Source: an optimization exercise on an open RTL-to-GDS flow (aim: small area). Production flows keep margins and buffers that such runs may drop. RTL that was checked went through simulation tests only; none was proved equivalent to the original. Some runs may be left out. An edit can pass the tests and still lose a function that they never use. For run 3, only the layout was checked, not whether the RTL still works. In runs 6 to 9 the design's own scripts or RTL, not TritonCTS, make the clock network. The clock port is modelled as an ideal driver, which makes a skipped or thinned clock tree look cheaper than it is; a real chip needs a root buffer or a tree.

**design/flow/run.sh**
```bash
#!/bin/bash
# synth_recipe.tcl (not shown) runs the flow's synth.tcl, then flattens the netlist and writes it again
# the make line also repeats each setting of config.mk as NAME=value (left out here)
make -C /OpenROAD-flow-scripts/flow DESIGN_CONFIG=/design/flow/config.mk WORK_HOME=/design/flow/orfs CLKGATE_MAP_FILE= SYNTH_SCRIPT=/design/flow/synth_recipe.tcl finish
```
**design/flow/config.mk**
```make
export PLATFORM = sky130hd
export DESIGN_NAME = uart_wb_bridge
export DESIGN_NICKNAME = uart_wb_bridge
export VERILOG_FILES = /design/flow/design.v
export SDC_FILE = /design/flow/constraint.sdc
export NUM_CORES = 4
export LEC_CHECK = 0
export CAP_MARGIN = 20
export CORE_MARGIN = 2
export CORE_UTILIZATION = 40
export SLEW_MARGIN = 20
```
**design/flow/constraint.sdc**
```tcl
create_clock -name core_clock -period 10.0 [get_ports {clk}]
set_input_delay 2.0000 -clock core_clock [delete_from_list [all_inputs] [get_ports {clk}]]
set_output_delay 2.0000 -clock core_clock [all_outputs]
set_load 0.01 [all_outputs]
```
**design/flow/design.v**
```verilog
`timescale 1ns / 1ps
module syscon ( 
   wb_clk, wb_rst,
   clk, rst
   ) ;
   input clk;
   input rst;
   output wb_clk;
   output wb_rst;
   wire   locked;
   reg [31:0] wb_rst_shr;
   always @(posedge clk or posedge rst)
	 if (rst)
	   wb_rst_shr <= 32'hffff_ffff;
	 else
	   wb_rst_shr <= {wb_rst_shr[30:0], ~(locked)};
   assign wb_rst = wb_rst_shr[31] | ~locked | rst;
   assign wb_clk = clk;   
   assign locked = 1'b1;
endmodule  
`timescale 1ns / 1ps
module uart(
	    input 	 clk,  
	    input 	 rst,  
	    input 	 rx,  
	    output 	 tx,  
	    input 	 transmit,  
	    input [7:0]  tx_byte,  
	    output 	 received,  
	    output [7:0] rx_byte,  
	    output 	 is_receiving,  
	    output 	 is_transmitting,  
	    output 	 recv_error  
	    );
  parameter CLOCK_DIVIDE = 217;  
   parameter RX_IDLE = 0;
   parameter RX_CHECK_START = 1;
   parameter RX_READ_BITS = 2;
   parameter RX_CHECK_STOP = 3;
   parameter RX_DELAY_RESTART = 4;
   parameter RX_ERROR = 5;
   parameter RX_RECEIVED = 6;
   parameter TX_IDLE = 0;
   parameter TX_SENDING = 1;
   parameter TX_DELAY_RESTART = 2;
   reg [10:0] 		 rx_clk_divider;
   reg [10:0] 		 tx_clk_divider;
   reg [2:0] 		 recv_state;
   reg [5:0] 		 rx_countdown;
   reg [3:0] 		 rx_bits_remaining;
   reg [7:0] 		 rx_data;
   reg 			 tx_out;
   reg [1:0] 		 tx_state;
   reg [5:0] 		 tx_countdown;
   reg [3:0] 		 tx_bits_remaining;
   reg [7:0] 		 tx_data;
   assign received = recv_state == RX_RECEIVED;
   assign recv_error = recv_state == RX_ERROR;
   assign is_receiving = recv_state != RX_IDLE;
   assign rx_byte = rx_data;
   assign tx = tx_out;
   assign is_transmitting = tx_state != TX_IDLE;
   always @(posedge clk) begin
      if (rst) begin
         recv_state = RX_IDLE;
         tx_state = TX_IDLE;
         tx_out = 1'b1;
      end
      rx_clk_divider = rx_clk_divider - 1;
      if (!rx_clk_divider) begin
         rx_clk_divider = CLOCK_DIVIDE;
         rx_countdown = rx_countdown - 1;
      end
      tx_clk_divider = tx_clk_divider - 1;
      if (!tx_clk_divider) begin
         tx_clk_divider = CLOCK_DIVIDE;
         tx_countdown = tx_countdown - 1;
      end
      case (recv_state)
        RX_IDLE: begin
           if (!rx) begin
              rx_clk_divider = CLOCK_DIVIDE;
              rx_countdown = 2;
              recv_state = RX_CHECK_START;
           end
        end
        RX_CHECK_START: begin
           if (!rx_countdown) begin
              if (!rx) begin
                 rx_countdown = 4;
                 rx_bits_remaining = 8;
                 recv_state = RX_READ_BITS;
              end else begin
                 recv_state = RX_ERROR;
              end
           end
        end
        RX_READ_BITS: begin
           if (!rx_countdown) begin
              rx_data = {rx, rx_data[7:1]};
              rx_countdown = 4;
              rx_bits_remaining = rx_bits_remaining - 1;
              recv_state = rx_bits_remaining ? RX_READ_BITS : RX_CHECK_STOP;
           end
        end
        RX_CHECK_STOP: begin
           if (!rx_countdown) begin
              recv_state = rx ? RX_RECEIVED : RX_ERROR;
           end
        end
        RX_DELAY_RESTART: begin
           recv_state = rx_countdown ? RX_DELAY_RESTART : RX_IDLE;
        end
        RX_ERROR: begin
           rx_countdown = 8;
           recv_state = RX_DELAY_RESTART;
        end
        RX_RECEIVED: begin
           recv_state = RX_IDLE;
        end
      endcase
      case (tx_state)
        TX_IDLE: begin
           if (transmit) begin
              tx_data = tx_byte;
              tx_clk_divider = CLOCK_DIVIDE;
              tx_countdown = 4;
              tx_out = 0;
              tx_bits_remaining = 8;
              tx_state = TX_SENDING;
           end
        end
        TX_SENDING: begin
           if (!tx_countdown) begin
              if (tx_bits_remaining) begin
                 tx_bits_remaining = tx_bits_remaining - 1;
                 tx_out = tx_data[0];
                 tx_data = {1'b0, tx_data[7:1]};
                 tx_countdown = 4;
                 tx_state = TX_SENDING;
              end else begin
                 tx_out = 1;
                 tx_countdown = 8;
                 tx_state = TX_DELAY_RESTART;
              end
           end
        end
        TX_DELAY_RESTART: begin
           tx_state = tx_countdown ? TX_DELAY_RESTART : TX_IDLE;
        end
      endcase
   end
endmodule
`timescale 1ns / 1ps
module packet_decode ( 
   cpu_address, cpu_start, cpu_selection, cpu_write, cpu_data_wr,
   transmit, tx_byte,
   clk, rst, rx_byte, received, recv_error, is_transmitting,
   cpu_data_rd, cpu_active
   ) ;
   parameter dw = 32;
   parameter aw = 32;
   parameter DEBUG = 0;
   input clk;
   input rst;
   input [7:0] rx_byte;
   input       received;
   input       recv_error;
   input       is_transmitting;
   output reg [aw-1:0] cpu_address;
   output reg          cpu_start;
   output reg [3:0]    cpu_selection;
   output reg          cpu_write;
   output reg [dw-1:0] cpu_data_wr;
   output reg          transmit;
   output reg [7:0]    tx_byte;
   input [dw-1:0]      cpu_data_rd;
   input               cpu_active;
   reg [7:0]           file_num;
   reg                 file_write;
   reg                 file_read;
   reg [31:0]          file_write_data;
   wire [31:0]         file_read_data = 32'h0;;
   wire                file_active = 1'b0;
   reg [7:0]           state;
   enum {
         STATE_IDLE                    = 8'h00,
         STATE_COMMAND                 = 8'h01,
         STATE_LENGTH                  = 8'h02,
         STATE_READ_START_ADDRESS      = 8'h03,
         STATE_CPU_DOWNLOAD_MEMORY     = 8'h04,
         STATE_CPU_WRITE_MEMORY        = 8'h05,
         STATE_CPU_READ_MEMORY         = 8'h06,
         STATE_CPU_READ_MEMORY_DONE    = 8'h07,
         STATE_CPU_UPLOAD_MEMORY       = 8'h08,
         STATE_CPU_UPLOAD_MEMORY_DONE  = 8'h09
         } packet_state;
   reg [3:0]           size;
   reg [3:0]           command;
   reg [7:0]           length;
   reg [31:0]          start_address;
   reg [7:0]           byte_count;
   reg [7:0]           samples_transferred;
   wire                decode_cpu_command   = (command == 4'h1) | (command == 4'h2);
   wire                decode_read_command  = (command == 4'h2);
   wire                decode_write_command = (command == 4'h1);
   always @(posedge clk)
     begin
        if (rst) begin
           command <= 0;
           length <= 0;
           size <= 0;
           start_address <= 0;
           byte_count <= 0;
           samples_transferred <= 0;
           cpu_address <= 0;
           cpu_start <= 0;
           cpu_selection <= 0;
           cpu_write <= 0;
           cpu_data_wr <= 0;
           transmit <=0;
           tx_byte <= 0;
           file_num <= 0;
           file_write_data <= 32'h0;
           file_write <= 0;
           file_read <= 0;
           packet_state <= STATE_IDLE;
        end else begin
           case (packet_state)
             STATE_IDLE: begin
                if (received && (rx_byte == 8'hCA)) begin
                   command <= 0;
                   length <= 0;
                   size <= 0;
                   start_address <= 0;
                   byte_count <= 0;
                   samples_transferred <= 0;
                   cpu_address <= 0;
                   cpu_start <= 0;
                   cpu_selection <= 0;
                   cpu_write <= 0;
                   cpu_data_wr <= 0;
                   transmit <=0;
                   tx_byte <= 0;
                   file_num <= 0;
                   file_write_data <= 32'h0;
                   file_write <= 0;
                   file_read <= 0;
                   packet_state <= STATE_COMMAND;
                end else begin
                   packet_state <= STATE_IDLE;
                end
             end
             STATE_COMMAND: begin
                if (recv_error) begin
                   packet_state <= STATE_IDLE;
                end else if (received) begin
                   command <= rx_byte[3:0];
                   size <= rx_byte[7:4];
                   packet_state <= STATE_LENGTH;
                end else begin
                   packet_state <= STATE_COMMAND;
                end
             end
             STATE_LENGTH: begin
                if (recv_error) begin
                   packet_state <= STATE_IDLE;
                end else if (received) begin
                   length <= rx_byte;
                   if (decode_cpu_command) begin
                      byte_count <= 0;
                      packet_state <= STATE_READ_START_ADDRESS;
                   end else begin
                      packet_state <= STATE_IDLE;
                   end
                end else begin
                   packet_state <= STATE_LENGTH;
                end
             end
             STATE_READ_START_ADDRESS: begin
                if (recv_error) begin
                   packet_state <= STATE_IDLE;
                end else if (received) begin
                   start_address[(byte_count*8)+:8] <= rx_byte;
                   byte_count <= byte_count + 1;
                   if (byte_count >= 3) begin
                      byte_count <= 0;
                      samples_transferred <= 0;
                      cpu_data_wr <=0;
                      if (decode_write_command) begin
                         packet_state <= STATE_CPU_DOWNLOAD_MEMORY;
                      end else begin
                         byte_count <= 0;
                         packet_state <= STATE_CPU_READ_MEMORY;
                      end
                   end
                end else begin
                   packet_state <= STATE_READ_START_ADDRESS;
                end
             end
             STATE_CPU_DOWNLOAD_MEMORY: begin
                if (recv_error) begin
                   packet_state <= STATE_IDLE;
                end else if (samples_transferred >= length) begin
                   packet_state <= STATE_IDLE;
                end else if (received) begin
                   cpu_data_wr[(byte_count*8)+:8] <= rx_byte;
                   byte_count <= byte_count + 1;
                   if (byte_count >= 3) begin
                      byte_count <= 0;
                      samples_transferred <= samples_transferred + 1;
                      packet_state <= STATE_CPU_WRITE_MEMORY;
                   end
                end else begin
                   packet_state <= STATE_CPU_DOWNLOAD_MEMORY;
                end
             end
             STATE_CPU_WRITE_MEMORY: begin
                cpu_address <= start_address;
                cpu_selection <= size;
                cpu_write <= 1;
                cpu_start <= 1;
                if (!cpu_active) begin
                   packet_state <= STATE_CPU_WRITE_MEMORY;
                end else begin
                   cpu_start <= 0;
                   cpu_write <= 0;
                   start_address <= start_address + 4;  
                   packet_state <= STATE_CPU_DOWNLOAD_MEMORY;
                end
             end
             STATE_CPU_READ_MEMORY: begin
                cpu_address <= start_address;
                cpu_selection <= size;
                cpu_write <= 0;
                cpu_start <= 1;
                if ((byte_count >= 4) && (samples_transferred >= length))begin
                   packet_state <= STATE_IDLE;
                   cpu_start <= 0;
                end else if (!cpu_active) begin
                   packet_state <= STATE_CPU_READ_MEMORY;
                end else begin
                   cpu_start <= 0;
                   packet_state <= STATE_CPU_READ_MEMORY_DONE;
                end
             end  
             STATE_CPU_READ_MEMORY_DONE:begin
                cpu_start <= 0;
                cpu_write <= 0;
                if ((byte_count >= 4) && (samples_transferred >= length))begin
                   packet_state <= STATE_IDLE;
                end else if (cpu_active) begin
                   packet_state <= STATE_CPU_READ_MEMORY_DONE;
                end else begin
                   tx_byte <= 0;
                   transmit <= 0;
                   byte_count <= 0;
                   packet_state <= STATE_CPU_UPLOAD_MEMORY;
                end
             end
             STATE_CPU_UPLOAD_MEMORY:begin
                tx_byte <= cpu_data_rd[(byte_count*8)+:8];
                transmit <= 1;
                if (is_transmitting == 1'b0) begin
                   packet_state <= STATE_CPU_UPLOAD_MEMORY;
                end else begin
                   packet_state <= STATE_CPU_UPLOAD_MEMORY_DONE;
                   transmit <= 0;
                   byte_count <= byte_count + 1;
                end
             end  
             STATE_CPU_UPLOAD_MEMORY_DONE:begin
                if (is_transmitting == 1'b1) begin
                   packet_state <= STATE_CPU_UPLOAD_MEMORY_DONE;
                end else begin
                   if (byte_count >= 4) begin
                      samples_transferred <= samples_transferred + 1;
                      if (samples_transferred >= length) begin
                         packet_state <= STATE_IDLE;
                      end else begin
                         packet_state <= STATE_CPU_READ_MEMORY;
                         start_address <= start_address + 4;
                      end
                   end else begin
                      packet_state <= STATE_CPU_UPLOAD_MEMORY;
                   end
                end
             end  
             default: begin
                packet_state <= STATE_IDLE;
             end
           endcase  
        end
     end  
endmodule  
`timescale 1ns / 1ps
module wb_master_interface (
                            input               wb_clk,
                            input               wb_rst,
                            output reg [31:0]   wb_adr,
                            output reg [31:0]   wb_wdat,
                            output reg [3:0]    wb_sel,
                            output reg          wb_we,
                            output reg          wb_cyc,
                            output reg          wb_stb,
                            input [31:0]        wb_rdat,
                            input               wb_ack,
                            input               wb_err,
                            input               wb_rty,
                            input               start,
                            input [31:0]        address,
                            input [3:0]         selection,
                            input               write,
                            input [31:0]      data_wr,
                            output reg [31:0] data_rd,
                            output wire         active
                            );
   enum                                         logic [1:0] {STATE_IDLE, STATE_WAIT_ACK, STATE_ERROR} state;
   assign active = state != STATE_IDLE;
   always_ff @(posedge wb_clk)
     if (wb_rst) begin
        state <= STATE_IDLE;
        wb_adr  <= 32'h0000_0000;
        wb_wdat <= 0;
        wb_sel  <= 0;
        wb_we   <= 0;
        wb_cyc  <= 0;
        wb_stb  <= 0;
        data_rd   <= 0;
     end else begin  
        case (state)
          STATE_IDLE: begin
             wb_adr  <= 32'h0000_0000;
             wb_wdat <= 0;
             wb_sel  <= 0;
             wb_we   <= 0;
             wb_cyc  <= 0;
             wb_stb  <= 0;
             if (start) begin
                state <= STATE_WAIT_ACK;
                wb_adr <= address;
                wb_wdat <= data_wr;
                wb_sel <= selection;
                wb_we  <= write;
                wb_cyc <= 1;
                wb_stb <= 1;
                data_rd  <=0;
             end else begin
                state <= STATE_IDLE;
             end
          end  
          STATE_WAIT_ACK: begin
             wb_cyc <= 1;
             wb_stb <= 1;
             if (wb_err || wb_rty) begin
                state <= STATE_ERROR;
                wb_stb <= 0;
                wb_cyc <= 0;
             end else if (wb_ack) begin
		if (!write) begin
		   data_rd <= wb_rdat;
		end
                state <= STATE_IDLE;
                wb_stb <= 0;
                wb_cyc <= 0;
             end else begin
                state <= STATE_WAIT_ACK;
             end
          end  
          STATE_ERROR: begin
             state <= STATE_IDLE;
          end
          default: begin
             state <= STATE_IDLE;
          end
        endcase  
     end  
endmodule  
`timescale 1ns / 1ps
module uart_to_wishbone_master(
                               input wire         wb_clk,
                               input wire         wb_rst,
                               output wire [31:0] wb_adr,
                               output wire [31:0] wb_wdat,
                               output wire [3:0]  wb_sel,
                               output wire        wb_we,
                               output wire        wb_cyc,
                               output wire        wb_stb,
                               input wire [31:0]  wb_rdat,
                               input wire         wb_ack,
                               input wire         wb_err,
                               input wire         wb_rty,
                               input wire  rx,
                               output wire tx
                               );
   parameter dw = 32;
   parameter aw = 32;
   parameter DEBUG = 0;
   wire [aw-1:0] cpu_address;
   wire          cpu_start;
   wire [3:0]    cpu_selection;
   wire          cpu_write;
   wire [dw-1:0] cpu_data_wr;
   wire [dw-1:0] cpu_data_rd;
   wire          cpu_active;
   wire       transmit;
   wire [7:0] tx_byte;
   wire       received;
   wire [7:0] rx_byte;
   wire       is_receiving;
   wire       is_transmitting;
   wire       recv_error;
   localparam UART_CLOCK_DIVIDE = 217;
   uart #(.CLOCK_DIVIDE(UART_CLOCK_DIVIDE))
   uart0(
	 .clk(wb_clk),  
	 .rst(wb_rst),  
	 .rx(rx),  
	 .tx(tx),  
	 .transmit(transmit),  
	 .tx_byte(tx_byte),  
	 .received(received),  
	 .rx_byte(rx_byte),  
	 .is_receiving(is_receiving),  
	 .is_transmitting(is_transmitting),  
	 .recv_error(recv_error)  
         );
   packet_decode decode(
                        .clk(wb_clk),
                        .rst(wb_rst),
                        .rx_byte(rx_byte),
                        .received(received),
                        .recv_error(recv_error),
                        .is_transmitting(is_transmitting),
                        .tx_byte(tx_byte),  
                        .transmit(transmit),  
                        .cpu_data_rd(cpu_data_rd),
                        .cpu_active(cpu_active),
                        .cpu_start(cpu_start),
                        .cpu_address(cpu_address),
                        .cpu_selection(cpu_selection),
                        .cpu_write(cpu_write),
                        .cpu_data_wr(cpu_data_wr)
                        ) ;
   wb_master_interface master(
                              .wb_clk(wb_clk),
                              .wb_rst(wb_rst),
                              .wb_adr(wb_adr),
                              .wb_wdat(wb_wdat),
                              .wb_sel(wb_sel),
                              .wb_we(wb_we),
                              .wb_cyc(wb_cyc),
                              .wb_stb(wb_stb),
                              .wb_rdat(wb_rdat),
                              .wb_ack(wb_ack),
                              .wb_err(wb_err),
                              .wb_rty(wb_rty),
                              .start(cpu_start),
                              .address(cpu_address),
                              .selection(cpu_selection),
                              .write(cpu_write),
                              .data_wr(cpu_data_wr),
                              .data_rd(cpu_data_rd),
                              .active(cpu_active)
                              );
endmodule  
`timescale 1ns / 1ps
module uart_wb_bridge (
                       input wire         clk,
                       input wire         rst,
                       input wire         rx,
                       output wire        tx,
                       output wire [31:0] wb_adr_o,
                       output wire [31:0] wb_dat_o,
                       output wire [3:0]  wb_sel_o,
                       output wire        wb_we_o,
                       output wire        wb_cyc_o,
                       output wire        wb_stb_o,
                       input wire [31:0]  wb_dat_i,
                       input wire         wb_ack_i,
                       input wire         wb_err_i,
                       input wire         wb_rty_i
                       );
   wire wb_clk;
   wire wb_rst;
   syscon syscon_inst(
                      .wb_clk(wb_clk),
                      .wb_rst(wb_rst),
                      .clk(clk),
                      .rst(rst)
                      );
   uart_to_wishbone_master uart_wb_master0(
                                           .wb_clk(wb_clk),
                                           .wb_rst(wb_rst),
                                           .wb_adr(wb_adr_o),
                                           .wb_wdat(wb_dat_o),
                                           .wb_sel(wb_sel_o),
                                           .wb_we(wb_we_o),
                                           .wb_cyc(wb_cyc_o),
                                           .wb_stb(wb_stb_o),
                                           .wb_rdat(wb_dat_i),
                                           .wb_ack(wb_ack_i),
                                           .wb_err(wb_err_i),
                                           .wb_rty(wb_rty_i),
                                           .rx(rx),
                                           .tx(tx)
                                           );
endmodule
```
==> reports/summary.txt, run 1 <==
Root Driver - clkbuf_16
status - no timing/DRC/antenna violations
multi-input combinational area share - 0.414
Data buffer area share - 0.0673
Yosys cell types - 80
Post-synth EDFFs - 24
Hold WC Path Type - flop to flop
largest net degree at the start of global routing - 98
vias in the first global route - 13.0k
clock transition at the registers of the reported paths - 0.06 ns
fin util - 0.472
sequential fraction of the synthesis area - 0.474
post-synthesis adder-cell area fraction - 0.0177
RSZ-0062 raised after global routing - no
CTS Buf Count - 39
Clock Latency Late Sink - 0.53 ns
Post-Layout Inst Area - 18200 um^2
fraction of final layout cells sized beyond drive strength 1 - 0.0755
GR Overflow Total - 0
syn avg cell area - 8.37 um^2
final net count - 1952
Hold Path End - syscon_inst.wb_rst_shr[28]
slowest CP cell - buf_4
Synth Flop Type - dfxtp_1
worst setup path start - rst
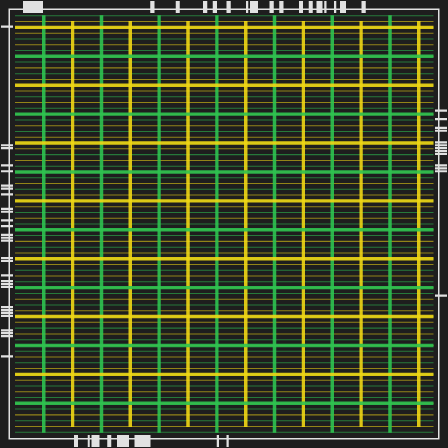
**Above:** run 1 (supply network).
Pins as bars on the die edge.
legend:
  VDD:
    color: yellow
  VSS:
    color: green
signal pins: 110
rows: 72
met1 rails: 73

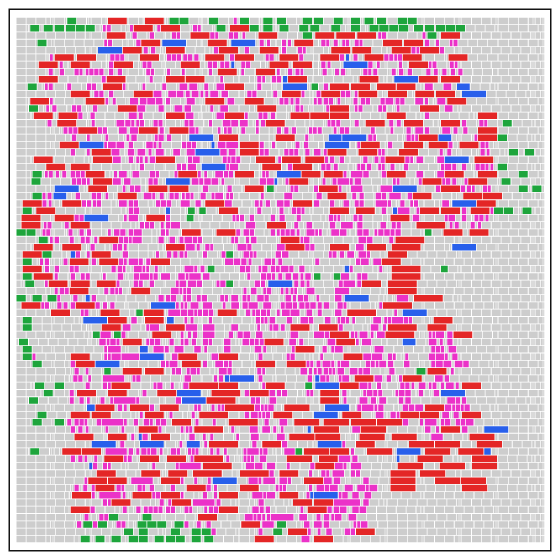
**Above:** run 1 (placed cells, one color a class).
Fill, decap, tap and diode cells in gray.
legend:
  remaining buffers and delay cells:
    color: green
    cells: 127
  remaining logic cells:
    color: magenta
    cells: 1377
  registers:
    color: red
    cells: 347
  clock drivers and dummy loads:
    color: blue
    cells: 69

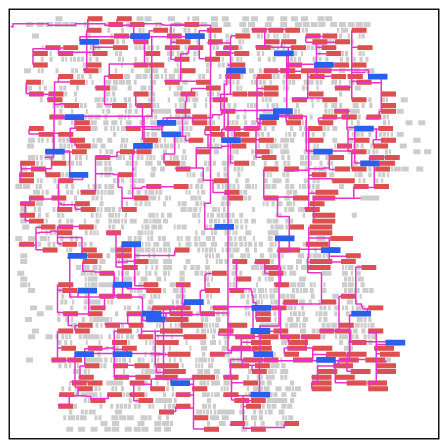
**Above:** run 1 (clock distribution).
legend:
  clock wires:
    color: magenta
    length: 4330 um
  clock-net drivers:
    color: blue
    count: 39
  flip-flops:
    color: red
    count: 347
flops lie: spread over the die
routed clock nets: 40

## Run 2: files that changed since run 1, shown whole
==> design/flow/design.v <==
`timescale 1ns / 1ps
`timescale 1ns / 1ps
`timescale 1ns / 1ps
`timescale 1ns / 1ps
`timescale 1ns / 1ps
`timescale 1ns / 1ps
`timescale 1ns / 1ps
module uart_wb_bridge (
                       input wire         clk,
                       input wire         rst,
                       input wire         rx,
                       output wire        tx,
                       output wire [31:0] wb_adr_o,
                       output wire [31:0] wb_dat_o,
                       output wire [3:0]  wb_sel_o,
                       output wire        wb_we_o,
                       output wire        wb_cyc_o,
                       output wire        wb_stb_o,
                       input wire [31:0]  wb_dat_i,
                       input wire         wb_ack_i,
                       input wire         wb_err_i,
                       input wire         wb_rty_i
                       );
   localparam [9:0] T_FULL = 10'd867;
   localparam [9:0] T_HALF = 10'd433;
   localparam [2:0] P_IDLE  = 3'd0,   
                    P_HDR   = 3'd1,   
                    P_ADDR  = 3'd2,   
                    P_WDATA = 3'd3,   
                    P_REQ   = 3'd4,   
                    P_TX    = 3'd5;   
   localparam [3:0] B_IDLE  = 4'd0,
                    B_START = 4'd1,   
                    B_STOP  = 4'd10,
                    B_WAIT  = 4'd11;  
   reg [2:0]  pst;
   reg [3:0]  ph;
   reg [9:0]  tmr;
   reg [1:0]  bcnt;
   reg [7:0]  len;
   reg        cy;
   reg        zf;
   reg [31:0] adr;
   reg [31:0] dat;
   reg [3:0]  sel;
   reg        we;
   wire txm  = (pst == P_TX);
   wire tdone = (tmr == 10'd0);
   wire in_data = (ph >= 4'd2) && (ph <= 4'd9);
   wire bitstb = tdone && in_data;
   wire start_go = (ph == B_IDLE) && (txm || !rx);
   wire stop_end = tdone && (ph == B_STOP);
   wire rcv  = stop_end && !txm && rx;
   wire rerr = !txm && tdone && (((ph == B_STOP) && !rx) || ((ph == B_START) && rx));
   wire sent = txm && tdone && (ph == 4'd9);
   wire last = (len[7:1] == 7'd0);
   wire resp = wb_ack_i || wb_err_i || wb_rty_i;
   wire byte4 = (bcnt == 2'd3);
   wire fin  = sent && byte4 && last;
   always @(posedge clk or posedge rst)
     if (rst)
       ph <= B_IDLE;
     else if (ph == B_IDLE) begin
        if (start_go) ph <= B_START;
     end else if (ph == B_WAIT) begin
        if (rx) ph <= B_IDLE;
     end else if (tdone) begin
        if (ph == B_START)
          ph <= (!txm && rx) ? B_WAIT : 4'd2;
        else if (ph == 4'd9)
          ph <= fin ? B_IDLE : B_STOP;
        else if (ph == B_STOP)
          ph <= txm ? B_START : B_WAIT;
        else
          ph <= ph + 4'd1;
     end
   always @(posedge clk)
     if (start_go && !txm)
       tmr <= T_HALF;
     else if (start_go || tdone)
       tmr <= T_FULL;
     else
       tmr <= tmr - 10'd1;
   always @(posedge clk or posedge rst)
     if (rst)
       pst <= P_IDLE;
     else
       case (pst)
         P_IDLE:
           if (rcv && dat[31:24] == 8'hCA) pst <= P_HDR;
         P_HDR:
           if (rerr) pst <= P_IDLE;
           else if (rcv && byte4)
             pst <= (dat[19:16] == 4'h1 || dat[19:16] == 4'h2) ? P_ADDR : P_IDLE;
         P_ADDR:
           if (rerr) pst <= P_IDLE;
           else if (rcv && byte4)
             pst <= !we ? P_REQ : (len == 8'd0) ? P_IDLE : P_WDATA;
         P_WDATA:
           if (rerr) pst <= P_IDLE;
           else if (rcv && byte4) pst <= P_REQ;
         P_REQ:
           if (resp) pst <= !we ? P_TX : last ? P_IDLE : P_WDATA;
         P_TX:
           if (sent && byte4) pst <= last ? P_IDLE : P_REQ;
         default:
           pst <= P_IDLE;
       endcase
   always @(posedge clk)
     if (pst == P_IDLE)
       bcnt <= 2'd2;
     else if (rcv || sent)
       bcnt <= bcnt + 2'd1;
   always @(posedge clk)
     if (pst == P_HDR && rcv && byte4) begin
        len <= dat[31:24];
        sel <= dat[23:20];
        we  <= (dat[19:16] == 4'h1);
     end else if ((pst == P_REQ && resp && we) || (sent && byte4))
       len <= len - 8'd1;
   always @(posedge clk)
     if (pst == P_REQ && wb_ack_i && !we)
       dat <= wb_dat_i;
     else if (bitstb && pst != P_ADDR)
       dat <= {rx, dat[31:1]};
   always @(posedge clk)
     if (pst == P_REQ && resp)
       zf <= !wb_ack_i;
   wire low2 = (bcnt == 2'd0) && (ph == 4'd2 || ph == 4'd3);
   wire ain = (pst == P_ADDR) ? rx : (adr[0] ^ (cy && !low2));
   always @(posedge clk)
     if (bitstb && (pst == P_ADDR || pst == P_WDATA || pst == P_TX))
       adr <= {ain, adr[31:1]};
   always @(posedge clk)
     if (pst == P_REQ && resp)
       cy <= 1'b1;
     else if (pst == P_ADDR)
       cy <= 1'b0;
     else if (bitstb && !low2)
       cy <= cy & adr[0];
   assign tx = !(txm && (ph == B_START || (in_data && (zf || !dat[0]))));
   assign wb_adr_o = adr;
   assign wb_dat_o = dat;
   assign wb_sel_o = sel;
   assign wb_we_o  = we;
   assign wb_cyc_o = (pst == P_REQ);
   assign wb_stb_o = (pst == P_REQ);
endmodule
==> run 2 against run 1 <==
Core utilization increased by 7.7 points. Global-route usage is 2.1 points lower. Synthesized area is 71% lower. Synthesized cell count down 82%. First-iteration DRC count fell by 88%. Sequential share of layout area grew 5.7 points. Clock skew shrank 0.0068 ns. Cell area down 67%. Die area decreased by 70%. Critical path type is now flop to output pin. Critical endpoint is now tx. Highest routed layer unchanged.
==> reports/summary.txt, run 2 <==
final net count - 496 (-75%)
Post-Layout Inst Area - 6010 um^2 (-67%)
slowest CP cell - clkdlybuf4s50_1
Tmin final - 4.36 ns
Synth Flop Type - edfxtp_1
RSZ-0062 raised after global routing - no
fin util - 0.549 (+0.0770)
hold buffer count at cts - 0
CP Data Arrival Time - 2.36 ns
WHS - 0.400 ns
critical path depth - 7
cell with the most instances after synthesis - edfxtp_1
clock transition at the registers of the reported paths - 0.07 ns (about the same)
post-synthesis adder-cell area fraction - 0.0306 (+0.0129)
M1 GR Usage - 0.216
IO buf count - 109
Yosys cell types - 56 (-30%)
GR Overflow Total - 0 (unchanged)
post-synthesis mux area share - 0.0945
Hold Path End - tmr[0]
status - no timing/DRC/antenna violations
multi-input combinational area share - 0.267 (-0.147)
Layout fillers - 960
Hold WC Path Type - flop to flop
largest net degree at the start of global routing - 34 (-65%)
worst setup path start - ph[0]
fraction of final layout cells sized beyond drive strength 1 - 0.137 (+0.0616)
achievable clock frequency - 230 MHz
WL met1 - 4480 um
Data buffer area share - 0.184 (+0.117)
first-pass GRT wire length - 15900 um
Root Driver - clkbuf_16
via-per-instance ratio - 5.25
Syn Inst Count - 341
vias in the first global route - 3207 (-75%)
Post-synth EDFFs - 78 (+230%)
core area - 10900 um^2
startpoint types - flop
sequential fraction of the synthesis area - 0.617 (+0.142)
worst stage delay on the critical path - 0.55 ns
n_diodes - 0
gr busiest metal - met2
reg2reg end - len[7]
area occupied by multi-input gates - 1600 um^2
Post-Synth Simple-Gate Area - 0.115
Clock Latency Late Sink - 0.34 ns (-0.19 ns)
largest cell class by area - flip-flops and latches
ys async rst share - 0.0714
syn avg cell area - 13.2 um^2 (+58%)
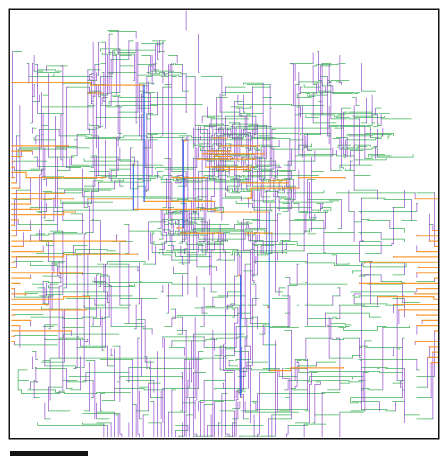
**Above:** run 2 (routed metal, one color a layer).
Scale bar: 20 um.
legend:
  M2:
    color: purple
    wire_length: 4800 um
  M3:
    color: orange
    wire_length: 729 um
  M4:
    color: blue
    wire_length: 136 um
  M1:
    color: green
    wire_length: 4480 um

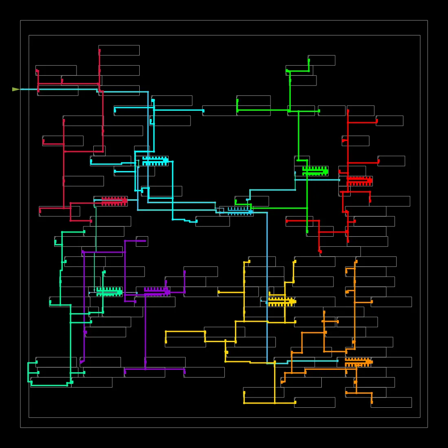
**Above:** run 2 (clock tree branches).
CTS Buf Count: 9
clock sink count: 98

## Run 3: files that changed since run 2, shown whole
removed: design/flow/run.sh
==> design/flow/design.v <==
`timescale 1ns / 1ps
`timescale 1ns / 1ps
`timescale 1ns / 1ps
`timescale 1ns / 1ps
`timescale 1ns / 1ps
`timescale 1ns / 1ps
`timescale 1ns / 1ps
module uart_wb_bridge (
                       input wire         clk,
                       input wire         rst,
                       input wire         rx,
                       output wire        tx,
                       output wire [31:0] wb_adr_o,
                       output wire [31:0] wb_dat_o,
                       output wire [3:0]  wb_sel_o,
                       output wire        wb_we_o,
                       output wire        wb_cyc_o,
                       output wire        wb_stb_o,
                       input wire [31:0]  wb_dat_i,
                       input wire         wb_ack_i,
                       input wire         wb_err_i,
                       input wire         wb_rty_i
                       );
   localparam [9:0] T_END  = 10'b0010100110;
   localparam [9:0] T_HALF = 10'b0010111111;
   localparam [9:0] T_FULL = 10'b0011111111;
   localparam [2:0] P_IDLE  = 3'b000,   
                    P_HDR   = 3'b001,   
                    P_ADDR  = 3'b011,   
                    P_WDATA = 3'b010,   
                    P_REQ   = 3'b100,   
                    P_TX    = 3'b101;   
   localparam [3:0] B_IDLE  = 4'b0000,
                    B_START = 4'b0001,   
                    B_D0    = 4'b1000,
                    B_D7    = 4'b1111,
                    B_STOP  = 4'b0010,
                    B_WAIT  = 4'b0011;   
   reg [2:0]  pst;
   reg [3:0]  ph;
   reg [9:0]  tmr;
   reg [1:0]  bcnt;
   reg [7:0]  len;
   reg        cy;      
   reg        bw;      
   reg [31:0] adr;
   reg [31:0] dat;
   reg [3:0]  sel;
   reg        we;
   wire txm    = (pst == P_TX);
   wire tdone  = (tmr == T_END);
   wire bitstb = tdone && ph[3];
   wire bend   = tdone && (ph == B_D7);
   wire rcv    = tdone && (ph == B_STOP) && rx;
   wire rerr   = tdone && (((ph == B_STOP) && !rx) || ((ph == B_START) && rx));
   wire last   = (len == 8'd0) || bw;
   wire resp   = wb_ack_i || wb_err_i || wb_rty_i;
   wire rx4    = (bcnt == 2'd0);         
   wire tx4    = (bcnt == 2'd3);         
   wire fin    = txm && tx4 && last;
   always @(posedge clk or posedge rst)
     if (rst)
       ph <= B_IDLE;
     else if (ph == B_IDLE) begin
        if (txm || !rx) ph <= B_START;
     end else if (ph == B_WAIT) begin
        if (rx) ph <= B_IDLE;
     end else if (tdone) begin
        if (ph == B_START)
          ph <= (!txm && rx) ? B_WAIT : B_D0;
        else if (ph == B_D7)
          ph <= fin ? B_WAIT : B_STOP;
        else if (ph == B_STOP)
          ph <= B_WAIT;
        else
          ph <= ph + 4'd1;
     end
   always @(posedge clk)
     if (ph == B_IDLE && !txm)
       tmr <= T_HALF;
     else if (ph == B_IDLE || tdone)
       tmr <= T_FULL;
     else
       tmr <= {tmr[8:0], tmr[9] ^ tmr[6]};
   always @(posedge clk or posedge rst)
     if (rst)
       pst <= P_IDLE;
     else
       case (pst)
         P_IDLE:
           if (rcv && dat[31:24] == 8'hCA) pst <= P_HDR;
         P_HDR:
           if (rerr) pst <= P_IDLE;
           else if (rcv && rx4)
             pst <= (dat[19:16] == 4'h1 || dat[19:16] == 4'h2) ? P_ADDR : P_IDLE;
         P_ADDR:
           if (rerr) pst <= P_IDLE;
           else if (rcv && rx4)
             pst <= !we ? P_REQ : last ? P_IDLE : P_WDATA;
         P_WDATA:
           if (rerr) pst <= P_IDLE;
           else if (rcv && rx4) pst <= P_REQ;
         P_REQ:
           if (resp) pst <= !we ? P_TX : last ? P_IDLE : P_WDATA;
         P_TX:
           if (bend && tx4) pst <= last ? P_IDLE : P_REQ;
         default:
           pst <= P_IDLE;
       endcase
   always @(posedge clk)
     if (pst == P_IDLE)
       bcnt <= 2'd2;
     else if (bend)
       bcnt <= bcnt + 2'd1;
   always @(posedge clk)
     if (pst == P_HDR) begin
        sel <= dat[23:20];
        we  <= (dat[19:16] == 4'h1);
     end
   wire din = rx && (pst == P_IDLE || pst == P_HDR || pst == P_WDATA);
   wire dld = (pst == P_REQ) && wb_ack_i && !we;
   wire nsh = !bitstb;
   always @(posedge clk)
     dat <= ({32{bitstb}} & {din, dat[31:1]}) | ({32{nsh}} & dat) |
            ({32{dld}} & wb_dat_i);
   wire byte0 = (bcnt == 2'd0);
   wire lin = (pst == P_IDLE || pst == P_HDR) ? rx : (len[0] ^ (bw && byte0));
   always @(posedge clk)
     if (bitstb)
       len <= {lin, len[7:1]};
   always @(posedge clk)
     if ((pst == P_ADDR && rcv && rx4) || (pst == P_REQ && resp))
       bw <= 1'b1;
     else if (pst == P_IDLE)
       bw <= 1'b0;
     else if (bitstb && byte0)
       bw <= bw & !len[0];
   wire low2 = byte0 && (ph[3:1] == 3'b100);
   wire ain = (pst == P_ADDR) ? rx : (adr[0] ^ (cy && !low2));
   always @(posedge clk)
     if (bitstb)
       adr <= {ain, adr[31:1]};
   always @(posedge clk)
     if (pst == P_REQ && resp)
       cy <= 1'b1;
     else if (pst == P_ADDR)
       cy <= 1'b0;
     else if (bitstb && !low2)
       cy <= cy & adr[0];
   assign tx = !(txm && (ph == B_START || (ph[3] && !dat[0])));
   assign wb_adr_o = adr;
   assign wb_dat_o = dat;
   assign wb_sel_o = sel;
   assign wb_we_o  = we;
   assign wb_cyc_o = (pst == P_REQ);
   assign wb_stb_o = (pst == P_REQ);
endmodule
==> design/flow/flow/run.sh <==
#!/bin/bash
# Own layout flow: the standard layout (standard.sh, unchanged synthesis
# and steps), except that the port buffers use the smallest buffer cell
# (sky130_fd_sc_hd__buf_1) instead of the default pick.  Every port still
# gets its own buffer.  The full tool output goes to standard.log here; the
# per-step ORFS logs stay under orfs/logs/.
set -euo pipefail
bash standard.sh \
  "BUFFER_PORTS_ARGS=-buffer_cell sky130_fd_sc_hd__buf_1" \
  finish > standard.log 2>&1
==> design/flow/standard.sh <==
#!/bin/bash
# synth_recipe.tcl (not shown) runs the flow's synth.tcl, then flattens the netlist and writes it again
# the make line also repeats each setting of config.mk as NAME=value (left out here)
make -C /OpenROAD-flow-scripts/flow DESIGN_CONFIG=/design/flow/config.mk WORK_HOME=/design/flow/orfs CLKGATE_MAP_FILE= SYNTH_SCRIPT=/design/flow/synth_recipe.tcl "${@:-finish}"
==> run 3 against run 2 <==
Die area decreased by 10%. Synthesized area decreased by 11%. Clock skew increased by 0.0012 ns. Global-route usage decreased by 0.90 points. Core utilization decreased by 6.8 points. Maximum frequency increased by 15%. Via count increased by 1.9%. Hold slack improved by 0.042 ns. Critical path type unchanged.
==> reports/summary.txt, run 3 <==
syn avg cell area - 10.1 um^2 (-23%)
Yosys cell types - 53 (-5.4%)
WL met1 - 4120 um (-8.0%)
hold buffer count at cts - 0 (unchanged)
via-per-instance ratio - 4.97 (-5.3%)
area occupied by multi-input gates - 1400 um^2 (-13%)
WHS - 0.442 ns (+0.0421 ns)
n_diodes - 0 (unchanged)
status - no timing/DRC/antenna violations
Hold Path Stages - 1
startpoint types - flop
GR Overflow Total - 0 (unchanged)
first-pass GRT wire length - 14600 um (-8.3%)
worst stage delay on the critical path - 0.44 ns (-0.11 ns)
cell with the most instances after synthesis - nand2_1
Hold Path End - tmr[2]
Hold WC Path Type - flop to flop
slowest CP cell - dfrtp_1
CP Data Arrival Time - 1.80 ns (-0.56 ns)
gr busiest metal - met2
fin util - 0.482 (-0.0677)
Clock Latency Late Sink - 0.36 ns (+0.02 ns)
post-synthesis mux area share - 0.00529 (-0.0892)
fraction of final layout cells sized beyond drive strength 1 - 0.0615 (-0.0757)
CTS Buf Count - 9 (unchanged)
post-synthesis adder-cell area fraction - 0.0187 (-0.0119)
largest net degree at the start of global routing - 61 (+79%)
worst setup path start - ph[1]
M1 GR Usage - 0.226 (+0.00990)
reg2reg end - bw
Tmin final - 3.80 ns (-0.557 ns)
RSZ-0062 raised after global routing - no
sequential fraction of the synthesis area - 0.608 (-0.00844)
clock sink count - 98 (unchanged)
final net count - 543 (+9.5%)
multi-input combinational area share - 0.297 (+0.0296)
Synth Flop Type - dfxtp_1
core area - 9770 um^2 (-11%)
ys async rst share - 0.0714 (unchanged)
Post-Layout Inst Area - 4710 um^2 (-22%)
achievable clock frequency - 263 MHz (+15%)
Syn Inst Count - 398 (+17%)
clock transition at the registers of the reported paths - 0.09 ns (+0.02 ns)
Post-synth EDFFs - 45 (-42%)
Layout fillers - 955 (-0.52%)
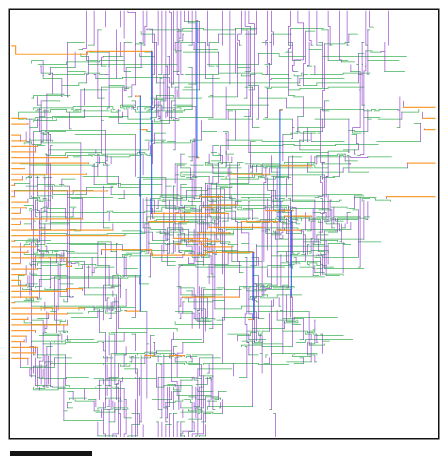
**Above:** run 3 (routed metal, one color a layer).
Scale bar: 20 um.
legend:
  M1:
    color: green
    wire_length: 4120 um
  M4:
    color: blue
    wire_length: 190 um
  M3:
    color: orange
    wire_length: 603 um
  M2:
    color: purple
    wire_length: 4010 um

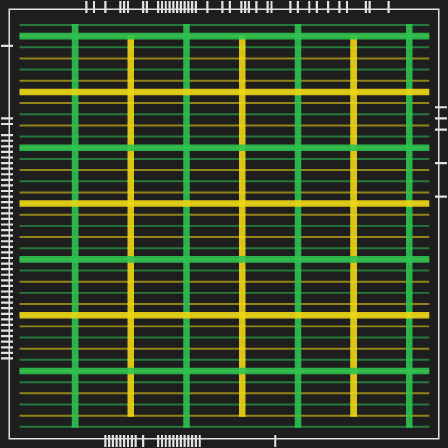
**Above:** run 3 (supply network).
Pins as bars on the die edge.
legend:
  VSS:
    color: green
  VDD:
    color: yellow
signal pins: 110
met4 straps: 7
met5 straps: 7

--- run 4 (changed files replaced; the others as in run 3) ---
==> design/flow/design.v <==
`timescale 1ns / 1ps
`timescale 1ns / 1ps
`timescale 1ns / 1ps
`timescale 1ns / 1ps
`timescale 1ns / 1ps
`timescale 1ns / 1ps
`timescale 1ns / 1ps
module uart_wb_bridge (
                       input wire         clk,
                       input wire         rst,
                       input wire         rx,
                       output wire        tx,
                       output wire [31:0] wb_adr_o,
                       output wire [31:0] wb_dat_o,
                       output wire [3:0]  wb_sel_o,
                       output wire        wb_we_o,
                       output wire        wb_cyc_o,
                       output wire        wb_stb_o,
                       input wire [31:0]  wb_dat_i,
                       input wire         wb_ack_i,
                       input wire         wb_err_i,
                       input wire         wb_rty_i
                       );
   localparam [9:0] T_END  = 10'b0010100110;
   localparam [9:0] T_HALF = 10'b0010111111;
   localparam [9:0] T_FULL = 10'b0011111111;
   localparam [2:0] P_IDLE  = 3'b000,   
                    P_RADDR = 3'b001,   
                    P_RTX   = 3'b010,   
                    P_RREQ  = 3'b011,   
                    P_HDR   = 3'b100,   
                    P_WADDR = 3'b101,   
                    P_WDATA = 3'b110,   
                    P_WREQ  = 3'b111;   
   localparam [3:0] B_IDLE  = 4'b0000,
                    B_START = 4'b0001,
                    B_D0 = 4'b1000, B_D1 = 4'b1001, B_D2 = 4'b1010, B_D3 = 4'b1011,
                    B_D4 = 4'b1100, B_D5 = 4'b1101, B_D6 = 4'b1110, B_D7 = 4'b1111,
                    B_STOP  = 4'b0010,
                    B_WAIT  = 4'b0011;   
   reg [2:0]  pst;
   reg [3:0]  ph;
   reg [9:0]  tmr;
   reg [1:0]  bcnt;
   reg [7:0]  len;
   reg        cy;      
   reg        bw;      
   reg [31:0] adr;
   reg [31:0] dat;
   reg [3:0]  sel;
   wire txm    = (pst == P_RTX);
   wire tdone  = (tmr == T_END);
   wire indata = (ph == B_D0) || (ph == B_D1) || (ph == B_D2) || (ph == B_D3) ||
                 (ph == B_D4) || (ph == B_D5) || (ph == B_D6) || (ph == B_D7);
   wire bitstb = tdone && indata;
   wire bend   = tdone && (ph == B_D7);
   wire rcv    = tdone && (ph == B_STOP) && rx;
   wire rerr   = tdone && (((ph == B_STOP) && !rx) || ((ph == B_START) && rx));
   wire last   = (len == 8'd0) || bw;
   wire resp   = wb_ack_i || wb_err_i || wb_rty_i;
   wire rx4    = (bcnt == 2'd0);         
   wire tx4    = (bcnt == 2'd3);         
   wire fin    = txm && tx4 && last;
   always @(posedge clk or posedge rst)
     if (rst)
       ph <= B_IDLE;
     else if (ph == B_IDLE) begin
        if (txm || !rx) ph <= B_START;
     end else if (ph == B_WAIT) begin
        if (rx) ph <= B_IDLE;
     end else if (tdone) begin
        if (ph == B_START)
          ph <= (!txm && rx) ? B_WAIT : B_D0;
        else if (ph == B_D7)
          ph <= fin ? B_WAIT : B_STOP;
        else if (ph == B_STOP)
          ph <= B_WAIT;
        else case (ph)
          B_D0: ph <= B_D1; B_D1: ph <= B_D2; B_D2: ph <= B_D3; B_D3: ph <= B_D4;
          B_D4: ph <= B_D5; B_D5: ph <= B_D6; B_D6: ph <= B_D7;
          default: ph <= B_IDLE;
        endcase
     end
   always @(posedge clk)
     if (ph == B_IDLE && !txm)
       tmr <= T_HALF;
     else if (ph == B_IDLE || tdone)
       tmr <= T_FULL;
     else
       tmr <= {tmr[8:0], tmr[9] ^ tmr[6]};
   wire [3:0] cmd = dat[19:16];
   always @(posedge clk or posedge rst)
     if (rst)
       pst <= P_IDLE;
     else
       case (pst)
         P_IDLE:
           if (rcv && dat[31:24] == 8'hCA) pst <= P_HDR;
         P_HDR:
           if (rerr) pst <= P_IDLE;
           else if (rcv && rx4)
             pst <= (cmd == 4'h1) ? P_WADDR : (cmd == 4'h2) ? P_RADDR : P_IDLE;
         P_WADDR:
           if (rerr) pst <= P_IDLE;
           else if (rcv && rx4) pst <= last ? P_IDLE : P_WDATA;
         P_RADDR:
           if (rerr) pst <= P_IDLE;
           else if (rcv && rx4) pst <= P_RREQ;
         P_WDATA:
           if (rerr) pst <= P_IDLE;
           else if (rcv && rx4) pst <= P_WREQ;
         P_WREQ:
           if (resp) pst <= last ? P_IDLE : P_WDATA;
         P_RREQ:
           if (resp) pst <= P_RTX;
         P_RTX:
           if (bend && tx4) pst <= last ? P_IDLE : P_RREQ;
       endcase
   always @(posedge clk)
     if (pst == P_IDLE)
       bcnt <= 2'd2;
     else if (bend)
       bcnt <= bcnt + 2'd1;
   always @(posedge clk)
     if (pst == P_HDR)
       sel <= dat[23:20];
   wire din = rx && (pst == P_IDLE || pst == P_HDR || pst == P_WDATA);
   wire dld = (pst == P_RREQ) && wb_ack_i;
   wire nsh = !bitstb;
   always @(posedge clk)
     dat <= ({32{bitstb}} & {din, dat[31:1]}) | ({32{nsh}} & dat) |
            ({32{dld}} & wb_dat_i);
   wire byte0 = (bcnt == 2'd0);
   wire lin = (pst == P_IDLE || pst == P_HDR) ? rx : (len[0] ^ (bw && byte0));
   always @(posedge clk)
     if (bitstb)
       len <= {lin, len[7:1]};
   always @(posedge clk)
     if (((pst == P_WADDR || pst == P_RADDR) && rcv && rx4) || (wb_cyc_o && resp))
       bw <= 1'b1;
     else if (pst == P_IDLE)
       bw <= 1'b0;
     else if (bitstb && byte0)
       bw <= bw & !len[0];
   wire low2 = byte0 && (ph == B_D0 || ph == B_D1);
   wire ain = (pst == P_WADDR || pst == P_RADDR) ? rx : (adr[0] ^ (cy && !low2));
   always @(posedge clk)
     if (bitstb)
       adr <= {ain, adr[31:1]};
   always @(posedge clk)
     if (wb_cyc_o && resp)
       cy <= 1'b1;
     else if (pst == P_IDLE)
       cy <= 1'b0;
     else if (bitstb && !low2)
       cy <= cy & adr[0];
   assign tx = !(txm && (ph == B_START || (indata && !dat[0])));
   assign wb_adr_o = adr;
   assign wb_dat_o = dat;
   assign wb_sel_o = sel;
   assign wb_we_o  = pst[2];
   assign wb_cyc_o = (pst[1:0] == 2'b11);
   assign wb_stb_o = wb_cyc_o;
endmodule
==> design/flow/flow/run.sh <==
#!/bin/bash
# Own layout flow: the standard layout (standard.sh: unchanged synthesis
# and steps) with two settings changed:
#  - the port buffers use the smallest buffer cell (sky130_fd_sc_hd__buf_1)
#    instead of the default pick; every port still gets its own buffer;
#  - clock tree synthesis uses clkbuf_8 buffers and no dummy load cells.
# The full tool output goes to standard.log here; the per-step ORFS logs
# stay under orfs/logs/.
set -euo pipefail
bash standard.sh \
  "BUFFER_PORTS_ARGS=-buffer_cell sky130_fd_sc_hd__buf_1" \
  "CTS_ARGS=-sink_clustering_enable -repair_clock_nets -dont_use_dummy_load -buf_list sky130_fd_sc_hd__clkbuf_8" \
  finish > standard.log 2>&1
==> run 4 against run 3 <==
Sequential cell count decreased by 1. Final cell count down 3.5%. Synthesized area fell by 2.9%.
==> reports/summary.txt, run 4 <==
status - no timing/DRC/antenna violations
syn avg cell area - 10.3 um^2 (+1.5%)
sequential fraction of the synthesis area - 0.619 (+0.0102)
reg2reg end - bcnt[0]
ys async rst share - 0.0722 (+0.000736)
GR Overflow Total - 0 (unchanged)
Synth Flop Type - dfxtp_1
worst stage delay on the critical path - 0.59 ns (+0.15 ns)
Clock Latency Late Sink - 0.36 ns (about the same)
startpoint types - flop
Layout fillers - 947 (-0.84%)
post-synthesis adder-cell area fraction - 0.00640 (-0.0123)
hold buffer count at cts - 0 (unchanged)
achievable clock frequency - 273 MHz (+3.7%)
Hold Path Stages - 0 (-1)
Post-Layout Inst Area - 4550 um^2 (-3.3%)
Tmin final - 3.66 ns (-0.137 ns)
CP Data Arrival Time - 3.88 ns (+2.08 ns)
multi-input combinational area share - 0.305 (+0.00799)
Hold WC Path Type - flop to flop
slowest CP cell - inv_2
clock transition at the registers of the reported paths - 0.09 ns (about the same)
worst setup path start - tmr[6]
area occupied by multi-input gates - 1390 um^2 (-0.72%)
fin util - 0.472 (-0.00947)
cell with the most instances after synthesis - nand2_1
fraction of final layout cells sized beyond drive strength 1 - 0.0560 (-0.00549)
WHS - 0.444 ns (+0.00168 ns)
largest net degree at the start of global routing - 44 (-28%)
final net count - 524 (-3.5%)
via-per-instance ratio - 4.99 (+0.40%)
CTS Buf Count - 9 (unchanged)
M1 GR Usage - 0.218 (-0.00734)
gr busiest metal - met2
Syn Inst Count - 381 (-4.3%)
RSZ-0062 raised after global routing - no
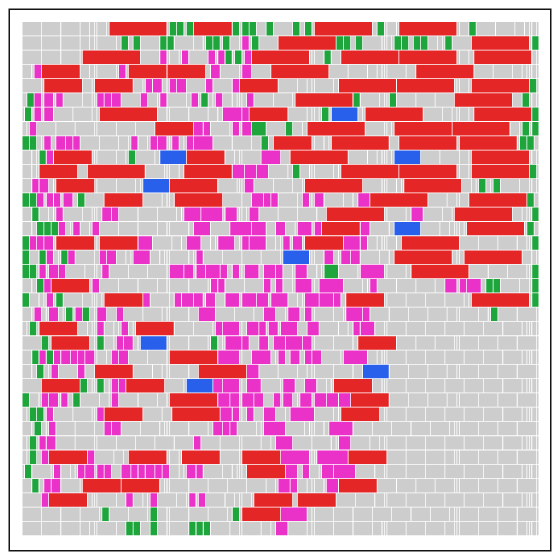
**Above:** run 4 (placed cells, one color a class).
Fill, decap, tap and diode cells in gray.
legend:
  remaining logic cells:
    color: magenta
    cells: 265
  clock-net drivers:
    color: blue
    cells: 9
  remaining buffers and delay cells:
    color: green
    cells: 111
  registers:
    color: red
    cells: 97

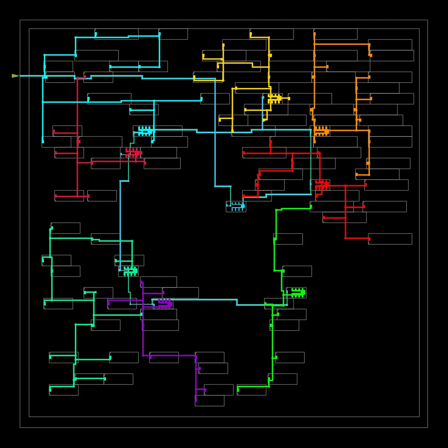
**Above:** run 4 (clock tree branches).
H-tree Lvls: 3
Root Driver: clkbuf_8
clock sink count: 97
seq_cells: 97

==> run 4 -> run 5 <==
==> design/flow/flow/run.sh (replaced) <==
#!/bin/bash
# Own layout flow: the standard layout (standard.sh and its steps) with
# these settings changed:
#  - synthesis: flow/synth.tcl, the standard flow's synthesis script whose final abc call
#    maps with the area-oriented script flow/area.abc (flip-flop mapping,
#    flatten and rename are unchanged);
#  - the port buffers use the smallest buffer cell (sky130_fd_sc_hd__buf_1)
#    instead of the default pick; every port still gets its own buffer;
#  - clock tree synthesis uses clkbuf_8 buffers and no dummy load cells.
# The full tool output goes to standard.log here; the per-step ORFS logs
# stay under orfs/logs/.
set -euo pipefail
here=$(pwd)
diff <(tail -n 6 flow/synth.tcl) <(tail -n 6 synth_recipe.tcl) > synth_diff.log 2>&1 || true
export AREA_ABC_SCRIPT="$here/flow/area.abc"
bash standard.sh \
  "SYNTH_SCRIPT=$here/flow/synth.tcl" \
  "BUFFER_PORTS_ARGS=-buffer_cell sky130_fd_sc_hd__buf_1" \
  "CTS_ARGS=-sink_clustering_enable -repair_clock_nets -dont_use_dummy_load -buf_list sky130_fd_sc_hd__clkbuf_8" \
  finish > standard.log 2>&1
grep -q "abc -script $here/flow/area.abc\|Executing ABC" orfs/logs/*/uart_wb_bridge/base/1_2_yosys.log >> standard.log 2>&1 || true
==> design/flow/flow/area.abc (new file) <==
strash
&get -n
&deepsyn -J 20
&put
dch -f
amap
topo
==> design/flow/flow/synth.tcl (new file) <==
# The standard flow's synthesis script (synth_recipe.tcl) with one change: the final
# technology mapping call to abc uses flow/area.abc, an area-oriented ABC
# script, instead of ORFS's speed script.  Everything before abc (including
# the flip-flop mapping) and after it (flatten, rename) is unchanged, so the
# registers are those of the standard synthesis.
proc synth {args} { yosys synth -nofsm -noshare {*}$args }
proc abc {args} {
  set i [lsearch -exact $args -script]
  if {$i >= 0} { lset args [expr {$i + 1}] $::env(AREA_ABC_SCRIPT) }
  yosys abc {*}$args
}
source $::env(SCRIPTS_DIR)/synth.tcl
# left out here: clear keep_hierarchy, flatten, clean up, hide names made inside functions, write 1_2_yosys.v
==> run 5 against run 4 <==
Still clean on timing, DRC and antenna. Sequential share of layout area grew 4.2 points. Clock skew is 0.018 ns higher.
==> reports/summary.txt, run 5 <==
Clock Latency Late Sink - 0.38 ns (+0.02 ns)
cell with the most instances after synthesis - clkinv_1
Layout fillers - 829 (-12%)
XOR/XNOR share of the synthesized area - 0
Area growth syn-to-layout - 19.5%
GR Overflow Total - 0 (unchanged)
largest net degree at the start of global routing - 73 (+66%)
status - no timing/DRC/antenna violations
first-pass GRT wire length - 12600 um
startpoint types - flop
CP Data Arrival Time - 3.85 ns (-0.03 ns)
Syn Inst Count - 292 (-23%)
sequential fraction of the synthesis area - 0.684 (+0.0657)
register area - 2420 um^2
H-tree Lvls - 3 (unchanged)
Fin Setup TNS - 0 ns
slowest CP cell - clkinv_1
Hold Path Stages - 0 (unchanged)
clock sink count - 97 (unchanged)
seq_cells - 97 (unchanged)
final net count - 453 (-14%)
worst stage delay on the critical path - 1.03 ns (+0.44 ns)
MaxCap Viol Count - 0
hold buffer count at cts - 0 (unchanged)
fin util - 0.489 (+0.0165)
M1 GR Usage - 0.236 (+0.0180)
Tcrit/Tclk final - 0.365
post-synthesis adder-cell area fraction - 0.00708 (+0.000681)
achievable clock frequency - 274 MHz (+0.29%)
Max FO, Critical Path - 72
CTS Buf Count - 9 (unchanged)
reg2reg end - cy
Post-Syn Area - 3530 um^2
Post-Layout Inst Area - 4220 um^2 (-7.3%)
RSZ-0062 raised after global routing - no
clock transition at the registers of the reported paths - 0.11 ns (+0.02 ns)
worst setup path start - tmr[6]
Tmin final - 3.65 ns (-0.0106 ns)
cell mode on critical path - clkinv_1
multi-input combinational area share - 0.221 (-0.0837)
syn avg cell area - 12.1 um^2 (+18%)
CP cell instances - nor2_1 -> clkinv_1 -> or3_1 -> nor2_4 -> buf_4 -> clkinv_1 -> o311ai_0 -> o21ai_0
Synth Flop Type - dfxtp_1
via-per-instance ratio - 5.28 (+5.8%)
area occupied by multi-input gates - 932 um^2 (-33%)
ys async rst share - 0.0722 (unchanged)
Hold WC Path Type - flop to flop
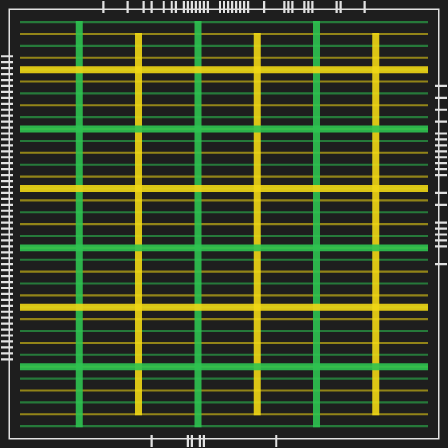
**Above:** run 5 (supply network).
Pins as bars on the die edge.
legend:
  VDD:
    color: yellow
  VSS:
    color: green
rows: 34
signal pins: 110
met1 rails: 35
met5 straps: 6

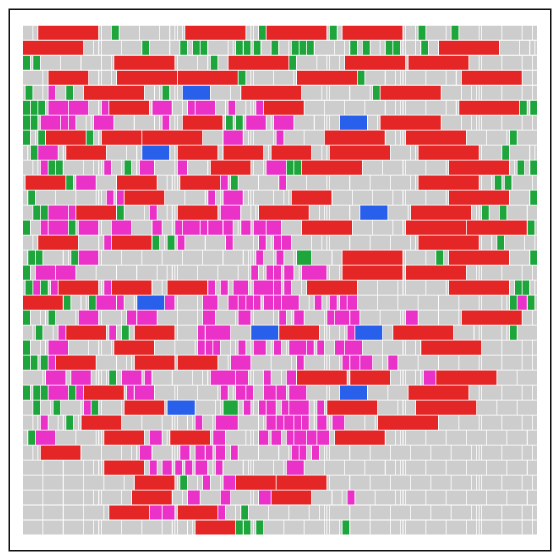
**Above:** run 5 (placed cells, one color a class).
Fill, decap, tap and diode cells in gray.
legend:
  clock-net drivers:
    color: blue
    cells: 9
  registers:
    color: red
    cells: 97
  remaining logic cells:
    color: magenta
    cells: 194
  remaining buffers and delay cells:
    color: green
    cells: 111

==> run 5 -> run 6 <==
==> design/flow/flow/run.sh (replaced) <==
#!/bin/bash
# Own layout flow: the standard layout (standard.sh and its steps) with
# these settings changed:
#  - synthesis: flow/synth.tcl, the standard flow's synthesis script whose final abc call
#    maps with the area-oriented script flow/area.abc (flip-flop mapping,
#    flatten and rename are unchanged);
#  - the port buffers use the smallest buffer cell (sky130_fd_sc_hd__buf_1)
#    instead of the default pick; every port still gets its own buffer;
#  - the clock tree is flat: flow/manual_cts.tcl (sourced before the CTS
#    step) replaces clock_tree_synthesis so that the clock port drives four
#    clkbuf_16 buffers, each feeding the flip-flops of one quadrant of the
#    placement; the rest of the CTS step (legalisation, timing repair) is
#    unchanged.
# The full tool output goes to standard.log here; the per-step ORFS logs
# stay under orfs/logs/.
set -euo pipefail
here=$(pwd)
diff <(tail -n 6 flow/synth.tcl) <(tail -n 6 synth_recipe.tcl) > synth_diff.log 2>&1 || true
export AREA_ABC_SCRIPT="$here/flow/area.abc"
bash standard.sh \
  "SYNTH_SCRIPT=$here/flow/synth.tcl" \
  "BUFFER_PORTS_ARGS=-buffer_cell sky130_fd_sc_hd__buf_1" \
  "PRE_CTS_TCL=$here/flow/manual_cts.tcl" \
  finish > standard.log 2>&1
==> design/flow/flow/manual_cts.tcl (new file) <==
proc clock_tree_synthesis {args} {
  set cell sky130_fd_sc_hd__clkbuf_16
  set n 4
  set db [ord::get_db]
  set block [ord::get_db_block]
  set master [$db findMaster $cell]
  set clk [$block findNet clk]
  set sinks {}
  foreach it [$clk getITerms] {
    if {[$it isInputSignal] || [$it getSigType] eq "CLOCK" || 1} {
      lappend sinks [list $it {*}[$it getAvgXY]]
    }
  }
  # split the sinks into n groups: by x, then (for 4) each half by y
  set byx [lsort -real -index 2 $sinks]
  set half [expr {[llength $byx] / 2}]
  if {$n == 1} {
    set groups [list $byx]
  } elseif {$n == 2} {
    set groups [list [lrange $byx 0 [expr {$half - 1}]] [lrange $byx $half end]]
  } else {
    set groups {}
    foreach g [list [lrange $byx 0 [expr {$half - 1}]] [lrange $byx $half end]] {
      set byy [lsort -real -index 3 $g]
      set h [expr {[llength $byy] / 2}]
      lappend groups [lrange $byy 0 [expr {$h - 1}]] [lrange $byy $h end]
    }
  }
  set k 0
  foreach g $groups {
    set sx 0; set sy 0
    foreach s $g { set sx [expr {$sx + [lindex $s 2]}]; set sy [expr {$sy + [lindex $s 3]}] }
    set cx [expr {int($sx / [llength $g])}]
    set cy [expr {int($sy / [llength $g])}]
    set inst [odb::dbInst_create $block $master "clkbuf_m_$k"]
    set net [odb::dbNet_create $block "clknet_m_$k"]
    $net setSigType CLOCK
    foreach s $g {
      set it [lindex $s 0]
      $it disconnect
      $it connect $net
    }
    [$inst findITerm A] connect $clk
    [$inst findITerm X] connect $net
    $inst setLocation $cx $cy
    $inst setPlacementStatus PLACED
    incr k
  }
  puts "manual clock tree: $k x $cell"
}
==> run 6 against run 5 <==
Still clean on timing, DRC and antenna. Synthesized area stayed put. Routed wire length is 0.44% lower. Via count is 0.95% lower. First-iteration DRC count is 16% lower. Register-to-register slack better by 0.03 ns. Worst setup slack better by 0.032 ns. Critical path type unchanged. Critical endpoint is now dat[30].
==> reports/summary.txt, run 6 <==
reg2reg end - dat[30]
hold buffer count at cts - 0 (unchanged)
Fin Setup TNS - 0 ns (unchanged)
status - no timing/DRC/antenna violations
M1 GR Usage - 0.232 (-0.00421)
seq_cells - 97 (unchanged)
Max FO, Critical Path - 72 (unchanged)
fin util - 0.486 (-0.00275)
Syn Inst Count - 292 (unchanged)
sequential fraction of the synthesis area - 0.684 (unchanged)
register area - 2420 um^2 (unchanged)
slowest CP cell - clkinv_1
Post-Layout Inst Area - 4200 um^2 (-0.56%)
CP Data Arrival Time - 3.66 ns (-0.19 ns)
worst setup path start - tmr[6]
Tmin final - 3.62 ns (-0.0322 ns)
Tcrit/Tclk final - 0.362 (-0.00322)
clock transition at the registers of the reported paths - 0.09 ns (-0.02 ns)
post-synthesis adder-cell area fraction - 0.00708 (unchanged)
Synth Flop Type - dfxtp_1
XOR/XNOR share of the synthesized area - 0 (unchanged)
area occupied by multi-input gates - 932 um^2 (unchanged)
ys async rst share - 0.0722 (unchanged)
Layout fillers - 831 (+0.24%)
GR Overflow Total - 0 (unchanged)
first-pass GRT wire length - 12400 um (-1.4%)
Hold WC Path Type - flop to flop
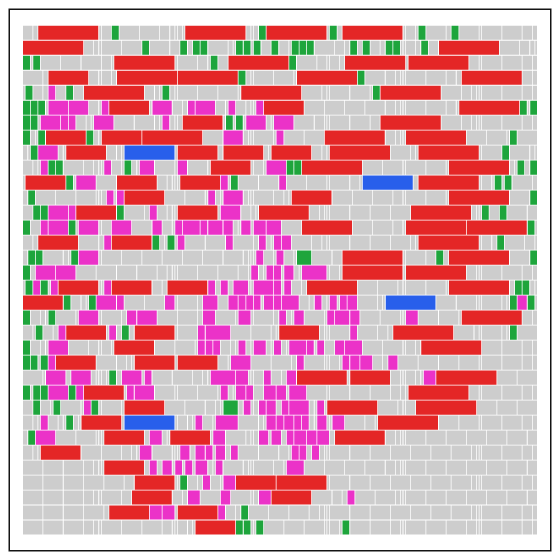
**Above:** run 6 (placed cells, one color a class).
Fill, decap, tap and diode cells in gray.
legend:
  clock-net drivers:
    color: blue
    cells: 4
  remaining logic cells:
    color: magenta
    cells: 194
  remaining buffers and delay cells:
    color: green
    cells: 111
  registers:
    color: red
    cells: 97

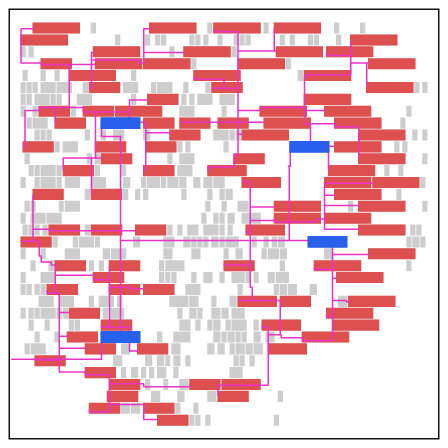
**Above:** run 6 (clock distribution).
legend:
  clock-net drivers:
    color: blue
    count: 4
  flip-flops:
    color: red
    count: 97
  clock wires:
    color: magenta
    length: 924 um
routed clock nets: 5

==> run 6 -> run 7 <==
--- a/design/flow/design.v
+++ b/design/flow/design.v
@@ -58,8 +58,8 @@
    wire rerr   = tdone && (((ph == B_STOP) && !rx) || ((ph == B_START) && rx));
    wire last   = (len == 8'd0) || bw;
    wire resp   = wb_ack_i || wb_err_i || wb_rty_i;
-   wire rx4    = (bcnt == 2'd0);         
-   wire tx4    = (bcnt == 2'd3);         
+   wire rx4    = (bcnt == 2'b00);         
+   wire tx4    = (bcnt == 2'b10);         
    wire fin    = txm && tx4 && last;
    always @(posedge clk or posedge rst)
      if (rst)
@@ -118,9 +118,9 @@
        endcase
    always @(posedge clk)
      if (pst == P_IDLE)
-       bcnt <= 2'd2;
+       bcnt <= 2'b11;
      else if (bend)
-       bcnt <= bcnt + 2'd1;
+       bcnt <= {bcnt[0], !bcnt[1]};   
    always @(posedge clk)
      if (pst == P_HDR)
        sel <= dat[23:20];
==> run 7 against run 6 <==
Still clean on timing, DRC and antenna. Sequential share of layout area decreased by 0.069 points. Core utilization increased by 0.058 points. Sequential cell count unchanged. First-iteration DRC count increased by 2.1%. Maximum frequency decreased by 29%. Critical path type unchanged. Critical endpoint is now pst[2]. Highest routed layer unchanged.
==> reports/summary.txt, run 7 <==
status - no timing/DRC/antenna violations
first-pass GRT wire length - 12600 um (+2.0%)
ys async rst share - 0.0722 (unchanged)
largest family of logic cells by synthesized area - compound AO/OA/AOI/OAI gates
Placed Instances - 517
final net count - 453
Post-Layout Inst Area - 4200 um^2 (+0.12%)
M1 GR Usage - 0.233 (+0.000954)
Max FO, Critical Path - 73 (+1.4%)
Tmin final - 5.09 ns (+1.47 ns)
Layout fillers - 834 (+0.36%)
area occupied by multi-input gates - 911 um^2 (-2.3%)
post-synthesis adder-cell area fraction - 0 (-0.00708)
hold buffer count at cts - 0 (unchanged)
cell mode on critical path - clkinv_1
WHS - 0.421 ns
Fin Setup TNS - 0 ns (unchanged)
reg2reg end - pst[2]
fin util - 0.487 (+0.000580)
Synth Flop Type - dfxtp_1
Tcrit/Tclk final - 0.509 (+0.147)
register area - 2420 um^2 (unchanged)
slowest CP cell - clkinv_1
seq_cells - 97 (unchanged)
Syn Inst Count - 300 (+2.7%)
XOR/XNOR share of the synthesized area - 0 (unchanged)
Hold WC Path Type - flop to flop
CP Data Arrival Time - 5.13 ns (+1.47 ns)
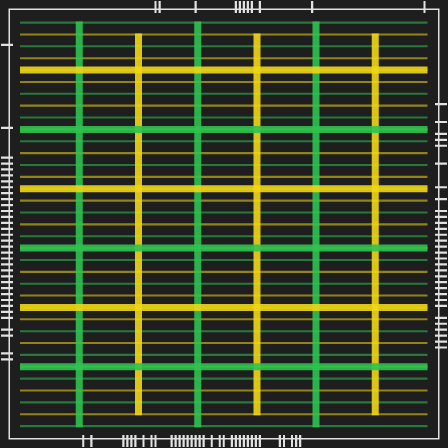
**Above:** run 7 (supply network).
Pins as bars on the die edge.
legend:
  VSS:
    color: green
  VDD:
    color: yellow
met5 straps: 6
signal pins: 110
met4 straps: 6
met1 rails: 35

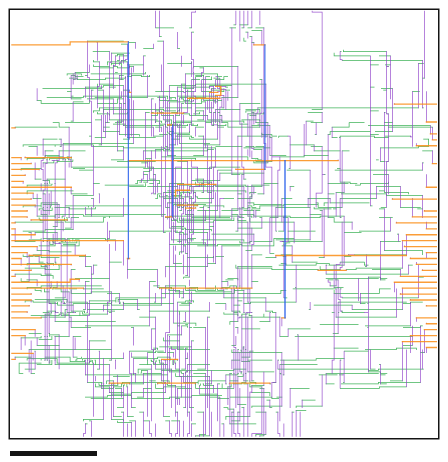
**Above:** run 7 (routed metal, one color a layer).
Scale bar: 20 um.
legend:
  M3:
    color: orange
    wire_length: 586 um
  M4:
    color: blue
    wire_length: 135 um
  M1:
    color: green
    wire_length: 3620 um
  M2:
    color: purple
    wire_length: 3550 um

==> run 7 -> run 8 <==
--- a/design/flow/flow/run.sh
+++ b/design/flow/flow/run.sh
@@ -7,8 +7,8 @@
 #  - the port buffers use the smallest buffer cell (sky130_fd_sc_hd__buf_1)
 #    instead of the default pick; every port still gets its own buffer;
 #  - the clock tree is flat: flow/manual_cts.tcl (sourced before the CTS
-#    step) replaces clock_tree_synthesis so that the clock port drives four
-#    clkbuf_16 buffers, each feeding the flip-flops of one quadrant of the
+#    step) replaces clock_tree_synthesis so that the clock port drives three
+#    clkbuf_16 buffers, each feeding the flip-flops of one third (by x) of the
 #    placement; the rest of the CTS step (legalisation, timing repair) is
 #    unchanged.
 # The full tool output goes to standard.log here; the per-step ORFS logs
--- a/design/flow/flow/manual_cts.tcl
+++ b/design/flow/flow/manual_cts.tcl
@@ -1,6 +1,6 @@
 proc clock_tree_synthesis {args} {
   set cell sky130_fd_sc_hd__clkbuf_16
-  set n 4
+  set n 3
   set db [ord::get_db]
   set block [ord::get_db_block]
   set master [$db findMaster $cell]
@@ -18,6 +18,10 @@
     set groups [list $byx]
   } elseif {$n == 2} {
     set groups [list [lrange $byx 0 [expr {$half - 1}]] [lrange $byx $half end]]
+  } elseif {$n == 3} {
+    set m [llength $byx]
+    set a [expr {$m / 3}]; set b [expr {2 * $m / 3}]
+    set groups [list [lrange $byx 0 [expr {$a - 1}]] [lrange $byx $a [expr {$b - 1}]] [lrange $byx $b end]]
   } else {
     set groups {}
     foreach g [list [lrange $byx 0 [expr {$half - 1}]] [lrange $byx $half end]] {
==> run 8 against run 7 <==
Worst setup slack better by 0.013 ns. Clock skew up 0.0032 ns. Synthesized cell count unchanged. Routed wire length down 0.14%. Maximum frequency up 0.25%. Via count up 0.82%. Critical path type unchanged. Critical endpoint unchanged.
==> reports/summary.txt, run 8 <==
status - no timing/DRC/antenna violations
pre-CTS setup slack - 4.93 ns
hold buffer count at cts - 0 (unchanged)
cell with the most instances after synthesis - clkinv_1
XOR/XNOR share of the synthesized area - 0 (unchanged)
slowest CP cell - clkinv_1
initial antenna violation count - 0
reg2reg end - pst[2]
cts repair resizes - 0
Die X-Extent - 98.1 um
post-synthesis adder-cell area fraction - 0 (unchanged)
die area - 9620 um^2
Fin Setup TNS - 0 ns (unchanged)
largest family of logic cells by synthesized area - compound AO/OA/AOI/OAI gates
fin util - 0.484 (-0.00290)
Tmin final - 5.08 ns (-0.0127 ns)
post-synthesis mux area share - 0
r2r setup slk - 4.92 ns
DRT iter0 DRCs - 258
ys async rst share - 0.0722 (unchanged)
Layout fillers - 840 (+0.72%)
Placed Instances - 517 (unchanged)
WHS - 0.422 ns (+0.00137 ns)
Synth Flop Type - dfxtp_1
Post-Layout Inst Area - 4180 um^2 (-0.60%)
GR Overflow Total - 0
reg2reg path depth - 13
cell mode on critical path - clkinv_1
area occupied by multi-input gates - 911 um^2 (unchanged)
register area - 2420 um^2 (unchanged)
largest net degree at the start of global routing - 74
CP cell instances - clkinv_1 -> or4_1 -> nor4_4 -> buf_4 -> clkinv_1 -> nor4_1 -> clkinv_1 -> nor3_1 -> o21ai_0 -> a221oi_1 -> clkinv_1 -> o21ai_0 -> o21ai_0
core area - 8640 um^2
final net count - 452 (-0.22%)
seq_cells - 97 (unchanged)
M1 GR Usage - 0.227 (-0.00557)
hold path start - tmr[7]
Syn Inst Count - 300 (unchanged)
r2r startpoint - tmr[1]
syn avg cell area - 11.8 um^2
first-pass GRT wire length - 12500 um (-0.88%)
CP Data Arrival Time - 5.15 ns (+0.02 ns)
Hold WC Path Type - flop to flop
number of core rows - 34
Tcrit/Tclk final - 0.508 (-0.00127)
Max FO, Critical Path - 73 (unchanged)
IO buf count - 109
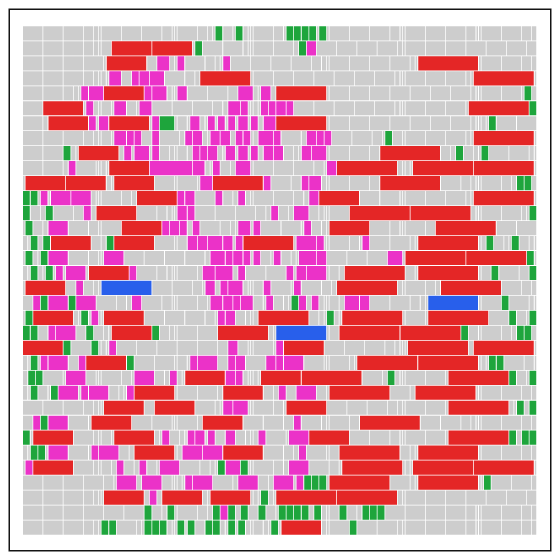
**Above:** run 8 (placed cells, one color a class).
Fill, decap, tap and diode cells in gray.
legend:
  registers:
    color: red
    cells: 97
  remaining buffers and delay cells:
    color: green
    cells: 110
  clock-net drivers:
    color: blue
    cells: 3
  remaining logic cells:
    color: magenta
    cells: 202

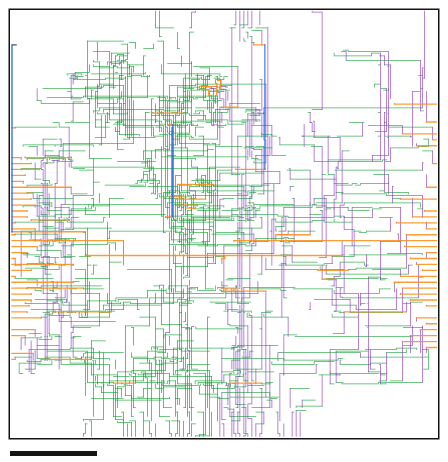
**Above:** run 8 (routed metal, one color a layer).
Scale bar: 20 um.
legend:
  M4:
    color: blue
    wire_length: 93.4 um
  M1:
    color: green
    wire_length: 3600 um
  M3:
    color: orange
    wire_length: 624 um
  M2:
    color: purple
    wire_length: 3560 um

==> run 8 -> run 9 <==
--- a/design/flow/flow/run.sh
+++ b/design/flow/flow/run.sh
@@ -8,7 +8,7 @@
 #    instead of the default pick; every port still gets its own buffer;
 #  - the clock tree is flat: flow/manual_cts.tcl (sourced before the CTS
 #    step) replaces clock_tree_synthesis so that the clock port drives three
-#    clkbuf_16 buffers, each feeding the flip-flops of one third (by x) of the
+#    clkbuf_16 buffers, each feeding one k-means cluster of the flip-flops in the
 #    placement; the rest of the CTS step (legalisation, timing repair) is
 #    unchanged.
 # The full tool output goes to standard.log here; the per-step ORFS logs
--- a/design/flow/flow/manual_cts.tcl
+++ b/design/flow/flow/manual_cts.tcl
@@ -30,6 +30,30 @@
       lappend groups [lrange $byy 0 [expr {$h - 1}]] [lrange $byy $h end]
     }
   }
+  # refine the groups with a few rounds of k-means on the sink positions
+  for {set iter 0} {$iter < 20} {incr iter} {
+    set cents {}
+    foreach g $groups {
+      set sx 0.0; set sy 0.0
+      foreach s $g { set sx [expr {$sx + [lindex $s 2]}]; set sy [expr {$sy + [lindex $s 3]}] }
+      lappend cents [list [expr {$sx / [llength $g]}] [expr {$sy / [llength $g]}]]
+    }
+    set new {}
+    foreach c $cents { lappend new {} }
+    foreach s $sinks {
+      set best 0; set bd 1e30; set i 0
+      foreach c $cents {
+        set d [expr {abs([lindex $s 2] - [lindex $c 0]) + abs([lindex $s 3] - [lindex $c 1])}]
+        if {$d < $bd} { set bd $d; set best $i }
+        incr i
+      }
+      lset new $best [concat [lindex $new $best] [list $s]]
+    }
+    set ok 1
+    foreach g $new { if {[llength $g] == 0} { set ok 0 } }
+    if {!$ok} break
+    set groups $new
+  }
   set k 0
   foreach g $groups {
     set sx 0; set sy 0
==> run 9 against run 8 <==
First-iteration DRC count rose by 10%. Clock skew rose by 0.0078 ns. Core utilization did not move. Hold slack got worse by 0.00056 ns. Still clean on timing, DRC and antenna. Global-route usage rose by 0.061 points.
==> reports/summary.txt, run 9 <==
M1 GR Usage - 0.230 (+0.00278)
Tcrit/Tclk final - 0.509 (+0.00122)
cell mode on critical path - clkinv_1
CP cell instances - clkinv_1 -> or4_1 -> nor4_4 -> buf_4 -> clkinv_1 -> nor4_1 -> clkinv_1 -> nor3_1 -> o21ai_0 -> a221oi_1 -> clkinv_1 -> o21ai_0 -> o21ai_0
initial antenna violation count - 0 (unchanged)
ys async rst share - 0.0722 (unchanged)
Fin Setup TNS - 0 ns (unchanged)
seq_cells - 97 (unchanged)
Placed Instances - 517 (unchanged)
status - no timing/DRC/antenna violations
cts repair resizes - 0 (unchanged)
CP Data Arrival Time - 5.15 ns (about the same)
Layout fillers - 841 (+0.12%)
reg2reg path depth - 13 (unchanged)
first-pass GRT wire length - 12600 um (+0.34%)
Hold WC Path Type - flop to flop
post-synthesis mux area share - 0 (unchanged)
IO buf count - 109 (unchanged)
WHS - 0.421 ns (-0.000560 ns)
largest family of logic cells by synthesized area - compound AO/OA/AOI/OAI gates
Synth Flop Type - dfxtp_1
GR Overflow Total - 0 (unchanged)
hold buffer count at cts - 0 (unchanged)
register area - 2420 um^2 (unchanged)
r2r setup slk - 4.91 ns (about the same)
final net count - 452 (unchanged)
Post-Layout Inst Area - 4180 um^2 (unchanged)
core area - 8640 um^2 (unchanged)
syn avg cell area - 11.8 um^2 (unchanged)
cell with the most instances after synthesis - clkinv_1
reg2reg end - pst[2]
pre-CTS setup slack - 4.93 ns (unchanged)
post-synthesis adder-cell area fraction - 0 (unchanged)
Syn Inst Count - 300 (unchanged)
hold path start - tmr[7]
area occupied by multi-input gates - 911 um^2 (unchanged)
DRT iter0 DRCs - 284 (+10%)
Die X-Extent - 98.1 um (unchanged)
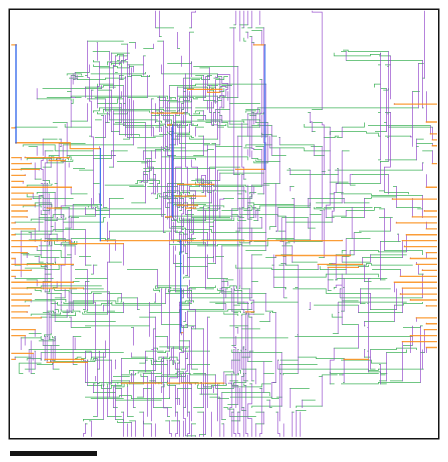
**Above:** run 9 (routed metal, one color a layer).
Scale bar: 20 um.
legend:
  M4:
    color: blue
    wire_length: 114 um
  M1:
    color: green
    wire_length: 3620 um
  M2:
    color: purple
    wire_length: 3580 um
  M3:
    color: orange
    wire_length: 563 um

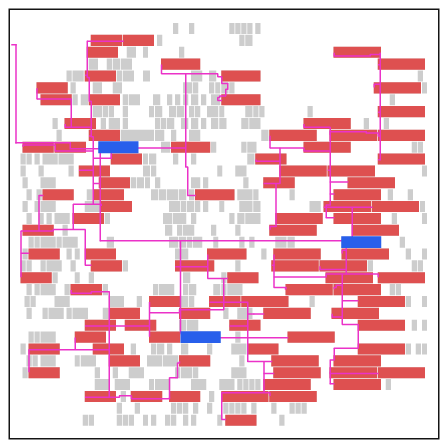
**Above:** run 9 (clock distribution).
legend:
  clock wires:
    color: magenta
    length: 877 um
  clock-net drivers:
    color: blue
    count: 3
  flip-flops:
    color: red
    count: 97
flops lie: spread over the die
routed clock nets: 4


## Gallery

Placed cells, one color a class.
Fill, decap, tap and diode cells in gray.
panel A
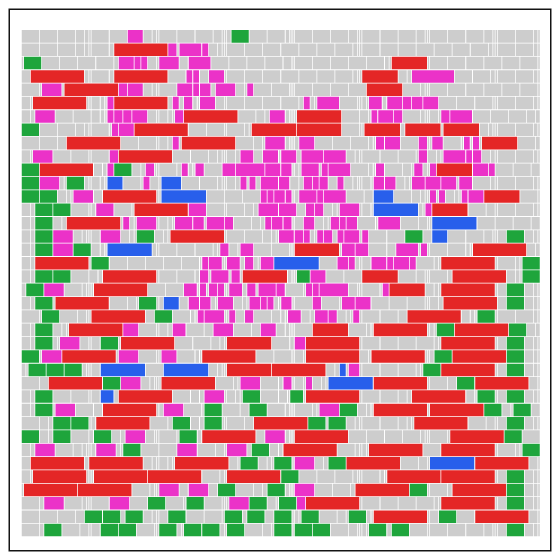
panel B
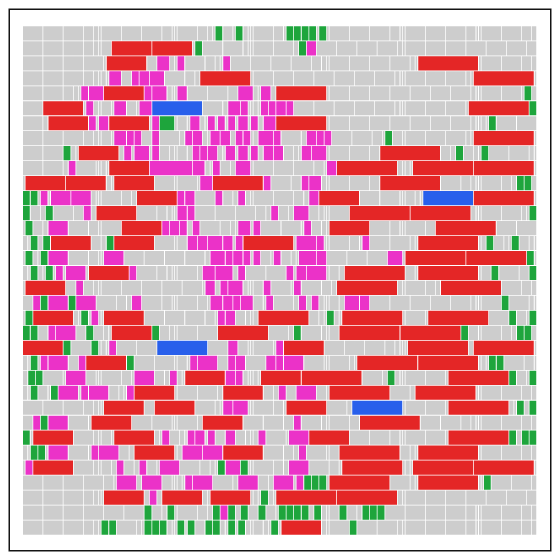
panel C
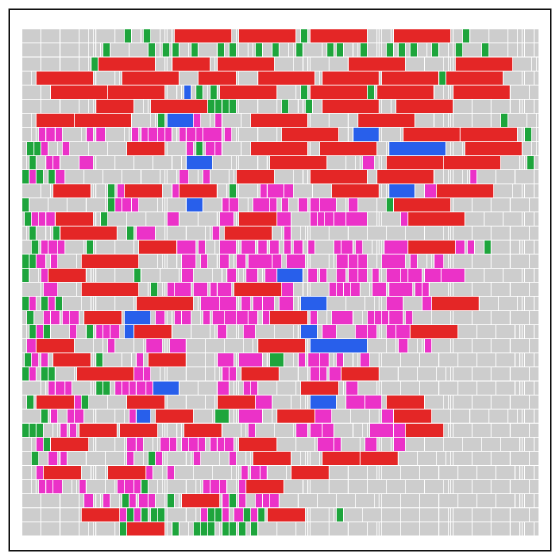
For run 2, see panel A.
For run 7, see panel B.
For run 3, see panel C.

Key to panel A:
legend:
  remaining buffers and delay cells:
    color: green
    cells: 111
  registers:
    color: red
    cells: 98
  clock drivers and dummy loads:
    color: blue
    cells: 16
  remaining logic cells:
    color: magenta
    cells: 227


==> notes/layouts.md <==
Pictures saved along the way, in no particular order.

Clock tree branches.
image #1
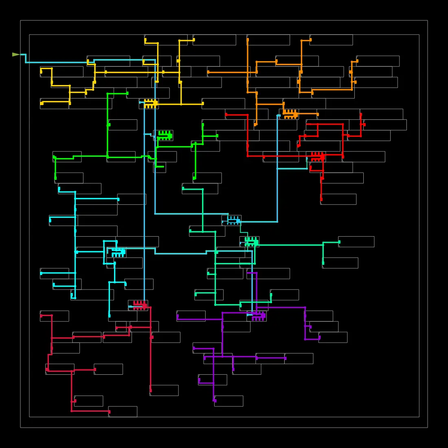
image #2
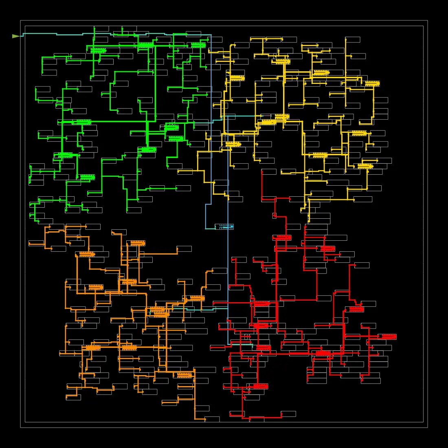
image #3
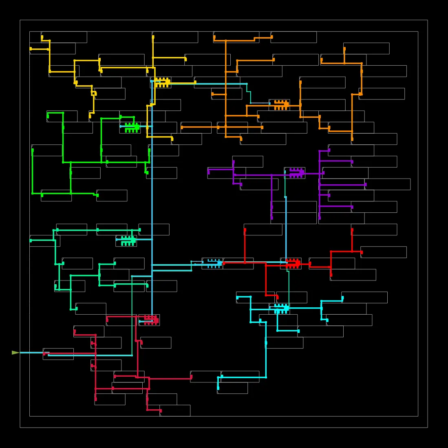
| picture | from |
|---|---|
| image #1 | run 3 |
| image #3 | run 5 |
| image #2 | run 1 |

-- re-timing with driven ports --
The flow's constraints put no driver on any port. The routed layouts listed below were extracted and timed again, unchanged, in two steps.
Step 1 (the two cells are an assumption about what drives the block):
set clk [get_ports {clk}]
set_driving_cell -lib_cell sky130_fd_sc_hd__clkbuf_16 $clk
set_driving_cell -lib_cell sky130_fd_sc_hd__buf_2 [delete_from_list [all_inputs] $clk]
Step 2 moves the port delays by t, midway between the first and last clock arrival at a register: inputs arrive t later, outputs are due t later. That takes back most of the time a late clock gives input paths.
Three values: ideal ports, drivers, drivers and shift; two values: the first two.
run	shift t [ns]	setup slack, ns	hold slack, ns	cell pins on the clock port's net
run 1	0.583	5.393 / 5.427 / 4.844	0.350 / 0.350 / 0.350	1
run 2	0.376	5.645 / 5.607 / 5.380	0.400 / 0.400 / 0.400	1
run 3	0.393	6.202 / 6.168 / 6.249	0.442 / 0.442 / 0.442	1
run 4	0.379	6.338 / 6.326 / 6.338	0.444 / 0.444 / 0.444	1
run 5	0.379	6.349 / 6.325 / 6.184	0.433 / 0.433 / 0.433	1
run 6	0.226	6.381 / 6.381 / 6.208	0.451 / 0.451 / 0.451	4
run 7	0.230	4.907 / 4.907 / 4.907	0.421 / 0.421 / 0.421	4
run 8	0.232	4.920 / 4.920 / 4.920	0.422 / 0.422 / 0.422	3
run 9	0.233	4.907 / 4.907 / 4.907	0.421 / 0.421 / 0.421	3
After both steps every run listed still meets setup and hold. The setup slack of run 1, which loses most, moves by +0.034 ns with the drivers and by -0.549 ns with both steps.
